Context: an optimization exercise on an open-source flow, tuned for small area. The choices shown serve that exercise and are no tape-out recipe.
In this exercise RTL edits were held to simulation tests only and were not proved equivalent to the original.
The series may have gaps, and a smaller design here may also do less where the tests do not look.
No driver is modelled on the clock port, so clock power and skew are understated where the tree is cut down; a real chip needs a root buffer or a tree.

<file path="flow/run.sh">
#!/bin/bash
# synth_recipe.tcl (not shown) runs the flow's synth.tcl, then flattens the netlist and writes it again
# the make line also repeats each setting of config.mk as NAME=value (left out here)
make -C /OpenROAD-flow-scripts/flow DESIGN_CONFIG=/design/flow/config.mk WORK_HOME=/design/flow/orfs CLKGATE_MAP_FILE= SYNTH_SCRIPT=/design/flow/synth_recipe.tcl finish
</file>
<file path="flow/config.mk">
export PLATFORM = sky130hd
export DESIGN_NAME = Top_Level
export DESIGN_NICKNAME = Top_Level
export VERILOG_FILES = /design/flow/design.v
export SDC_FILE = /design/flow/constraint.sdc
export NUM_CORES = 4
export LEC_CHECK = 0
export CAP_MARGIN = 20
export CORE_MARGIN = 2
export CORE_UTILIZATION = 40
export SLEW_MARGIN = 20
</file>
<file path="flow/constraint.sdc">
create_clock -name core_clock -period 10.0 [get_ports {clk}]
set_input_delay 2.0000 -clock core_clock [delete_from_list [all_inputs] [get_ports {clk}]]
set_output_delay 2.0000 -clock core_clock [all_outputs]
set_load 0.01 [all_outputs]
</file>
<file path="flow/design.v">
`timescale 1ns / 1ps
module AISO(
    input   clk,
    input   rst,
    output  Reset_S
    );
    reg    Qok, Qmeta;
    assign  Reset_S = ~Qok;
    always @(posedge clk, posedge rst)
        if(rst)
            Qmeta <= 1'b0;
        else
            Qmeta <= 1'b1;
    always @(posedge clk)
        Qok <= Qmeta;
endmodule
`timescale 1ns / 1ps
module clk_25MHz(
    input       clk,
    input       rst,
    output  reg clk_out25MHz
    );
    reg     [1:0]   Q;
    always @(posedge clk, posedge rst)
        if(rst)
            Q <= 2'b0;
        else
            Q <= Q + 2'b01;
    always @(*)
        if(Q == 2'b11)
            clk_out25MHz = 1'b1;
        else
            clk_out25MHz = 1'b0;
endmodule
`timescale 1ns / 1ps
module clk_60Hz(
    input       clk,
    input       rst,
    output  reg refr_tick
    );
    reg     [15:0]   Q;
    always @(posedge clk, posedge rst)
        if(rst)
            Q <= 16'b0;
        else
            Q <= Q + 16'b1;
    always @(*)
        if(Q == 16'b0110111001101011)
            refr_tick = 1'b1;
        else
            refr_tick = 1'b0;
endmodule
`timescale 1ns / 1ps
module Horizontal_Scan_Count(
    input               clk_100MHz,
    input               clk_VGA,
    input               rst,
    output  reg         h_sync,
    output  reg         h_scan,
    output  reg         h_vid_on,
    output  reg [9:0]   H_count
    );
    reg     [9:0]   D;
    always @(posedge clk_100MHz, posedge rst)
        if(rst)
            H_count <= 10'b0;
        else
            H_count <= D;
    always @(*) begin
        case({clk_VGA,h_scan})
            2'b00:      D = H_count;
            2'b01:      D = H_count;
            2'b10:      D = H_count + 10'b0000000001;
            2'b11:      D = 10'b0;
            default:    D = 10'b0;
        endcase
        if(H_count == 799)
            h_scan = 1'b1;
        else
            h_scan = 1'b0;
        h_sync =    ~((H_count > 655)  & (H_count < 752));
        h_vid_on =   ((H_count == 0)   | (H_count < 640));
    end      
endmodule
`timescale 1ns / 1ps
module Vertical_Scan_Count(
    input               clk_100MHz,
    input               clk_VGA,
    input               h_scan,
    input               rst,
    output  reg         v_sync,
    output  reg         v_vid_on,
    output  reg [9:0]   V_count
    );
    reg     [9:0]   D;
    reg             v_scan;
    always @(posedge clk_100MHz, posedge rst)
        if(rst)
            V_count <= 10'b0;
        else if(clk_VGA)
                V_count <= D;
             else
                V_count <= V_count;
    always @(*) begin
        case({h_scan,v_scan})
            2'b00:      D = V_count;
            2'b01:      D = V_count;
            2'b10:      D = V_count + 10'b0000000001;
            2'b11:      D = 10'b0;
            default:    D = 10'b0;
        endcase
        if(V_count == 524)
            v_scan = 1'b1;
        else
            v_scan = 1'b0;
        v_sync =    ~((V_count > 489)  & (V_count < 492));
        v_vid_on =   ((V_count == 0)   | (V_count < 480));
    end      
endmodule
`timescale 1ns / 1ps
module VGA_Sync(
    input           clk,
    input           rst,
    output          h_sync,
    output          v_sync,
    output  [9:0]   pixel_x,
    output  [9:0]   pixel_y,
    output          video_on
    );
    wire            clk_VGA, h_vid_on, v_vid_on, h_scan;
    clk_25MHz               u0( .clk(clk),
                                .rst(rst),
                                .clk_out25MHz(clk_VGA));
    Horizontal_Scan_Count   u1( .clk_100MHz(clk),
                                .clk_VGA(clk_VGA),
                                .rst(rst),
                                .h_sync(h_sync),
                                .h_scan(h_scan),
                                .h_vid_on(h_vid_on),
                                .H_count(pixel_x));
    Vertical_Scan_Count     u2( .clk_100MHz(clk),
                                .clk_VGA(clk_VGA),
                                .h_scan(h_scan),
                                .rst(rst),
                                .v_sync(v_sync),
                                .v_vid_on(v_vid_on),
                                .V_count(pixel_y));
    assign video_on = h_vid_on && v_vid_on;
endmodule
`timescale 1ns / 1ps
module Pixel_Generation(
    input               clk,
    input               rst,
    input               refr_tick,
    input               incdec1,
    input               incdec2,
    input               video_on,
    input       [9:0]   pixel_x,
    input       [9:0]   pixel_y,
    output  reg [11:0]  RGB
    );
    reg         [9:0]   paddle_top1;
    reg         [9:0]   paddle_top2;
    reg         [9:0]   ball_left;
    reg         [9:0]   ball_top;
    reg                 ball_goingRight;
    reg                 ball_goingDown;
    always @(posedge clk, posedge rst) begin
        if(rst) begin
            paddle_top1 <= 10'd204;
            paddle_top2 <= 10'd204;
            ball_left <= 10'd36;
            ball_top <= 10'd0;
            ball_goingRight <= 1'b1;
            ball_goingDown <= 1'b1;
        end
        else    if(refr_tick) begin
                    if((~incdec1) && (paddle_top1 != 408))
                        paddle_top1 <= paddle_top1 + 10'd4;
                    if(incdec1 && (paddle_top1 != 0))
                        paddle_top1 <= paddle_top1 - 10'd4;
                    if((~incdec2) && (paddle_top2 != 408))
                        paddle_top2 <= paddle_top2 + 10'd4;
                    if(incdec2 && (paddle_top2 != 0))
                        paddle_top2 <= paddle_top2 - 10'd4;
                    if(ball_top == 0)
                        ball_goingDown <= 1'b1;
                    if(ball_top == 472)
                        ball_goingDown <= 1'b0;
                    if(((ball_left + 10'd8) == 600)) begin
                        if((ball_top > paddle_top1) && (ball_top < (paddle_top1 + 72)))
                            ball_goingRight <= 1'b0;
                        else    if(ball_left == 632) begin
                                    paddle_top1 <= 10'd204;
                                    paddle_top2 <= 10'd204;
                                    ball_left <= 10'd36;
                                    ball_top <= 10'd0;
                                    ball_goingRight <= 1'b1;
                                    ball_goingDown <= 1'b1;
                                end
                    end
                    if((ball_left == 36)) begin
                        if((ball_top > paddle_top2) && (ball_top < (paddle_top2 + 72)))
                            ball_goingRight <= 1'b1;
                        else    if(ball_left == 0) begin
                                    paddle_top1 <= 10'd204;
                                    paddle_top2 <= 10'd204;
                                    ball_left <= 10'd36;
                                    ball_top <= 10'd0;
                                    ball_goingRight <= 1'b1;
                                    ball_goingDown <= 1'b1;
                                end
                    end
                    case({ball_goingRight, ball_goingDown})
                        2'b00:      {ball_left, ball_top} <= {ball_left - 10'd4, ball_top - 10'd4};
                        2'b01:      {ball_left, ball_top} <= {ball_left - 10'd4, ball_top + 10'd4};
                        2'b10:      {ball_left, ball_top} <= {ball_left + 10'd4, ball_top - 10'd4};
                        2'b11:      {ball_left, ball_top} <= {ball_left + 10'd4, ball_top + 10'd4};
                        default:    {ball_left, ball_top} = {ball_left, ball_top};
                    endcase
                end
    end
    always @(*) begin
        if(~video_on)
            RGB = 12'b0;
        else if((pixel_x > 599) && (pixel_x < 604) && (pixel_y > paddle_top1) && (pixel_y < (paddle_top1 + 10'd72)))
            RGB = 12'b1111_1111_0000;
        else if((pixel_x > 31) && (pixel_x < 36) && (pixel_y > paddle_top2) && (pixel_y < (paddle_top2 + 10'd72)))
            RGB = 12'b1111_0000_1111;
        else if((pixel_x > ball_left) && (pixel_x < (ball_left + 10'd8)) && (pixel_y > ball_top) && (pixel_y < (ball_top + 10'd10)))
            RGB = 12'b1111_0000_0000;
        else
            RGB = 12'b0;
    end
endmodule
`timescale 1ns / 1ps
module Top_Level(
    input           clk,
    input           rst,
    input           incdec1,
    input           incdec2,
    output          h_sync,
    output          v_sync,
    output  [11:0]  RGB
    );
    wire            Reset_S, video_on, refr_tick;
    wire    [9:0]   pixel_x, pixel_y;
    AISO                u0( .clk(clk),
                            .rst(rst),
                            .Reset_S(Reset_S));
    VGA_Sync            u1( .clk(clk),
                            .rst(Reset_S),
                            .h_sync(h_sync),
                            .v_sync(v_sync),
                            .pixel_x(pixel_x),
                            .pixel_y(pixel_y),
                            .video_on(video_on));
    clk_60Hz            u2( .clk(clk),
                            .rst(Reset_S),
                            .refr_tick(refr_tick));
    Pixel_Generation    u3( .clk(clk),
                            .rst(Reset_S),
                            .refr_tick(refr_tick),
                            .incdec1(incdec1),
                            .incdec2(incdec2),
                            .video_on(video_on),
                            .pixel_x(pixel_x),
                            .pixel_y(pixel_y),
                            .RGB(RGB));
endmodule
</file>
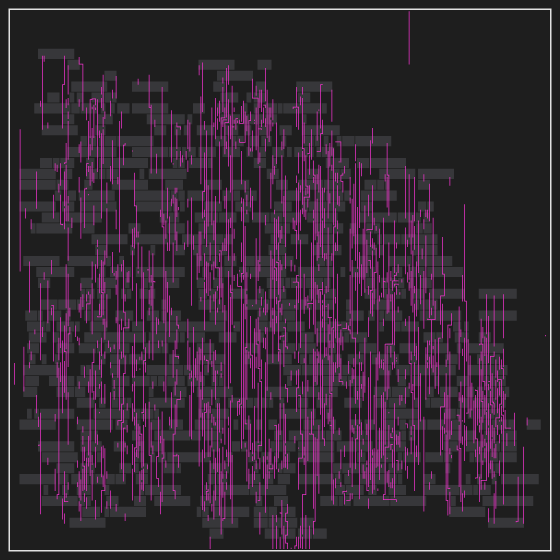
run_1/m2.png
Cells faint in the background.
share of all routed wire: 45%
wire length on this layer: 7460 um
main direction: vertical

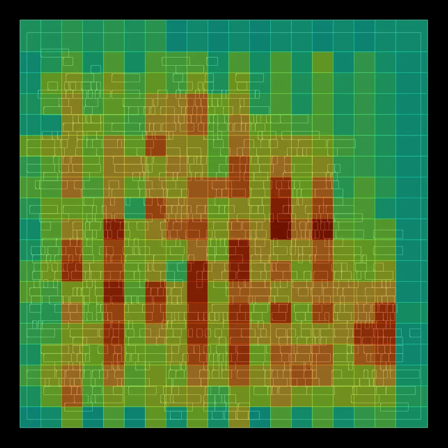
run_1/congestion_map.png
grt met1 use: 27.3%
met3 track utilization from global routing: 2.93%
average routed wire per standard cell: 16.6 um
Post-Route Utilization: 44.7%

==> run notes, run 1 <==
GRT
----------------------------------------------------------------------------------------
Grt ovf ...................................................................            0
Global-route wire length before repair ....................................     27900 um
Global-route met2 utilization .............................................        30.6%
Vias in the first global route ............................................         5335
Maximum number of pins on one net before global-route repair ..............           77
Number of antenna violations at the first check in global routing .........            0
Busiest layer in global routing ...........................................         met2
Overall Global Routing Usage ..............................................        19.3%

DRT
----------------------------------------------------------------------------------------
Remaining routing DRC violations ..........................................            0
Drt via density ...........................................................         5.44
Post-detailed-route count of antenna-violating nets .......................            0
Initial drt markers .......................................................          311
Sum of met2 wire segment lengths after detailed routing ...................      7460 um
Number of search-and-repair iterations in the first detailed-routing pass .            5
Sum of met3 wire segment lengths after detailed routing ...................       472 um
Metal-1 WL ................................................................      8260 um
Top sig layer .............................................................         met4

TIMING
----------------------------------------------------------------------------------------
Period utilisation layout .................................................        57.9%
Max-slew violation count ..................................................            0
Worst slack on hold paths .................................................       195 ps
Max frequency .............................................................      173 MHz
Number of hold-slack violations in the final timing report ................            0
Minimum setup slack in the final design ...................................      4210 ps
Slew at the pin closest to its max-slew limit .............................       932 ps
Clock tree skew after final layout ........................................      6.13 ps
Setup TNS .................................................................         0 ps
Final number of setup-violating endpoints .................................            0
Unrepaired setup endpoints after global routing ...........................           no
Final critical path time including I/O delays and setup ...................      5790 ps
Max-slew headroom at the worst pin ........................................        37.3%

WORST SETUP PATH
----------------------------------------------------------------------------------------
WS Path Type .............................................................. flop to output pin
Largest driver fanout on the critical path ................................            8
Critical path's largest stage delay .......................................       670 ps
Crit-path cells ........................................................... ha_1 > a21oi_1 > xnor2_1 > ha_1 > a21oi_1 > nor2b_1 > o21ai_0 > nand3_1 > a221oi_1 > or3_1 > clkdlybuf4s50_1
Number of buffers and inverters on the critical path ......................            1
Data arrival time at the worst-slack endpoint .............................      3790 ps
Flop2flop setup slack .....................................................      7080 ps
Top delay family on crit path ............................................. compound AO/OA/AOI/OAI gates
Instance count on the critical path .......................................           11
Slowest-stage cell, CP .................................................... sky130_fd_sc_hd__a221oi_1
Endpoint of the worst-slack reg-to-reg timing path ........................ u3.ball_goingRight
Required time worst endpoint ..............................................      8000 ps
Worst setup path start .................................................... u3.paddle_top2[3]
Startpoint types ..........................................................         flop
Reg-to-reg critical path startpoint .......................................      u2.Q[7]
Worst setup EP type .......................................................   output pin

FINISH
----------------------------------------------------------------------------------------
Count of plain and timing-repair buffers ..................................           19
Number of sequential cells in the layout ..................................           78
Final-layout non-clock buffer area share ..................................        2.76%
Layout Area Growth over Synthesis .........................................        8.90%
Sequential fraction of total cell area ....................................        26.4%
Cell group occupying the most layout area ................................. multi-input gates
# clk buffers .............................................................           10
Register with the highest flop count ......................................         u2.Q
Top library cells by usage in the layout, fill and taps aside ............. sky130_fd_sc_hd__ha_1, sky130_fd_sc_hd__xnor2_1, sky130_fd_sc_hd__dfrtp_1, sky130_fd_sc_hd__nor2_1, sky130_fd_sc_hd__inv_1
Clock tree cell share of total cell area ..................................        4.03%
Nonclk inv count ..........................................................           56
Area of all sequential standard cells .....................................    1970 um^2
Number of inserted filler cells in the final layout .......................         1625
Antenna diode count .......................................................            0
Number of multi-input combinational cells .................................          601
Total area of multi-input combinational cells .............................    4490 um^2
Proportion of layout cells with a drive suffix above 1 ....................        5.45%
Proportion of cell area occupied by multi-input gates .....................        60.3%
Flip-flop count of the largest register after layout ......................           16
Net total in the final layout .............................................          893
Final design instance area without fill ...................................    7440 um^2

LOGIC SYNTHESIS
----------------------------------------------------------------------------------------
Ranking of synthesized cells by instance count ............................ sky130_fd_sc_hd__ha_1, sky130_fd_sc_hd__xnor2_1, sky130_fd_sc_hd__dfrtp_1, sky130_fd_sc_hd__nor2_1, sky130_fd_sc_hd__inv_1
EDFF count, synth .........................................................            0
Most used flip-flop cell after synthesis .................................. sky130_fd_sc_hd__dfrtp_1
Synth Instances ...........................................................          766
Synthesis Warnings ........................................................            6
Syn nets ..................................................................          894
Largest family of logic cells by synthesized area .........................  adder cells
Library cells used by synthesis ...........................................           70
Area contributors post-synth .............................................. sky130_fd_sc_hd__dfrtp_1, sky130_fd_sc_hd__ha_1, sky130_fd_sc_hd__xnor2_1, sky130_fd_sc_hd__dfstp_2, sky130_fd_sc_hd__nor2_1
Synth Area in XOR/XNOR ....................................................        9.87%
Number of synthesized register bits .......................................           78
Post-synthesis adder-cell area fraction ...................................        22.8%
Area fraction in and, or, nand and nor cells after synthesis ..............        19.4%
Multiplexer share of the synthesized area .................................       0.458%
Post-synthesis compound-gate area fraction ................................        13.0%
Area leader, netlist ...................................................... sky130_fd_sc_hd__dfrtp_1
Netlist area before placement .............................................    6830 um^2
Sequential area share after synthesis .....................................        28.7%
Share of flip-flops with an asynchronous set or reset after synthesis .....        98.7%
Portion of synthesized cell area occupied by the leading cell type ........        23.8%
Cell with the most instances after synthesis .............................. sky130_fd_sc_hd__ha_1
Mapped Avg Cell Area ......................................................    8.92 um^2

CTS
----------------------------------------------------------------------------------------
Sink count of the clock tree ..............................................           78
Inserted Clock Buffers ....................................................            9
Max Root-Sink Buffers .....................................................            2
CTS tree ..................................................................          yes
Reg clk slew, reported paths ..............................................        60 ps
Clk Latency, worst-skew pair ..............................................       350 ps
Hold Buf Count CTS ........................................................            0
Cells resized by post-CTS repair ..........................................            0
CTS H-tree lvls ...........................................................            3
CTS Root Cell ............................................................. sky130_fd_sc_hd__clkbuf_16
Setup fix buffers added after clock tree synthesis ........................            0

PLACEMENT
----------------------------------------------------------------------------------------
Detailed-placement wirelength estimate ....................................     12000 um
Pre-CTS worst setup slack .................................................      4570 ps
Placed cell count .........................................................          973
Total placed instance area ................................................    7110 um^2
Count of input and output buffers .........................................           17
Placer congestion estimate ................................................        0.870

RUN
----------------------------------------------------------------------------------------
# Max-Cap Violations ......................................................            0

FLOORPLAN
----------------------------------------------------------------------------------------
Tapcell Cnt ...............................................................          220
Die area ..................................................................   18100 um^2
Initial Utilization .......................................................        41.1%
Count of pins on the block boundary .......................................           18
Floorplan core area .......................................................   16600 um^2
Vertical die dimension ....................................................       135 um
Chip width ................................................................       135 um
Number of rows in the core area ...........................................           47

HOLD PATH
----------------------------------------------------------------------------------------
Worst Hold Class .......................................................... flop to async pin

OUTCOME
----------------------------------------------------------------------------------------
Run status ................................................................  timing/DRC/antenna clean

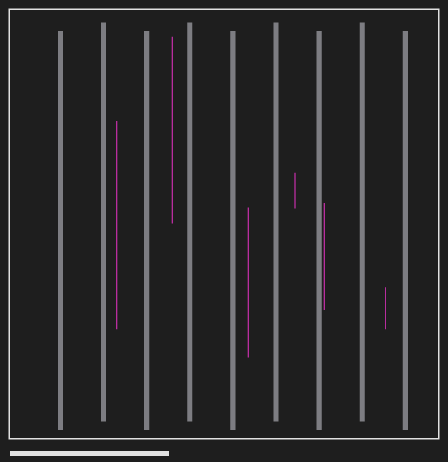
run_1/m4.png
Scale bar: 50 um. Supply wires on this layer in gray.
wire length on this layer: 228 um
main direction: vertical
nets with wire on the layer: 4
longest straight run: 65.3 um
share of all routed wire: 1.4%
routed vias: 5387
total wirelength of the detailed-routed design: 16400 um

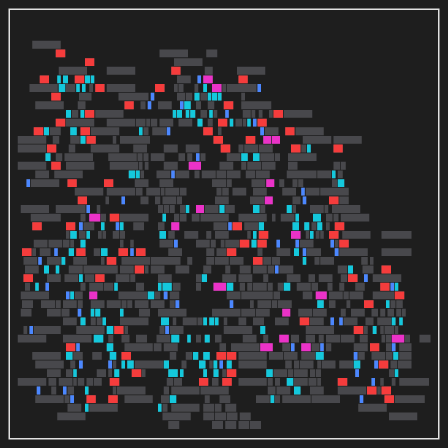
run_1/gates.png
[red] xor and xnor cells | cells: 77 | where: spread over the die
[cyan] nand cells | cells: 123
[magenta] non-inverting ao/oa cells | cells: 19
[blue] inv cells | cells: 56

run_1/clock_wires.png
Scale bar: 50 um.
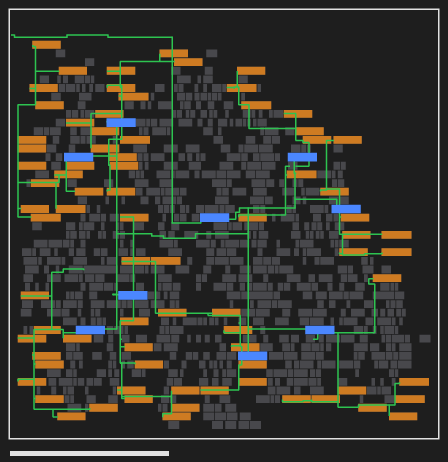

--- run 2 (diff from run 1) ---
==> flow/design.v (replaced) <==
`timescale 1ns / 1ps
module Top_Level(
    input           clk,
    input           rst,
    input           incdec1,
    input           incdec2,
    output          h_sync,
    output          v_sync,
    output  [11:0]  RGB
    );
    reg Qmeta, Qok;
    always @(posedge clk, posedge rst)
        if (rst) Qmeta <= 1'b0;
        else     Qmeta <= 1'b1;
    always @(posedge clk)
        Qok <= Qmeta;
    wire srst = ~(Qmeta & Qok);
    reg [1:0] J;
    always @(posedge clk)
        if (srst) J <= 2'b00;
        else      J <= {J[0], ~J[1]};
    wire pen = J[1] & ~J[0];
    reg [15:0] T;
    wire z15 = ~|T[14:0];
    wire tick = z15 & ~T[15];
    always @(posedge clk)
        if (srst) T <= 16'h9e21;
        else      T <= {T[14:0], T[15] ^ T[13] ^ T[12] ^ T[10] ^ z15};
    function [8:0] sub8(input [7:0] a, input [7:0] b);
        integer i;
        reg br;
        begin
            br = 1'b0;
            for (i = 0; i < 8; i = i + 1) begin
                sub8[i] = a[i] ^ b[i] ^ br;
                br = (~a[i] & b[i]) | (~(a[i] ^ b[i]) & br);
            end
            sub8[8] = br;
        end
    endfunction
    function [9:0] inc10(input [9:0] v, input en);
        integer i;
        reg c;
        begin
            c = en;
            for (i = 0; i < 10; i = i + 1) begin
                inc10[i] = v[i] ^ c;
                c = c & v[i];
            end
        end
    endfunction
    function [7:0] updn8(input [7:0] v, input dn, input en);
        integer i;
        reg c;
        begin
            c = en;
            for (i = 0; i < 8; i = i + 1) begin
                updn8[i] = v[i] ^ c;
                c = c & (v[i] ^ dn);
            end
        end
    endfunction
    reg [9:0] x, y;
    wire x_end = x[9] & x[8] & (&x[4:0]);    
    wire y_end = y[9] & y[3] & y[2];         
    always @(posedge clk)
        if (srst | (pen & x_end)) x <= 10'd0;
        else x <= inc10(x, pen);
    always @(posedge clk)
        if (srst | (pen & x_end & y_end)) y <= 10'd0;
        else y <= inc10(y, pen & x_end);
    assign h_sync = ~(x[9] & ~x[8] & x[7] & (x[6] | x[5] | x[4]) & ~(x[6] & x[5] & x[4]));
    assign v_sync = ~(y[8] & y[7] & y[6] & y[5] & ~y[4] & y[3] & ~y[2] & y[1]);
    wire vid = (~x[9] | (~x[8] & ~x[7])) & ~y[9] & ~(y[8] & y[7] & y[6] & y[5]);
    reg [6:0] k1, k2;    
    reg [7:0] a;         
    reg [6:0] w;         
    reg gr, gd;          
    wire k1_max = k1[6] & k1[5] & k1[2] & k1[1];    
    wire k2_max = k2[6] & k2[5] & k2[2] & k2[1];
    wire k1_min = ~|k1;
    wire k2_min = ~|k2;
    wire [6:0] kh = a[7] ? k1 : k2;
    wire [8:0] dh = sub8({1'b0, w}, {1'b0, kh});
    wire hin = ~dh[8] & ~dh[7] & ~dh[6] & ~dh[5] & (dh[4] ? ~|dh[3:1] : |dh[3:0]);   
    wire hit1 = (a == 8'd148) & hin;
    wire hit2 = (a == 8'd9)   & hin;
    wire [7:0] k1n = updn8({1'b0, k1}, incdec1, tick & (incdec1 ? ~k1_min : ~k1_max));
    wire [7:0] k2n = updn8({1'b0, k2}, incdec2, tick & (incdec2 ? ~k2_min : ~k2_max));
    wire [7:0] an  = updn8(a, ~gr, tick);
    wire [7:0] wn  = updn8({1'b0, w}, ~gd, tick);
    wire w_top = w == 7'd0;
    wire w_bot = w == 7'd118;
    always @(posedge clk) begin
        k1 <= srst ? 7'd51 : k1n[6:0];
        k2 <= srst ? 7'd51 : k2n[6:0];
        a  <= srst ? 8'd9  : an;
        w  <= srst ? 7'd0  : wn[6:0];
        gd <= srst | (tick & w_top) | (gd & ~(tick & w_bot));
        gr <= srst | (tick & hit2) | (gr & ~(tick & hit1));
    end
    wire [7:0] mx = x[9:2];
    wire [7:0] my = y[9:2];
    wire [1:0] rx = x[1:0];
    wire [1:0] ry = y[1:0];
    wire [6:0] kd = x[9] ? k1 : k2;
    wire [8:0] dp = sub8(my, {1'b0, kd});
    wire pin = ~dp[8] & ~dp[7] & ~dp[6] & ~dp[5] & (~dp[4] | ~|dp[3:1]) & ~(~|dp[7:0] & ~|ry);   
    wire p1 = (mx == 8'd150) & pin;
    wire p2 = (mx == 8'd8)   & pin;
    wire [8:0] dx = sub8(mx, a);
    wire bx = ~dx[8] & ~|dx[7:1] & (dx[0] | |rx);
    wire [8:0] dy = sub8(my, {1'b0, w});
    wire by = ~dy[8] & ~|dy[7:2] & (dy[1] ? (~dy[0] & ~ry[1]) : (dy[0] | |ry));
    wire ball = vid & bx & by;
    wire red = p1 | p2 | ball;
    assign RGB = {{4{red}}, {4{p1}}, {4{p2}}};
endmodule
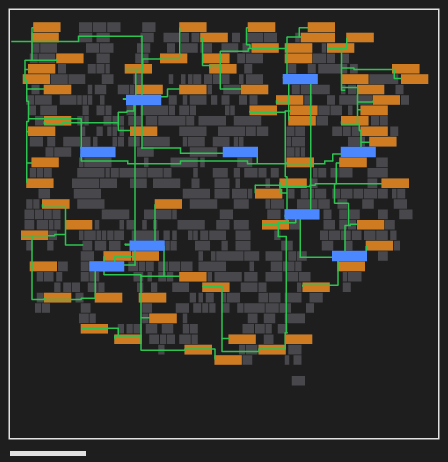
run_2/clock_wires.png
Scale bar: 20 um.
[green] clock wires | length: 1060 um
[orange] flip-flops | count: 71
[blue] clock-net drivers | count: 9
routed clock nets: 10

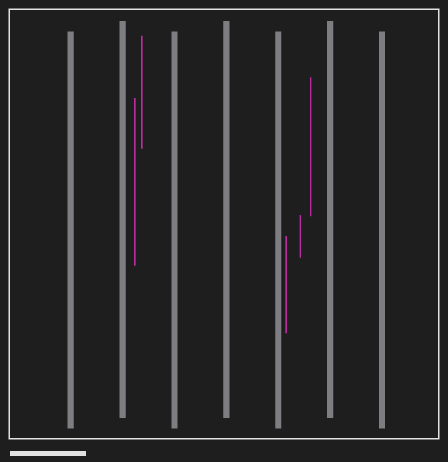
run_2/m4.png
Scale bar: 20 um. Supply wires on this layer in gray.
wire length on this layer: 145 um
nets with wire on the layer: 3

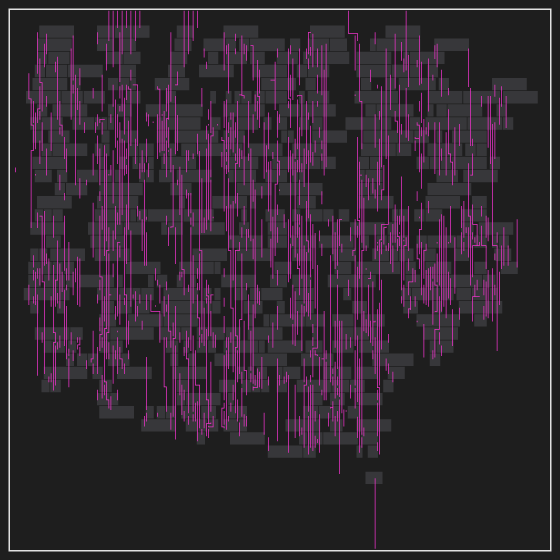
run_2/m2.png
Cells faint in the background.
share of all routed wire: 49%
main direction: vertical
wire length on this layer: 4770 um
longest straight run: 38.1 um
nets with wire on the layer: 452
global-route met2 utilization: 27.8%
routed vias: 3462
total wirelength of the detailed-routed design: 9720 um

==> run 2 against run 1 <==
Effect of this change: core utilization down 0.30 points; clock-buffer cell count is the same; critical path type unchanged; still clean; via count down 36%; synthesized cell count fell by 36%; die area shrank 31%; area after synthesis down 32%; global-route usage fell by 2.6 points; clock skew grew 1.9 ps; flip-flop and latch count is 7 lower; wire length decreased by 41%.
==> run notes, run 2 <==
OUTCOME
----------------------------------------------------------------------------------------
Run status ................................................................  timing/DRC/antenna clean

TIMING
----------------------------------------------------------------------------------------
Slew at the pin closest to its max-slew limit .............................       877 ps
Period utilisation layout .................................................        73.6%
Max-slew violation count ..................................................            0
Max frequency .............................................................      136 MHz
Final number of setup-violating endpoints .................................            0
Max-slew headroom at the worst pin ........................................        41.4%
Clock tree skew after final layout ........................................      8.06 ps
Setup TNS .................................................................         0 ps
Worst slack on hold paths .................................................       459 ps
Final critical path time including I/O delays and setup ...................      7360 ps
Unrepaired setup endpoints after global routing ...........................           no
Minimum setup slack in the final design ...................................      2640 ps
Number of hold-slack violations in the final timing report ................            0

FINISH
----------------------------------------------------------------------------------------
Antenna diode count .......................................................            0
Final design instance area without fill ...................................    5050 um^2
Nonclk inv count ..........................................................           31
Register with the highest flop count ......................................            T
Flip-flop count of the largest register after layout ......................           16
Registers with the most flip-flops ........................................ T x16, x x10, y x10
Number of inserted filler cells in the final layout .......................         1085
Post-Route Utilization ....................................................        44.4%
Proportion of cell area occupied by multi-input gates .....................        57.0%
Total area of multi-input combinational cells .............................    2880 um^2
Top library cells by usage in the layout, fill and taps aside ............. sky130_fd_sc_hd__dfxtp_1, sky130_fd_sc_hd__inv_1, sky130_fd_sc_hd__fa_1, sky130_fd_sc_hd__ha_1, sky130_fd_sc_hd__and2_1
Non-filler cells, final ...................................................          622
Proportion of layout cells with a drive suffix above 1 ....................        9.19%
Clock tree cell share of total cell area ..................................        5.28%
Count of plain and timing-repair buffers ..................................           19
Number of multi-input combinational cells .................................          342
Final-layout non-clock buffer area share ..................................        3.67%
Layout Area Growth over Synthesis .........................................        8.38%
Cell group occupying the most layout area ................................. multi-input gates
Net total in the final layout .............................................          526
Sequential fraction of total cell area ....................................        28.2%
# clk buffers .............................................................           10
Area of all sequential standard cells .....................................    1430 um^2
Most common cell after layout, fill and taps aside ........................ sky130_fd_sc_hd__dfxtp_1
Number of sequential cells in the layout ..................................           71

FLOORPLAN
----------------------------------------------------------------------------------------
Number of rows in the core area ...........................................           39
Vertical die dimension ....................................................       112 um
Count of pins on the block boundary .......................................           18
Tapcell Cnt ...............................................................          143
Die area ..................................................................   12500 um^2
Initial Utilization .......................................................        41.0%
Floorplan core area .......................................................   11400 um^2
Chip width ................................................................       112 um

DRT
----------------------------------------------------------------------------------------
Number of search-and-repair iterations in the first detailed-routing pass .            4
Sum of met3 wire segment lengths after detailed routing ...................       341 um
Remaining routing DRC violations ..........................................            0
Initial drt markers .......................................................          228
Top sig layer .............................................................         met4
Sum of met2 wire segment lengths after detailed routing ...................      4770 um
Drt via density ...........................................................         5.57
Post-detailed-route count of antenna-violating nets .......................            0
Metal-1 WL ................................................................      4460 um
Average routed wire per standard cell .....................................      15.6 um

PLACEMENT
----------------------------------------------------------------------------------------
Placed cell count .........................................................          606
Placer congestion estimate ................................................        0.822
Detailed-placement wirelength estimate ....................................      7070 um
Total placed instance area ................................................    4780 um^2
Count of input and output buffers .........................................           17
Pre-CTS worst setup slack .................................................      2930 ps

LOGIC SYNTHESIS
----------------------------------------------------------------------------------------
Largest family of logic cells by synthesized area ......................... simple AND/OR/NAND/NOR gates
Synth Instances ...........................................................          489
Share of flip-flops with an asynchronous set or reset after synthesis .....        1.41%
Most used flip-flop cell after synthesis .................................. sky130_fd_sc_hd__dfxtp_1
Area fraction in and, or, nand and nor cells after synthesis ..............        27.8%
Multiplexer share of the synthesized area .................................        5.45%
Sequential area share after synthesis .....................................        30.6%
Post-synthesis adder-cell area fraction ...................................        16.9%
Ranking of synthesized cells by instance count ............................ sky130_fd_sc_hd__dfxtp_1, sky130_fd_sc_hd__inv_1, sky130_fd_sc_hd__fa_1, sky130_fd_sc_hd__ha_1, sky130_fd_sc_hd__and2_1
Portion of synthesized cell area occupied by the leading cell type ........        30.1%
Mapped Avg Cell Area ......................................................    9.53 um^2
Synth Area in XOR/XNOR ....................................................        3.14%
Synthesis Warnings ........................................................            1
Syn nets ..................................................................          541
Number of synthesized register bits .......................................           71
Post-synthesis compound-gate area fraction ................................        8.32%
Netlist area before placement .............................................    4660 um^2
Area contributors post-synth .............................................. sky130_fd_sc_hd__dfxtp_1, sky130_fd_sc_hd__fa_1, sky130_fd_sc_hd__ha_1, sky130_fd_sc_hd__and2_1, sky130_fd_sc_hd__mux2i_1
Library cells used by synthesis ...........................................           59
EDFF count, synth .........................................................            0
Cell with the most instances after synthesis .............................. sky130_fd_sc_hd__dfxtp_1
Area leader, netlist ...................................................... sky130_fd_sc_hd__dfxtp_1

WORST SETUP PATH
----------------------------------------------------------------------------------------
Worst setup EP type .......................................................   output pin
Critical path endpoint ....................................................       RGB[5]
Largest driver fanout on the critical path ................................           14
Data arrival time at the worst-slack endpoint .............................      5360 ps
Top delay family on crit path .............................................  adder cells
Instance count on the critical path .......................................           14
WS Path Type .............................................................. flop to output pin
Startpoint types ..........................................................         flop
Slowest-stage cell, CP .................................................... sky130_fd_sc_hd__dfxtp_1
Flop2flop setup slack .....................................................      5660 ps
Number of buffers and inverters on the critical path ......................            3
Worst setup path start ....................................................         x[9]
Endpoint of the worst-slack reg-to-reg timing path ........................           gr
Crit-path cells ........................................................... mux2_2 > ha_1 > inv_1 > fa_1 > inv_1 > fa_1 > fa_1 > fa_1 > fa_1 > fa_1 > and4_1 > o2111ai_1 > nor4_1 > clkdlybuf4s50_1
Required time worst endpoint ..............................................      8000 ps
Critical path's largest stage delay .......................................       670 ps
Reg-to-reg critical path startpoint .......................................         a[7]

HOLD PATH
----------------------------------------------------------------------------------------
Worst Hold Class .......................................................... flop to flop
Number of cells on the worst hold path ....................................            1

CTS
----------------------------------------------------------------------------------------
Sink count of the clock tree ..............................................           71
Cells resized by post-CTS repair ..........................................            0
CTS tree ..................................................................          yes
CTS H-tree lvls ...........................................................            3
Max Root-Sink Buffers .....................................................            2
CTS Root Cell ............................................................. sky130_fd_sc_hd__clkbuf_16
Reg clk slew, reported paths ..............................................        60 ps
Inserted Clock Buffers ....................................................            9
Clk Latency, worst-skew pair ..............................................       340 ps
Hold Buf Count CTS ........................................................            0
Setup fix buffers added after clock tree synthesis ........................            0

GRT
----------------------------------------------------------------------------------------
Global-route wire length before repair ....................................     17100 um
Vias in the first global route ............................................         3519
Number of antenna violations at the first check in global routing .........            0
Grt met1 use ..............................................................        21.6%
Busiest layer in global routing ...........................................         met2
Grt ovf ...................................................................            0
Maximum number of pins on one net before global-route repair ..............           48
Overall Global Routing Usage ..............................................        16.7%
Met3 track utilization from global routing ................................        3.76%

RUN
----------------------------------------------------------------------------------------
# Max-Cap Violations ......................................................            0

run_2/congestion_map.png
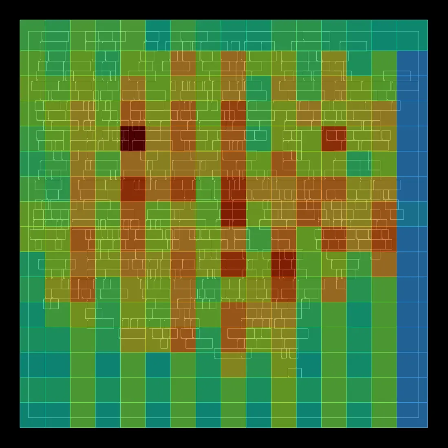

--- run 3 (diff from run 2) ---
--- a/flow/design.v
+++ b/flow/design.v
@@ -22,8 +22,2 @@
     wire pen = J[1] & ~J[0];
-    reg [15:0] T;
-    wire z15 = ~|T[14:0];
-    wire tick = z15 & ~T[15];
-    always @(posedge clk)
-        if (srst) T <= 16'h9e21;
-        else      T <= {T[14:0], T[15] ^ T[13] ^ T[12] ^ T[10] ^ z15};
     function [8:0] sub8(input [7:0] a, input [7:0] b);
@@ -38,2 +32,13 @@
             sub8[8] = br;
+        end
+    endfunction
+    function [8:0] inc9(input [8:0] v, input en);
+        integer i;
+        reg c;
+        begin
+            c = en;
+            for (i = 0; i < 9; i = i + 1) begin
+                inc9[i] = v[i] ^ c;
+                c = c & v[i];
+            end
         end
@@ -63,4 +68,10 @@
     reg [9:0] x, y;
-    wire x_end = x[9] & x[8] & (&x[4:0]);    
+    wire x_lo = &x[4:0];
+    wire x_end = x[9] & x[8] & x_lo;         
     wire y_end = y[9] & y[3] & y[2];         
+    reg [8:0] T;
+    always @(posedge clk)
+        if (srst) T <= 9'd0;
+        else T <= inc9(T, pen & x_lo);
+    wire tick = pen & (x[4:0] == 5'd26) & (T == 9'hDC);
     always @(posedge clk)
@@ -82,7 +93,5 @@
     wire k2_min = ~|k2;
-    wire [6:0] kh = a[7] ? k1 : k2;
-    wire [8:0] dh = sub8({1'b0, w}, {1'b0, kh});
-    wire hin = ~dh[8] & ~dh[7] & ~dh[6] & ~dh[5] & (dh[4] ? ~|dh[3:1] : |dh[3:0]);   
-    wire hit1 = (a == 8'd148) & hin;
-    wire hit2 = (a == 8'd9)   & hin;
+    reg hf;
+    wire hit1 = (a == 8'd148) & hf;
+    wire hit2 = (a == 8'd9)   & hf;
     wire [7:0] k1n = updn8({1'b0, k1}, incdec1, tick & (incdec1 ? ~k1_min : ~k1_max));
@@ -105,5 +114,11 @@
     wire [1:0] ry = y[1:0];
-    wire [6:0] kd = x[9] ? k1 : k2;
-    wire [8:0] dp = sub8(my, {1'b0, kd});
-    wire pin = ~dp[8] & ~dp[7] & ~dp[6] & ~dp[5] & (~dp[4] | ~|dp[3:1]) & ~(~|dp[7:0] & ~|ry);   
+    wire hbl = x[9] & (x[8] | x[7]);         
+    wire ksel = hbl ? a[7] : x[9];
+    wire [6:0] kd = ksel ? k1 : k2;
+    wire [7:0] m_in = hbl ? {1'b0, w} : my;
+    wire [1:0] r_in = hbl ? 2'b00 : ry;
+    wire [8:0] dp = sub8(m_in, {1'b0, kd});
+    wire pin = ~dp[8] & ~dp[7] & ~dp[6] & ~dp[5] & (~dp[4] | ~|dp[3:1]) & ~(~|dp[7:0] & ~|r_in);   
+    always @(posedge clk)
+        if (hbl) hf <= pin;
     wire p1 = (mx == 8'd150) & pin;
==> flow/flow/run.sh (new file) <==
#!/bin/bash
# Own layout flow: the standard ORFS flow, with
#  - synthesis: the standard synthesis script, but ABC optimises for area
#    (area.abc: deepsyn, then amap) and Yosys's full/half adder extraction is
#    skipped, so ABC sees the adders as plain logic; the registers are mapped
#    exactly as in the standard synthesis (ABC runs on the logic only)
#  - clkbuf_8 clock-tree buffers and no dummy clock loads
#  - buf_1 port buffers
# Every tool's output goes to a log file in this folder.
set -euo pipefail
WORK=$(pwd)
FLOWDIR=$(cd "$(dirname "${BASH_SOURCE[0]}")" && pwd)

cat > "$WORK/own_synth.tcl" <<EOT
proc abc {args} {
  set i [lsearch \$args -script]
  if { \$i >= 0 } { lset args [expr {\$i + 1}] $FLOWDIR/area.abc }
  yosys abc {*}\$args
}
proc extract_fa {args} { }
source $WORK/synth_recipe.tcl
EOT

CTS="-sink_clustering_enable -repair_clock_nets -dont_use_dummy_load -buf_list {sky130_fd_sc_hd__clkbuf_8}"
bash "$WORK/standard.sh" \
  SYNTH_SCRIPT="$WORK/own_synth.tcl" \
  CTS_ARGS="${X_CTS_ARGS:-$CTS}" \
  BUFFER_PORTS_ARGS="-buffer_cell sky130_fd_sc_hd__buf_1" \
  ${X_EXTRA:-} \
  finish > "$WORK/orfs_make.log" 2>&1
==> flow/flow/area.abc (new file) <==
strash
&get -n
&deepsyn -J 100 -T 100
&put
dch -f
amap
topo
stime -c
==> flow/standard.sh (new file) <==
#!/bin/bash
# synth_recipe.tcl (not shown) runs the flow's synth.tcl, then flattens the netlist and writes it again
# the make line also repeats each setting of config.mk as NAME=value (left out here)
make -C /OpenROAD-flow-scripts/flow DESIGN_CONFIG=/design/flow/config.mk WORK_HOME=/design/flow/orfs CLKGATE_MAP_FILE= SYNTH_SCRIPT=/design/flow/synth_recipe.tcl "${@:-finish}"
removed: flow/run.sh
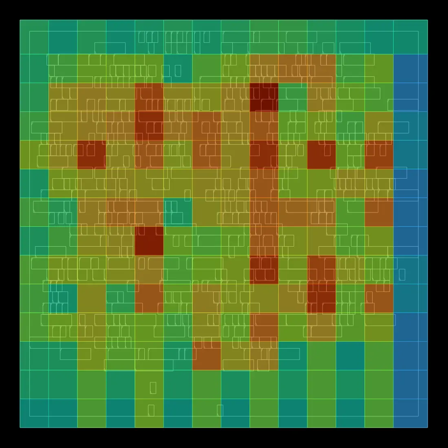
run_3/congestion_map.png
global-route met2 utilization: 30.7%
Post-Route Utilization: 43.6%

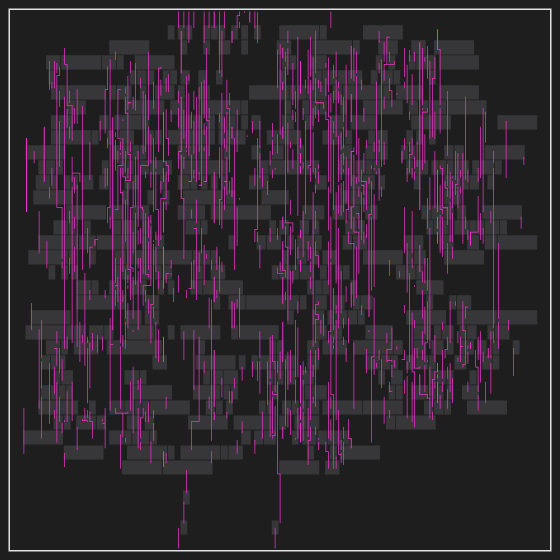
run_3/m2.png
Cells faint in the background.
wire length on this layer: 3980 um
share of all routed wire: 46%
main direction: vertical
nets with wire on the layer: 426
total wirelength of the detailed-routed design: 8570 um
routed vias: 3443

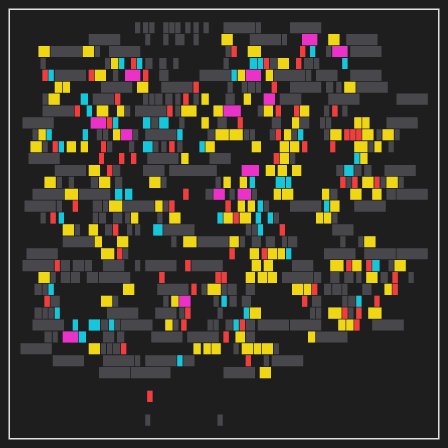
run_3/gates.png
[cyan] nand cells | cells: 48 | where: spread over the die
[red] inv cells | cells: 71
[yellow] aoi and oai cells | cells: 119
[magenta] non-inverting ao/oa cells | cells: 13
non-filler cells, final: 620
proportion of cell area occupied by multi-input gates: 49.2%

==> run 3 against run 2 <==
Effect of this change: register-to-register slack better by 730 ps; die area down 23%.
==> run notes, run 3 <==
TIMING
----------------------------------------------------------------------------------------
Slew at the pin closest to its max-slew limit .............................       922 ps
Max-slew headroom at the worst pin ........................................        37.9%
Setup TNS .................................................................         0 ps
Max frequency .............................................................      154 MHz
Final number of setup-violating endpoints .................................            0
Clock tree skew after final layout ........................................      17.0 ps
Period utilisation layout .................................................        64.8%

WORST SETUP PATH
----------------------------------------------------------------------------------------
Worst setup EP type .......................................................   output pin
Flop2flop setup slack .....................................................      6390 ps
Data arrival time at the worst-slack endpoint .............................      4480 ps
WS Path Type .............................................................. flop to output pin
Largest driver fanout on the critical path ................................            8
Number of buffers and inverters on the critical path ......................            2
Required time worst endpoint ..............................................      8000 ps
Crit-path cells ........................................................... nor2_1 > o21ai_0 > clkinv_1 > o22ai_1 > nor2_1 > nor2_1 > nand2_1 > o22a_1 > a21oi_1 > o21ai_0 > o21a_1 > nor3_1 > nor2_1 > a21oi_1 > nand2_1 > nor3_1 > or3_1 > buf_1
Endpoint of the worst-slack reg-to-reg timing path ........................        k2[6]
Top delay family on crit path ............................................. compound AO/OA/AOI/OAI gates
Worst setup path start ....................................................         x[8]
Slowest-stage cell, CP .................................................... sky130_fd_sc_hd__o21ai_0
Critical path's largest stage delay .......................................       720 ps
Instance count on the critical path .......................................           18
Critical path endpoint ....................................................       RGB[8]

FINISH
----------------------------------------------------------------------------------------
Antenna diode count .......................................................            0
# clk buffers .............................................................            9
Top library cells by usage in the layout, fill and taps aside ............. sky130_fd_sc_hd__nor2_1, sky130_fd_sc_hd__clkinv_1, sky130_fd_sc_hd__dfxtp_1, sky130_fd_sc_hd__nand2_1, sky130_fd_sc_hd__nor3_1
Count of plain and timing-repair buffers ..................................           18
Final design instance area without fill ...................................    3770 um^2
Layout Area Growth over Synthesis .........................................        6.81%
Final-layout non-clock buffer area share ..................................        1.89%
Sequential fraction of total cell area ....................................        34.9%
Registers with the most flip-flops ........................................ x x10, y x10, T x9
Proportion of layout cells with a drive suffix above 1 ....................        1.95%
Number of inserted filler cells in the final layout .......................          919
Cell group occupying the most layout area ................................. multi-input gates
Total area of multi-input combinational cells .............................    1850 um^2
Area of all sequential standard cells .....................................    1320 um^2
Nonclk inv count ..........................................................           71
Net total in the final layout .............................................          518

CTS
----------------------------------------------------------------------------------------
CTS Root Cell ............................................................. sky130_fd_sc_hd__clkbuf_8
CTS tree ..................................................................          yes
Sink count of the clock tree ..............................................           65
Hold Buf Count CTS ........................................................            0
Reg clk slew, reported paths ..............................................        70 ps
Setup fix buffers added after clock tree synthesis ........................            0
Max Root-Sink Buffers .....................................................            2
Inserted Clock Buffers ....................................................            9

OUTCOME
----------------------------------------------------------------------------------------
Run status ................................................................  timing/DRC/antenna clean

GRT
----------------------------------------------------------------------------------------
Global-route wire length before repair ....................................     14800 um
Met3 track utilization from global routing ................................        4.51%
Grt ovf ...................................................................            0
Vias in the first global route ............................................         3091
Number of antenna violations at the first check in global routing .........            0
Busiest layer in global routing ...........................................         met2
Overall Global Routing Usage ..............................................        18.9%
Maximum number of pins on one net before global-route repair ..............           34

LOGIC SYNTHESIS
----------------------------------------------------------------------------------------
Cell with the most instances after synthesis .............................. sky130_fd_sc_hd__nor2_1
Syn nets ..................................................................          501
Sequential area share after synthesis .....................................        37.3%
Largest family of logic cells by synthesized area ......................... simple AND/OR/NAND/NOR gates
Synth Instances ...........................................................          497
Library cells used by synthesis ...........................................           39
Netlist area before placement .............................................    3530 um^2
Mapped Avg Cell Area ......................................................    7.10 um^2
Post-synthesis adder-cell area fraction ...................................           0%
Ranking of synthesized cells by instance count ............................ sky130_fd_sc_hd__nor2_1, sky130_fd_sc_hd__clkinv_1, sky130_fd_sc_hd__dfxtp_1, sky130_fd_sc_hd__nand2_1, sky130_fd_sc_hd__nor3_1
Multiplexer share of the synthesized area .................................           0%
Portion of synthesized cell area occupied by the leading cell type ........        35.8%
Most used flip-flop cell after synthesis .................................. sky130_fd_sc_hd__dfxtp_1
Post-synthesis compound-gate area fraction ................................        25.4%
Area fraction in and, or, nand and nor cells after synthesis ..............        27.1%
Area leader, netlist ...................................................... sky130_fd_sc_hd__dfxtp_1
Number of synthesized register bits .......................................           65

PLACEMENT
----------------------------------------------------------------------------------------
Total placed instance area ................................................    3640 um^2
Placer congestion estimate ................................................        0.937

FLOORPLAN
----------------------------------------------------------------------------------------
Number of rows in the core area ...........................................           34
Chip width ................................................................      97.9 um
Tapcell Cnt ...............................................................          108
Count of pins on the block boundary .......................................           18
Floorplan core area .......................................................    8640 um^2

DRT
----------------------------------------------------------------------------------------
Post-detailed-route count of antenna-violating nets .......................            0
Initial drt markers .......................................................          141
Top sig layer .............................................................         met4
Number of search-and-repair iterations in the first detailed-routing pass .            5
Sum of met3 wire segment lengths after detailed routing ...................       355 um
Metal-1 WL ................................................................      4140 um
Remaining routing DRC violations ..........................................            0

RUN
----------------------------------------------------------------------------------------
# Max-Cap Violations ......................................................            0

run_3/util_map.png
Scale bar: 20 um. 10 x 10 tiles, from dark purple (low) to yellow (high), 0 to 100% covered.
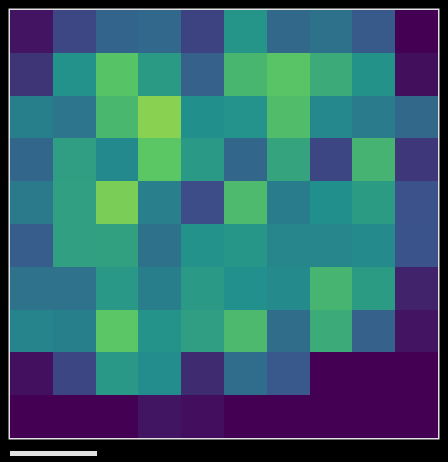

--- run 4 (diff from run 3) ---
--- a/flow/flow/run.sh
+++ b/flow/flow/run.sh
@@ -6,3 +6,2 @@
 #    exactly as in the standard synthesis (ABC runs on the logic only)
-#  - clkbuf_8 clock-tree buffers and no dummy clock loads
 #  - buf_1 port buffers
@@ -26,5 +25,5 @@
   SYNTH_SCRIPT="$WORK/own_synth.tcl" \
-  CTS_ARGS="${X_CTS_ARGS:-$CTS}" \
+  CTS_ARGS="$CTS" \
   BUFFER_PORTS_ARGS="-buffer_cell sky130_fd_sc_hd__buf_1" \
-  ${X_EXTRA:-} \
+  POST_CTS_TCL="$FLOWDIR/post_cts.tcl" \
   finish > "$WORK/orfs_make.log" 2>&1
==> flow/flow/post_cts.tcl (new file) <==
set target_ps 110.0
proc clk_slew_max_ps {} {
  set worst 0.0
  foreach pin [all_registers -clock_pins -edge_triggered] {
    foreach edge {rise fall} {
      foreach an {min max} {
        set s [sta::time_ui_sta [get_property $pin slew_${an}_$edge]]
        set worst [expr {max($worst, $s * 1e12)}]
      }
    }
  }
  return $worst
}
estimate_parasitics -placement
puts "post_cts: clock pin slew before: [clk_slew_max_ps] ps"
set bufs {}
foreach inst [get_cells -hierarchical *] {
  set m [get_property $inst ref_name]
  if {[string match sky130_fd_sc_hd__clkbuf_* $m]} { lappend bufs $inst }
}
foreach inst $bufs {
  set name [get_property $inst full_name]
  foreach smaller {sky130_fd_sc_hd__clkbuf_4 sky130_fd_sc_hd__clkbuf_2} {
    set old [get_property $inst ref_name]
    replace_cell $inst $smaller
    estimate_parasitics -placement
    set s [clk_slew_max_ps]
    if {$s > $target_ps} {
      replace_cell $inst $old
      estimate_parasitics -placement
      puts "post_cts: $name stays $old ($smaller gives $s ps)"
      break
    }
    puts "post_cts: $name -> $smaller ($s ps)"
  }
}
puts "post_cts: clock pin slew after: [clk_slew_max_ps] ps"
detailed_placement
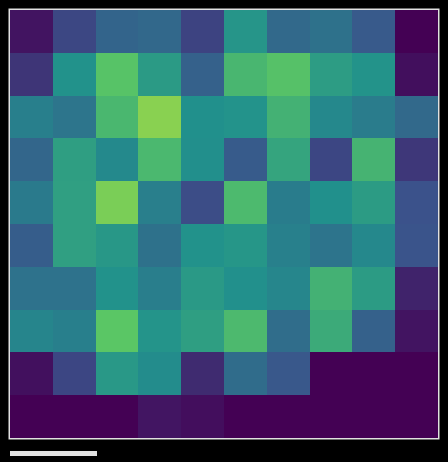
run_4/util_map.png
Scale bar: 20 um. 10 x 10 tiles, from dark purple (low) to yellow (high), 0 to 100% covered.
emptiest ninth of the die: lower right
tiles over 75% full: 2.0%
mean over tiles: 37%
nearly empty tiles: 12%
fullest tile: 82%

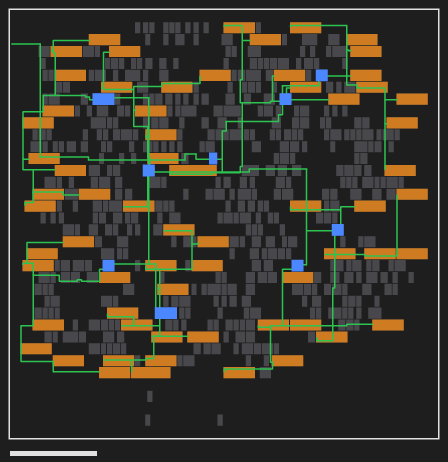
run_4/clock_wires.png
Scale bar: 20 um.
[blue] clock-net drivers | count: 9
[green] clock wires | length: 904 um
[orange] flip-flops | count: 65
flops lie: spread over the die

==> run 4 against run 3 <==
Effect of this change: cell count unchanged; area after synthesis stayed put; clock skew up 9.5 ps; die area stayed put; first-iteration DRC count grew 7.8%; critical path type unchanged; global-route usage is 0.090 points lower; setup slack lost 160 ps; critical path depth is the same; sequential share of layout area is 0.43 points higher; fmax fell by 2.4%.
==> run notes, run 4 <==
OUTCOME
----------------------------------------------------------------------------------------
Run status ................................................................  timing/DRC/antenna clean

FINISH
----------------------------------------------------------------------------------------
Total area of multi-input combinational cells .............................    1850 um^2
Cell group occupying the most layout area ................................. multi-input gates
Antenna diode count .......................................................            0
Area of all sequential standard cells .....................................    1320 um^2
Proportion of layout cells with a drive suffix above 1 ....................        1.95%
Nonclk inv count ..........................................................           71
Most common cell after layout, fill and taps aside ........................ sky130_fd_sc_hd__nor2_1
Non-filler cells, final ...................................................          620
# clk buffers .............................................................            9
Net total in the final layout .............................................          518
Top library cells by usage in the layout, fill and taps aside ............. sky130_fd_sc_hd__nor2_1, sky130_fd_sc_hd__clkinv_1, sky130_fd_sc_hd__dfxtp_1, sky130_fd_sc_hd__nand2_1, sky130_fd_sc_hd__nor3_1
Clock tree cell share of total cell area ..................................        2.08%
Layout Area Growth over Synthesis .........................................        5.50%
Registers with the most flip-flops ........................................ x x10, y x10, T x9
Final design instance area without fill ...................................    3720 um^2
Number of multi-input combinational cells .................................          349
Number of inserted filler cells in the final layout .......................          924
Sequential fraction of total cell area ....................................        35.4%
Count of plain and timing-repair buffers ..................................           18
Number of sequential cells in the layout ..................................           65
Final-layout non-clock buffer area share ..................................        1.92%
Proportion of cell area occupied by multi-input gates .....................        49.8%

WORST SETUP PATH
----------------------------------------------------------------------------------------
Critical path endpoint ....................................................       RGB[8]
Required time worst endpoint ..............................................      8000 ps
Endpoint of the worst-slack reg-to-reg timing path ........................        k2[6]
Crit-path cells ........................................................... nor2_1 > o21ai_0 > clkinv_1 > o22ai_1 > nor2_1 > nor2_1 > nand2_1 > o22a_1 > a21oi_1 > o21ai_0 > o21a_1 > nor3_1 > nor2_1 > a21oi_1 > nand2_1 > nor3_1 > or3_1 > buf_1
Instance count on the critical path .......................................           18
Cell repeated most along the worst path ................................... sky130_fd_sc_hd__nor2_1
Critical path's largest stage delay .......................................       730 ps
WS Path Type .............................................................. flop to output pin
Largest driver fanout on the critical path ................................            8
Worst setup path start ....................................................         x[8]
Number of buffers and inverters on the critical path ......................            2
Slowest-stage cell, CP .................................................... sky130_fd_sc_hd__o21ai_0
Data arrival time at the worst-slack endpoint .............................      4640 ps
Reg-to-reg critical path startpoint .......................................         T[1]
Startpoint types ..........................................................         flop
Worst Reg-to-Reg Cells ....................................................           12
Flop2flop setup slack .....................................................      6340 ps
Worst setup EP type .......................................................   output pin
Top delay family on crit path ............................................. compound AO/OA/AOI/OAI gates

TIMING
----------------------------------------------------------------------------------------
Final critical path time including I/O delays and setup ...................      6640 ps
Number of hold-slack violations in the final timing report ................            0
Setup TNS .................................................................         0 ps
Period utilisation layout .................................................        66.4%
Max-slew violation count ..................................................            0
Max frequency .............................................................      151 MHz
Slew at the pin closest to its max-slew limit .............................       926 ps
Clock tree skew after final layout ........................................      26.5 ps
Unrepaired setup endpoints after global routing ...........................           no
Max-slew headroom at the worst pin ........................................        37.6%
Minimum setup slack in the final design ...................................      3360 ps
Final number of setup-violating endpoints .................................            0
Worst slack on hold paths .................................................       373 ps

DRT
----------------------------------------------------------------------------------------
Number of search-and-repair iterations in the first detailed-routing pass .            4
Average routed wire per standard cell .....................................      13.8 um
Total wirelength of the detailed-routed design ............................      8570 um
Routed vias ...............................................................         3383
Initial drt markers .......................................................          152
Top sig layer .............................................................         met4
Drt via density ...........................................................         5.46
Sum of met3 wire segment lengths after detailed routing ...................       250 um
Metal-1 WL ................................................................      4270 um
Remaining routing DRC violations ..........................................            0
Sum of met2 wire segment lengths after detailed routing ...................      3970 um
Post-detailed-route count of antenna-violating nets .......................            0

LOGIC SYNTHESIS
----------------------------------------------------------------------------------------
Synthesis Warnings ........................................................            1
Mapped Avg Cell Area ......................................................    7.10 um^2
Multiplexer share of the synthesized area .................................           0%
Synth Area in XOR/XNOR ....................................................           0%
Cell with the most instances after synthesis .............................. sky130_fd_sc_hd__nor2_1
Post-synthesis adder-cell area fraction ...................................           0%
Ranking of synthesized cells by instance count ............................ sky130_fd_sc_hd__nor2_1, sky130_fd_sc_hd__clkinv_1, sky130_fd_sc_hd__dfxtp_1, sky130_fd_sc_hd__nand2_1, sky130_fd_sc_hd__nor3_1
Synth Instances ...........................................................          497
EDFF count, synth .........................................................            1
Post-synthesis compound-gate area fraction ................................        25.4%
Syn nets ..................................................................          501
Area leader, netlist ...................................................... sky130_fd_sc_hd__dfxtp_1
Portion of synthesized cell area occupied by the leading cell type ........        35.8%
Netlist area before placement .............................................    3530 um^2
Most used flip-flop cell after synthesis .................................. sky130_fd_sc_hd__dfxtp_1
Sequential area share after synthesis .....................................        37.3%
Share of flip-flops with an asynchronous set or reset after synthesis .....        1.54%
Number of synthesized register bits .......................................           65
Area fraction in and, or, nand and nor cells after synthesis ..............        27.1%
Library cells used by synthesis ...........................................           39
Area contributors post-synth .............................................. sky130_fd_sc_hd__dfxtp_1, sky130_fd_sc_hd__nor2_1, sky130_fd_sc_hd__clkinv_1, sky130_fd_sc_hd__a211oi_1, sky130_fd_sc_hd__nor3_1
Largest family of logic cells by synthesized area ......................... simple AND/OR/NAND/NOR gates

GRT
----------------------------------------------------------------------------------------
Vias in the first global route ............................................         3094
Grt ovf ...................................................................            0
Maximum number of pins on one net before global-route repair ..............           34
Global-route met2 utilization .............................................        30.7%
Global-route wire length before repair ....................................     14700 um
Number of antenna violations at the first check in global routing .........            0

CTS
----------------------------------------------------------------------------------------
Clk Latency, worst-skew pair ..............................................       500 ps
CTS tree ..................................................................          yes
Reg clk slew, reported paths ..............................................        90 ps
Sink count of the clock tree ..............................................           65

HOLD PATH
----------------------------------------------------------------------------------------
Worst Hold Class .......................................................... flop to flop
Hold Path End .............................................................          Qok
HP Start ..................................................................        Qmeta
Number of cells on the worst hold path ....................................            0

PLACEMENT
----------------------------------------------------------------------------------------
Detailed-placement wirelength estimate ....................................      6520 um
Placer congestion estimate ................................................        0.937
Pre-CTS worst setup slack .................................................      3950 ps
Count of input and output buffers .........................................           17
Total placed instance area ................................................    3640 um^2
Placed cell count .........................................................          611

FLOORPLAN
----------------------------------------------------------------------------------------
Number of rows in the core area ...........................................           34
Initial Utilization .......................................................        40.8%
Floorplan core area .......................................................    8640 um^2
Tapcell Cnt ...............................................................          108
Vertical die dimension ....................................................      97.9 um
Chip width ................................................................      97.9 um
Die area ..................................................................    9590 um^2
Count of pins on the block boundary .......................................           18

RUN
----------------------------------------------------------------------------------------
# Max-Cap Violations ......................................................            0

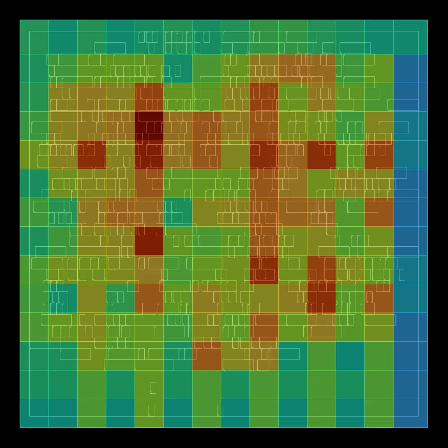
run_4/congestion_map.png
met3 track utilization from global routing: 3.44%
Post-Route Utilization: 43.1%
busiest layer in global routing: met2
grt met1 use: 25.3%
Overall Global Routing Usage: 18.8%

run_4/gates.png
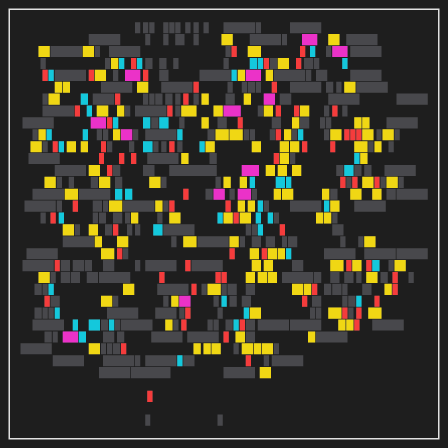

--- run 5 (diff from run 4) ---
==> flow/flow/area.abc (replaced) <==
strash
&get -n
&deepsyn -J 1000 -T 300
&put
dch -f
amap
topo
stime -c
--- a/flow/flow/post_cts.tcl
+++ b/flow/flow/post_cts.tcl
@@ -1,2 +1,2 @@
-set target_ps 110.0
+set target_ps 118.0
 proc clk_slew_max_ps {} {
@@ -13,12 +13,69 @@
 }
+set block [ord::get_db_block]
+proc move_to_sinks {inst} {
+  set net [[$inst findITerm X] getNet]
+  set sx 0; set sy 0; set n 0
+  foreach it [$net getITerms] {
+    if {[$it getInst] eq $inst} { continue }
+    set b [[$it getInst] getBBox]
+    incr sx [expr {([$b xMin] + [$b xMax]) / 2}]
+    incr sy [expr {([$b yMin] + [$b yMax]) / 2}]
+    incr n
+  }
+  if {$n} { $inst setLocation [expr {$sx / $n}] [expr {$sy / $n}] }
+}
+set leaves {}
+foreach i {0 1 2 3 4 5 6 7} {
+  set inst [$block findInst clkbuf_3_${i}__f_clk]
+  if {$inst ne "NULL"} { lappend leaves $inst }
+}
+if {[llength $leaves] == 8} {
+  foreach {keep drop} $leaves {
+    set keepnet [[$keep findITerm X] getNet]
+    set dropnet [[$drop findITerm X] getNet]
+    foreach lt [$dropnet getITerms] {
+      if {[$lt getInst] eq $drop} { continue }
+      $lt disconnect
+      $lt connect $keepnet
+    }
+    puts "post_cts: merged [$drop getName] into [$keep getName]"
+    odb::dbInst_destroy $drop
+    odb::dbNet_destroy $dropnet
+    move_to_sinks $keep
+  }
+}
 estimate_parasitics -placement
-puts "post_cts: clock pin slew before: [clk_slew_max_ps] ps"
-set bufs {}
-foreach inst [get_cells -hierarchical *] {
-  set m [get_property $inst ref_name]
-  if {[string match sky130_fd_sc_hd__clkbuf_* $m]} { lappend bufs $inst }
+puts "post_cts: clock pin slew after merging: [clk_slew_max_ps] ps"
+# a merged leaf whose registers see too slow a clock edge gets a bigger buffer
+proc sink_slew_max_ps {inst} {
+  set worst 0.0
+  foreach it [[[$inst findITerm X] getNet] getITerms] {
+    if {[$it getInst] eq $inst} { continue }
+    set pin [get_pins [[$it getInst] getName]/[[$it getMTerm] getName]]
+    foreach edge {rise fall} {
+      foreach an {min max} {
+        set s [sta::time_ui_sta [get_property $pin slew_${an}_$edge]]
+        set worst [expr {max($worst, $s * 1e12)}]
+      }
+    }
+  }
+  return $worst
 }
+foreach i {0 2 4 6} {
+  set inst [$block findInst clkbuf_3_${i}__f_clk]
+  if {$inst eq "NULL"} { continue }
+  if {[sink_slew_max_ps $inst] > $target_ps} {
+    replace_cell [get_cells clkbuf_3_${i}__f_clk] sky130_fd_sc_hd__clkbuf_16
+    estimate_parasitics -placement
+    puts "post_cts: clkbuf_3_${i}__f_clk -> clkbuf_16 ([sink_slew_max_ps $inst] ps)"
+  }
+}
+puts "post_cts: clock pin slew after upsizing: [clk_slew_max_ps] ps"
+set bufs [list [get_cells clkbuf_0_clk]]
+foreach inst [get_cells clkbuf_3_*] { lappend bufs $inst }
 foreach inst $bufs {
   set name [get_property $inst full_name]
-  foreach smaller {sky130_fd_sc_hd__clkbuf_4 sky130_fd_sc_hd__clkbuf_2} {
+  set sizes {sky130_fd_sc_hd__clkbuf_16 sky130_fd_sc_hd__clkbuf_8 sky130_fd_sc_hd__clkbuf_4 sky130_fd_sc_hd__clkbuf_2}
+  set cur [lsearch $sizes [get_property $inst ref_name]]
+  foreach smaller [lrange $sizes [expr {$cur + 1}] end] {
     set old [get_property $inst ref_name]
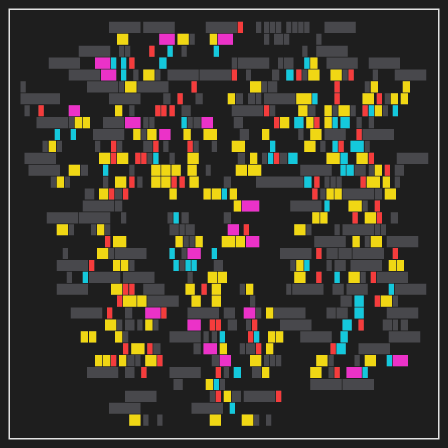
run_5/gates.png
[yellow] aoi and oai cells | cells: 123 | where: spread over the die
[magenta] non-inverting ao/oa cells | cells: 19
[red] inv cells | cells: 71 | where: spread over the die
[cyan] nand cells | cells: 52

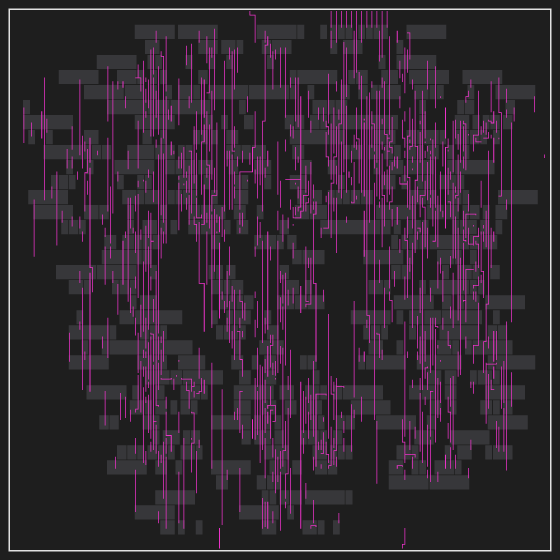
run_5/m2.png
Cells faint in the background.
wire length on this layer: 4100 um
nets with wire on the layer: 430

==> run 5 against run 4 <==
Effect of this change: fmax increased by 3.1%; die area is 0.17% lower; sequential share of layout area up 0.16 points; first-iteration DRC count grew 11%; cell count decreased by 0.97%; setup slack gained 200 ps; wire length up 4.1%; still clean on timing, DRC and antenna; hold slack improved by 8.0 ps; highest routed layer unchanged; clock-buffer cell count fell by 4.
==> run notes, run 5 <==
FINISH
----------------------------------------------------------------------------------------
Nonclk inv count ..........................................................           71
Top library cells by usage in the layout, fill and taps aside ............. sky130_fd_sc_hd__nor2_1, sky130_fd_sc_hd__clkinv_1, sky130_fd_sc_hd__dfxtp_1, sky130_fd_sc_hd__nand2_1, sky130_fd_sc_hd__o21ai_0
Number of multi-input combinational cells .................................          346
Area of all sequential standard cells .....................................    1320 um^2
Proportion of layout cells with a drive suffix above 1 ....................        1.38%
Number of sequential cells in the layout ..................................           65
Non-filler cells, final ...................................................          614
Total area of multi-input combinational cells .............................    1850 um^2
Layout Area Growth over Synthesis .........................................        5.22%
# clk buffers .............................................................            5
Net total in the final layout .............................................          512
Sequential fraction of total cell area ....................................        35.5%
Most common cell after layout, fill and taps aside ........................ sky130_fd_sc_hd__nor2_1
Registers with the most flip-flops ........................................ x x10, y x10, T x9
Antenna diode count .......................................................            0
Proportion of cell area occupied by multi-input gates .....................        49.9%
Clock tree cell share of total cell area ..................................        1.62%
Final design instance area without fill ...................................    3700 um^2

TIMING
----------------------------------------------------------------------------------------
Max-slew violation count ..................................................            0
Unrepaired setup endpoints after global routing ...........................           no
Max-slew headroom at the worst pin ........................................        34.9%
Minimum setup slack in the final design ...................................      3560 ps
Worst slack on hold paths .................................................       381 ps
Setup TNS .................................................................         0 ps
Final number of setup-violating endpoints .................................            0
Clock tree skew after final layout ........................................      8.78 ps
Number of hold-slack violations in the final timing report ................            0
Slew at the pin closest to its max-slew limit .............................       967 ps
Max frequency .............................................................      155 MHz
Final critical path time including I/O delays and setup ...................      6440 ps

LOGIC SYNTHESIS
----------------------------------------------------------------------------------------
Ranking of synthesized cells by instance count ............................ sky130_fd_sc_hd__nor2_1, sky130_fd_sc_hd__clkinv_1, sky130_fd_sc_hd__dfxtp_1, sky130_fd_sc_hd__nand2_1, sky130_fd_sc_hd__o21ai_0
Area leader, netlist ...................................................... sky130_fd_sc_hd__dfxtp_1
Portion of synthesized cell area occupied by the leading cell type ........        35.8%
Library cells used by synthesis ...........................................           39
Multiplexer share of the synthesized area .................................           0%
Sequential area share after synthesis .....................................        37.4%
Post-synthesis adder-cell area fraction ...................................           0%
Synth Instances ...........................................................          494
Mapped Avg Cell Area ......................................................    7.13 um^2
Number of synthesized register bits .......................................           65
Area contributors post-synth .............................................. sky130_fd_sc_hd__dfxtp_1, sky130_fd_sc_hd__nor2_1, sky130_fd_sc_hd__clkinv_1, sky130_fd_sc_hd__a211oi_1, sky130_fd_sc_hd__o21ai_0
Synthesis Warnings ........................................................            1
Area fraction in and, or, nand and nor cells after synthesis ..............        25.5%
EDFF count, synth .........................................................            1
Post-synthesis compound-gate area fraction ................................        26.9%
Syn nets ..................................................................          498
Largest family of logic cells by synthesized area ......................... compound AO/OA/AOI/OAI gates
Share of flip-flops with an asynchronous set or reset after synthesis .....        1.54%
Netlist area before placement .............................................    3520 um^2
Cell with the most instances after synthesis .............................. sky130_fd_sc_hd__nor2_1

DRT
----------------------------------------------------------------------------------------
Initial drt markers .......................................................          168
Drt via density ...........................................................         5.49
Metal-1 WL ................................................................      4290 um
Total wirelength of the detailed-routed design ............................      8920 um
Routed vias ...............................................................         3372
Sum of met3 wire segment lengths after detailed routing ...................       409 um
Average routed wire per standard cell .....................................      14.5 um
Top sig layer .............................................................         met4
Remaining routing DRC violations ..........................................            0
Post-detailed-route count of antenna-violating nets .......................            0
Sum of met2 wire segment lengths after detailed routing ...................      4100 um
Number of search-and-repair iterations in the first detailed-routing pass .            5

GRT
----------------------------------------------------------------------------------------
Met3 track utilization from global routing ................................        3.51%
Grt met1 use ..............................................................        25.8%
Overall Global Routing Usage ..............................................        19.4%
Global-route wire length before repair ....................................     15000 um
Number of antenna violations at the first check in global routing .........            0
Maximum number of pins on one net before global-route repair ..............           19
Vias in the first global route ............................................         3120
Grt ovf ...................................................................            0
Busiest layer in global routing ...........................................         met2

PLACEMENT
----------------------------------------------------------------------------------------
Detailed-placement wirelength estimate ....................................      6870 um
Count of input and output buffers .........................................           17
Pre-CTS worst setup slack .................................................      4050 ps
Placed cell count .........................................................          609
Total placed instance area ................................................    3640 um^2
Placer congestion estimate ................................................        0.924

WORST SETUP PATH
----------------------------------------------------------------------------------------
Top delay family on crit path ............................................. simple AND/OR/NAND/NOR gates
Largest driver fanout on the critical path ................................            9
Startpoint types ..........................................................         flop
Critical path's largest stage delay .......................................       760 ps
Worst Reg-to-Reg Cells ....................................................           19
Crit-path cells ........................................................... nor2_1 > o21ai_0 > clkinv_1 > o22ai_1 > and2_0 > or2_0 > nor2_1 > o21ai_0 > o2111ai_1 > nor3_1 > o221a_1 > nand2_1 > nor4_1 > or3_1 > buf_1
Endpoint of the worst-slack reg-to-reg timing path ........................         y[8]
Number of buffers and inverters on the critical path ......................            2
Required time worst endpoint ..............................................      8000 ps
Data arrival time at the worst-slack endpoint .............................      4440 ps
Worst setup EP type .......................................................   output pin
Worst setup path start ....................................................         x[7]
Slowest-stage cell, CP .................................................... sky130_fd_sc_hd__o21ai_0
Reg-to-reg critical path startpoint .......................................         J[0]
Flop2flop setup slack .....................................................      6520 ps
Critical path endpoint ....................................................      RGB[11]

FLOORPLAN
----------------------------------------------------------------------------------------
Chip width ................................................................      97.8 um
Die area ..................................................................    9570 um^2
Count of pins on the block boundary .......................................           18
Tapcell Cnt ...............................................................          108
Vertical die dimension ....................................................      97.8 um
Number of rows in the core area ...........................................           34
Floorplan core area .......................................................    8640 um^2
Initial Utilization .......................................................        40.8%

CTS
----------------------------------------------------------------------------------------
Sink count of the clock tree ..............................................           65
Reg clk slew, reported paths ..............................................       100 ps
Clk Latency, worst-skew pair ..............................................       440 ps

HOLD PATH
----------------------------------------------------------------------------------------
HP Start ..................................................................        Qmeta
Hold Path End .............................................................          Qok
Worst Hold Class .......................................................... flop to flop
Number of cells on the worst hold path ....................................            0

OUTCOME
----------------------------------------------------------------------------------------
Run status ................................................................  timing/DRC/antenna clean

RUN
----------------------------------------------------------------------------------------
# Max-Cap Violations ......................................................            0

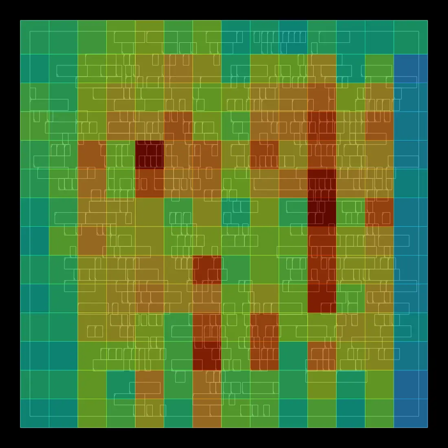
run_5/congestion_map.png
global-route met2 utilization: 32.1%
Post-Route Utilization: 42.9%

## re-timing with driven ports
The flow's constraints put no driver on any port. The routed layouts listed below were extracted and timed again, unchanged, in two steps. Step 1: set_driving_cell puts a clkbuf_16 on clk and a buf_2 on each other input, an assumption about the parent block. Step 2 adds t to the input delays and takes it off the output delays; t is the mean of the earliest and latest rising clock arrival at the registers after step 1. Input paths then give back, and output paths get back, about the clock's delay inside the block. a / b / c = ideal ports / drivers / drivers and shift; a / b = the first two.
run | t, ns | slack for setup (ns) | hold WS [ns] | worst register clock-pin slew, ns | worst slew at a driven data input, ns
run 1 | 0.391 | 4.212 / 4.170 / 4.561 | 0.195 / 0.195 / 0.195 | 0.06 / 0.06 | 0.05
run 2 | 0.370 | 2.638 / 2.603 / 2.973 | 0.459 / 0.459 / 0.459 | 0.06 / 0.06 | 0.03
run 3 | 0.373 | 3.520 / 3.491 / 3.864 | 0.372 / 0.372 / 0.372 | 0.07 / 0.07 | 0.03
run 4 | 0.513 | 3.359 / 3.332 / 3.845 | 0.373 / 0.373 / 0.373 | 0.09 / 0.09 | 0.03
run 5 | 0.465 | 3.556 / 3.526 / 3.991 | 0.381 / 0.381 / 0.381 | 0.10 / 0.10 | 0.03
After both steps every run listed still meets setup and hold.
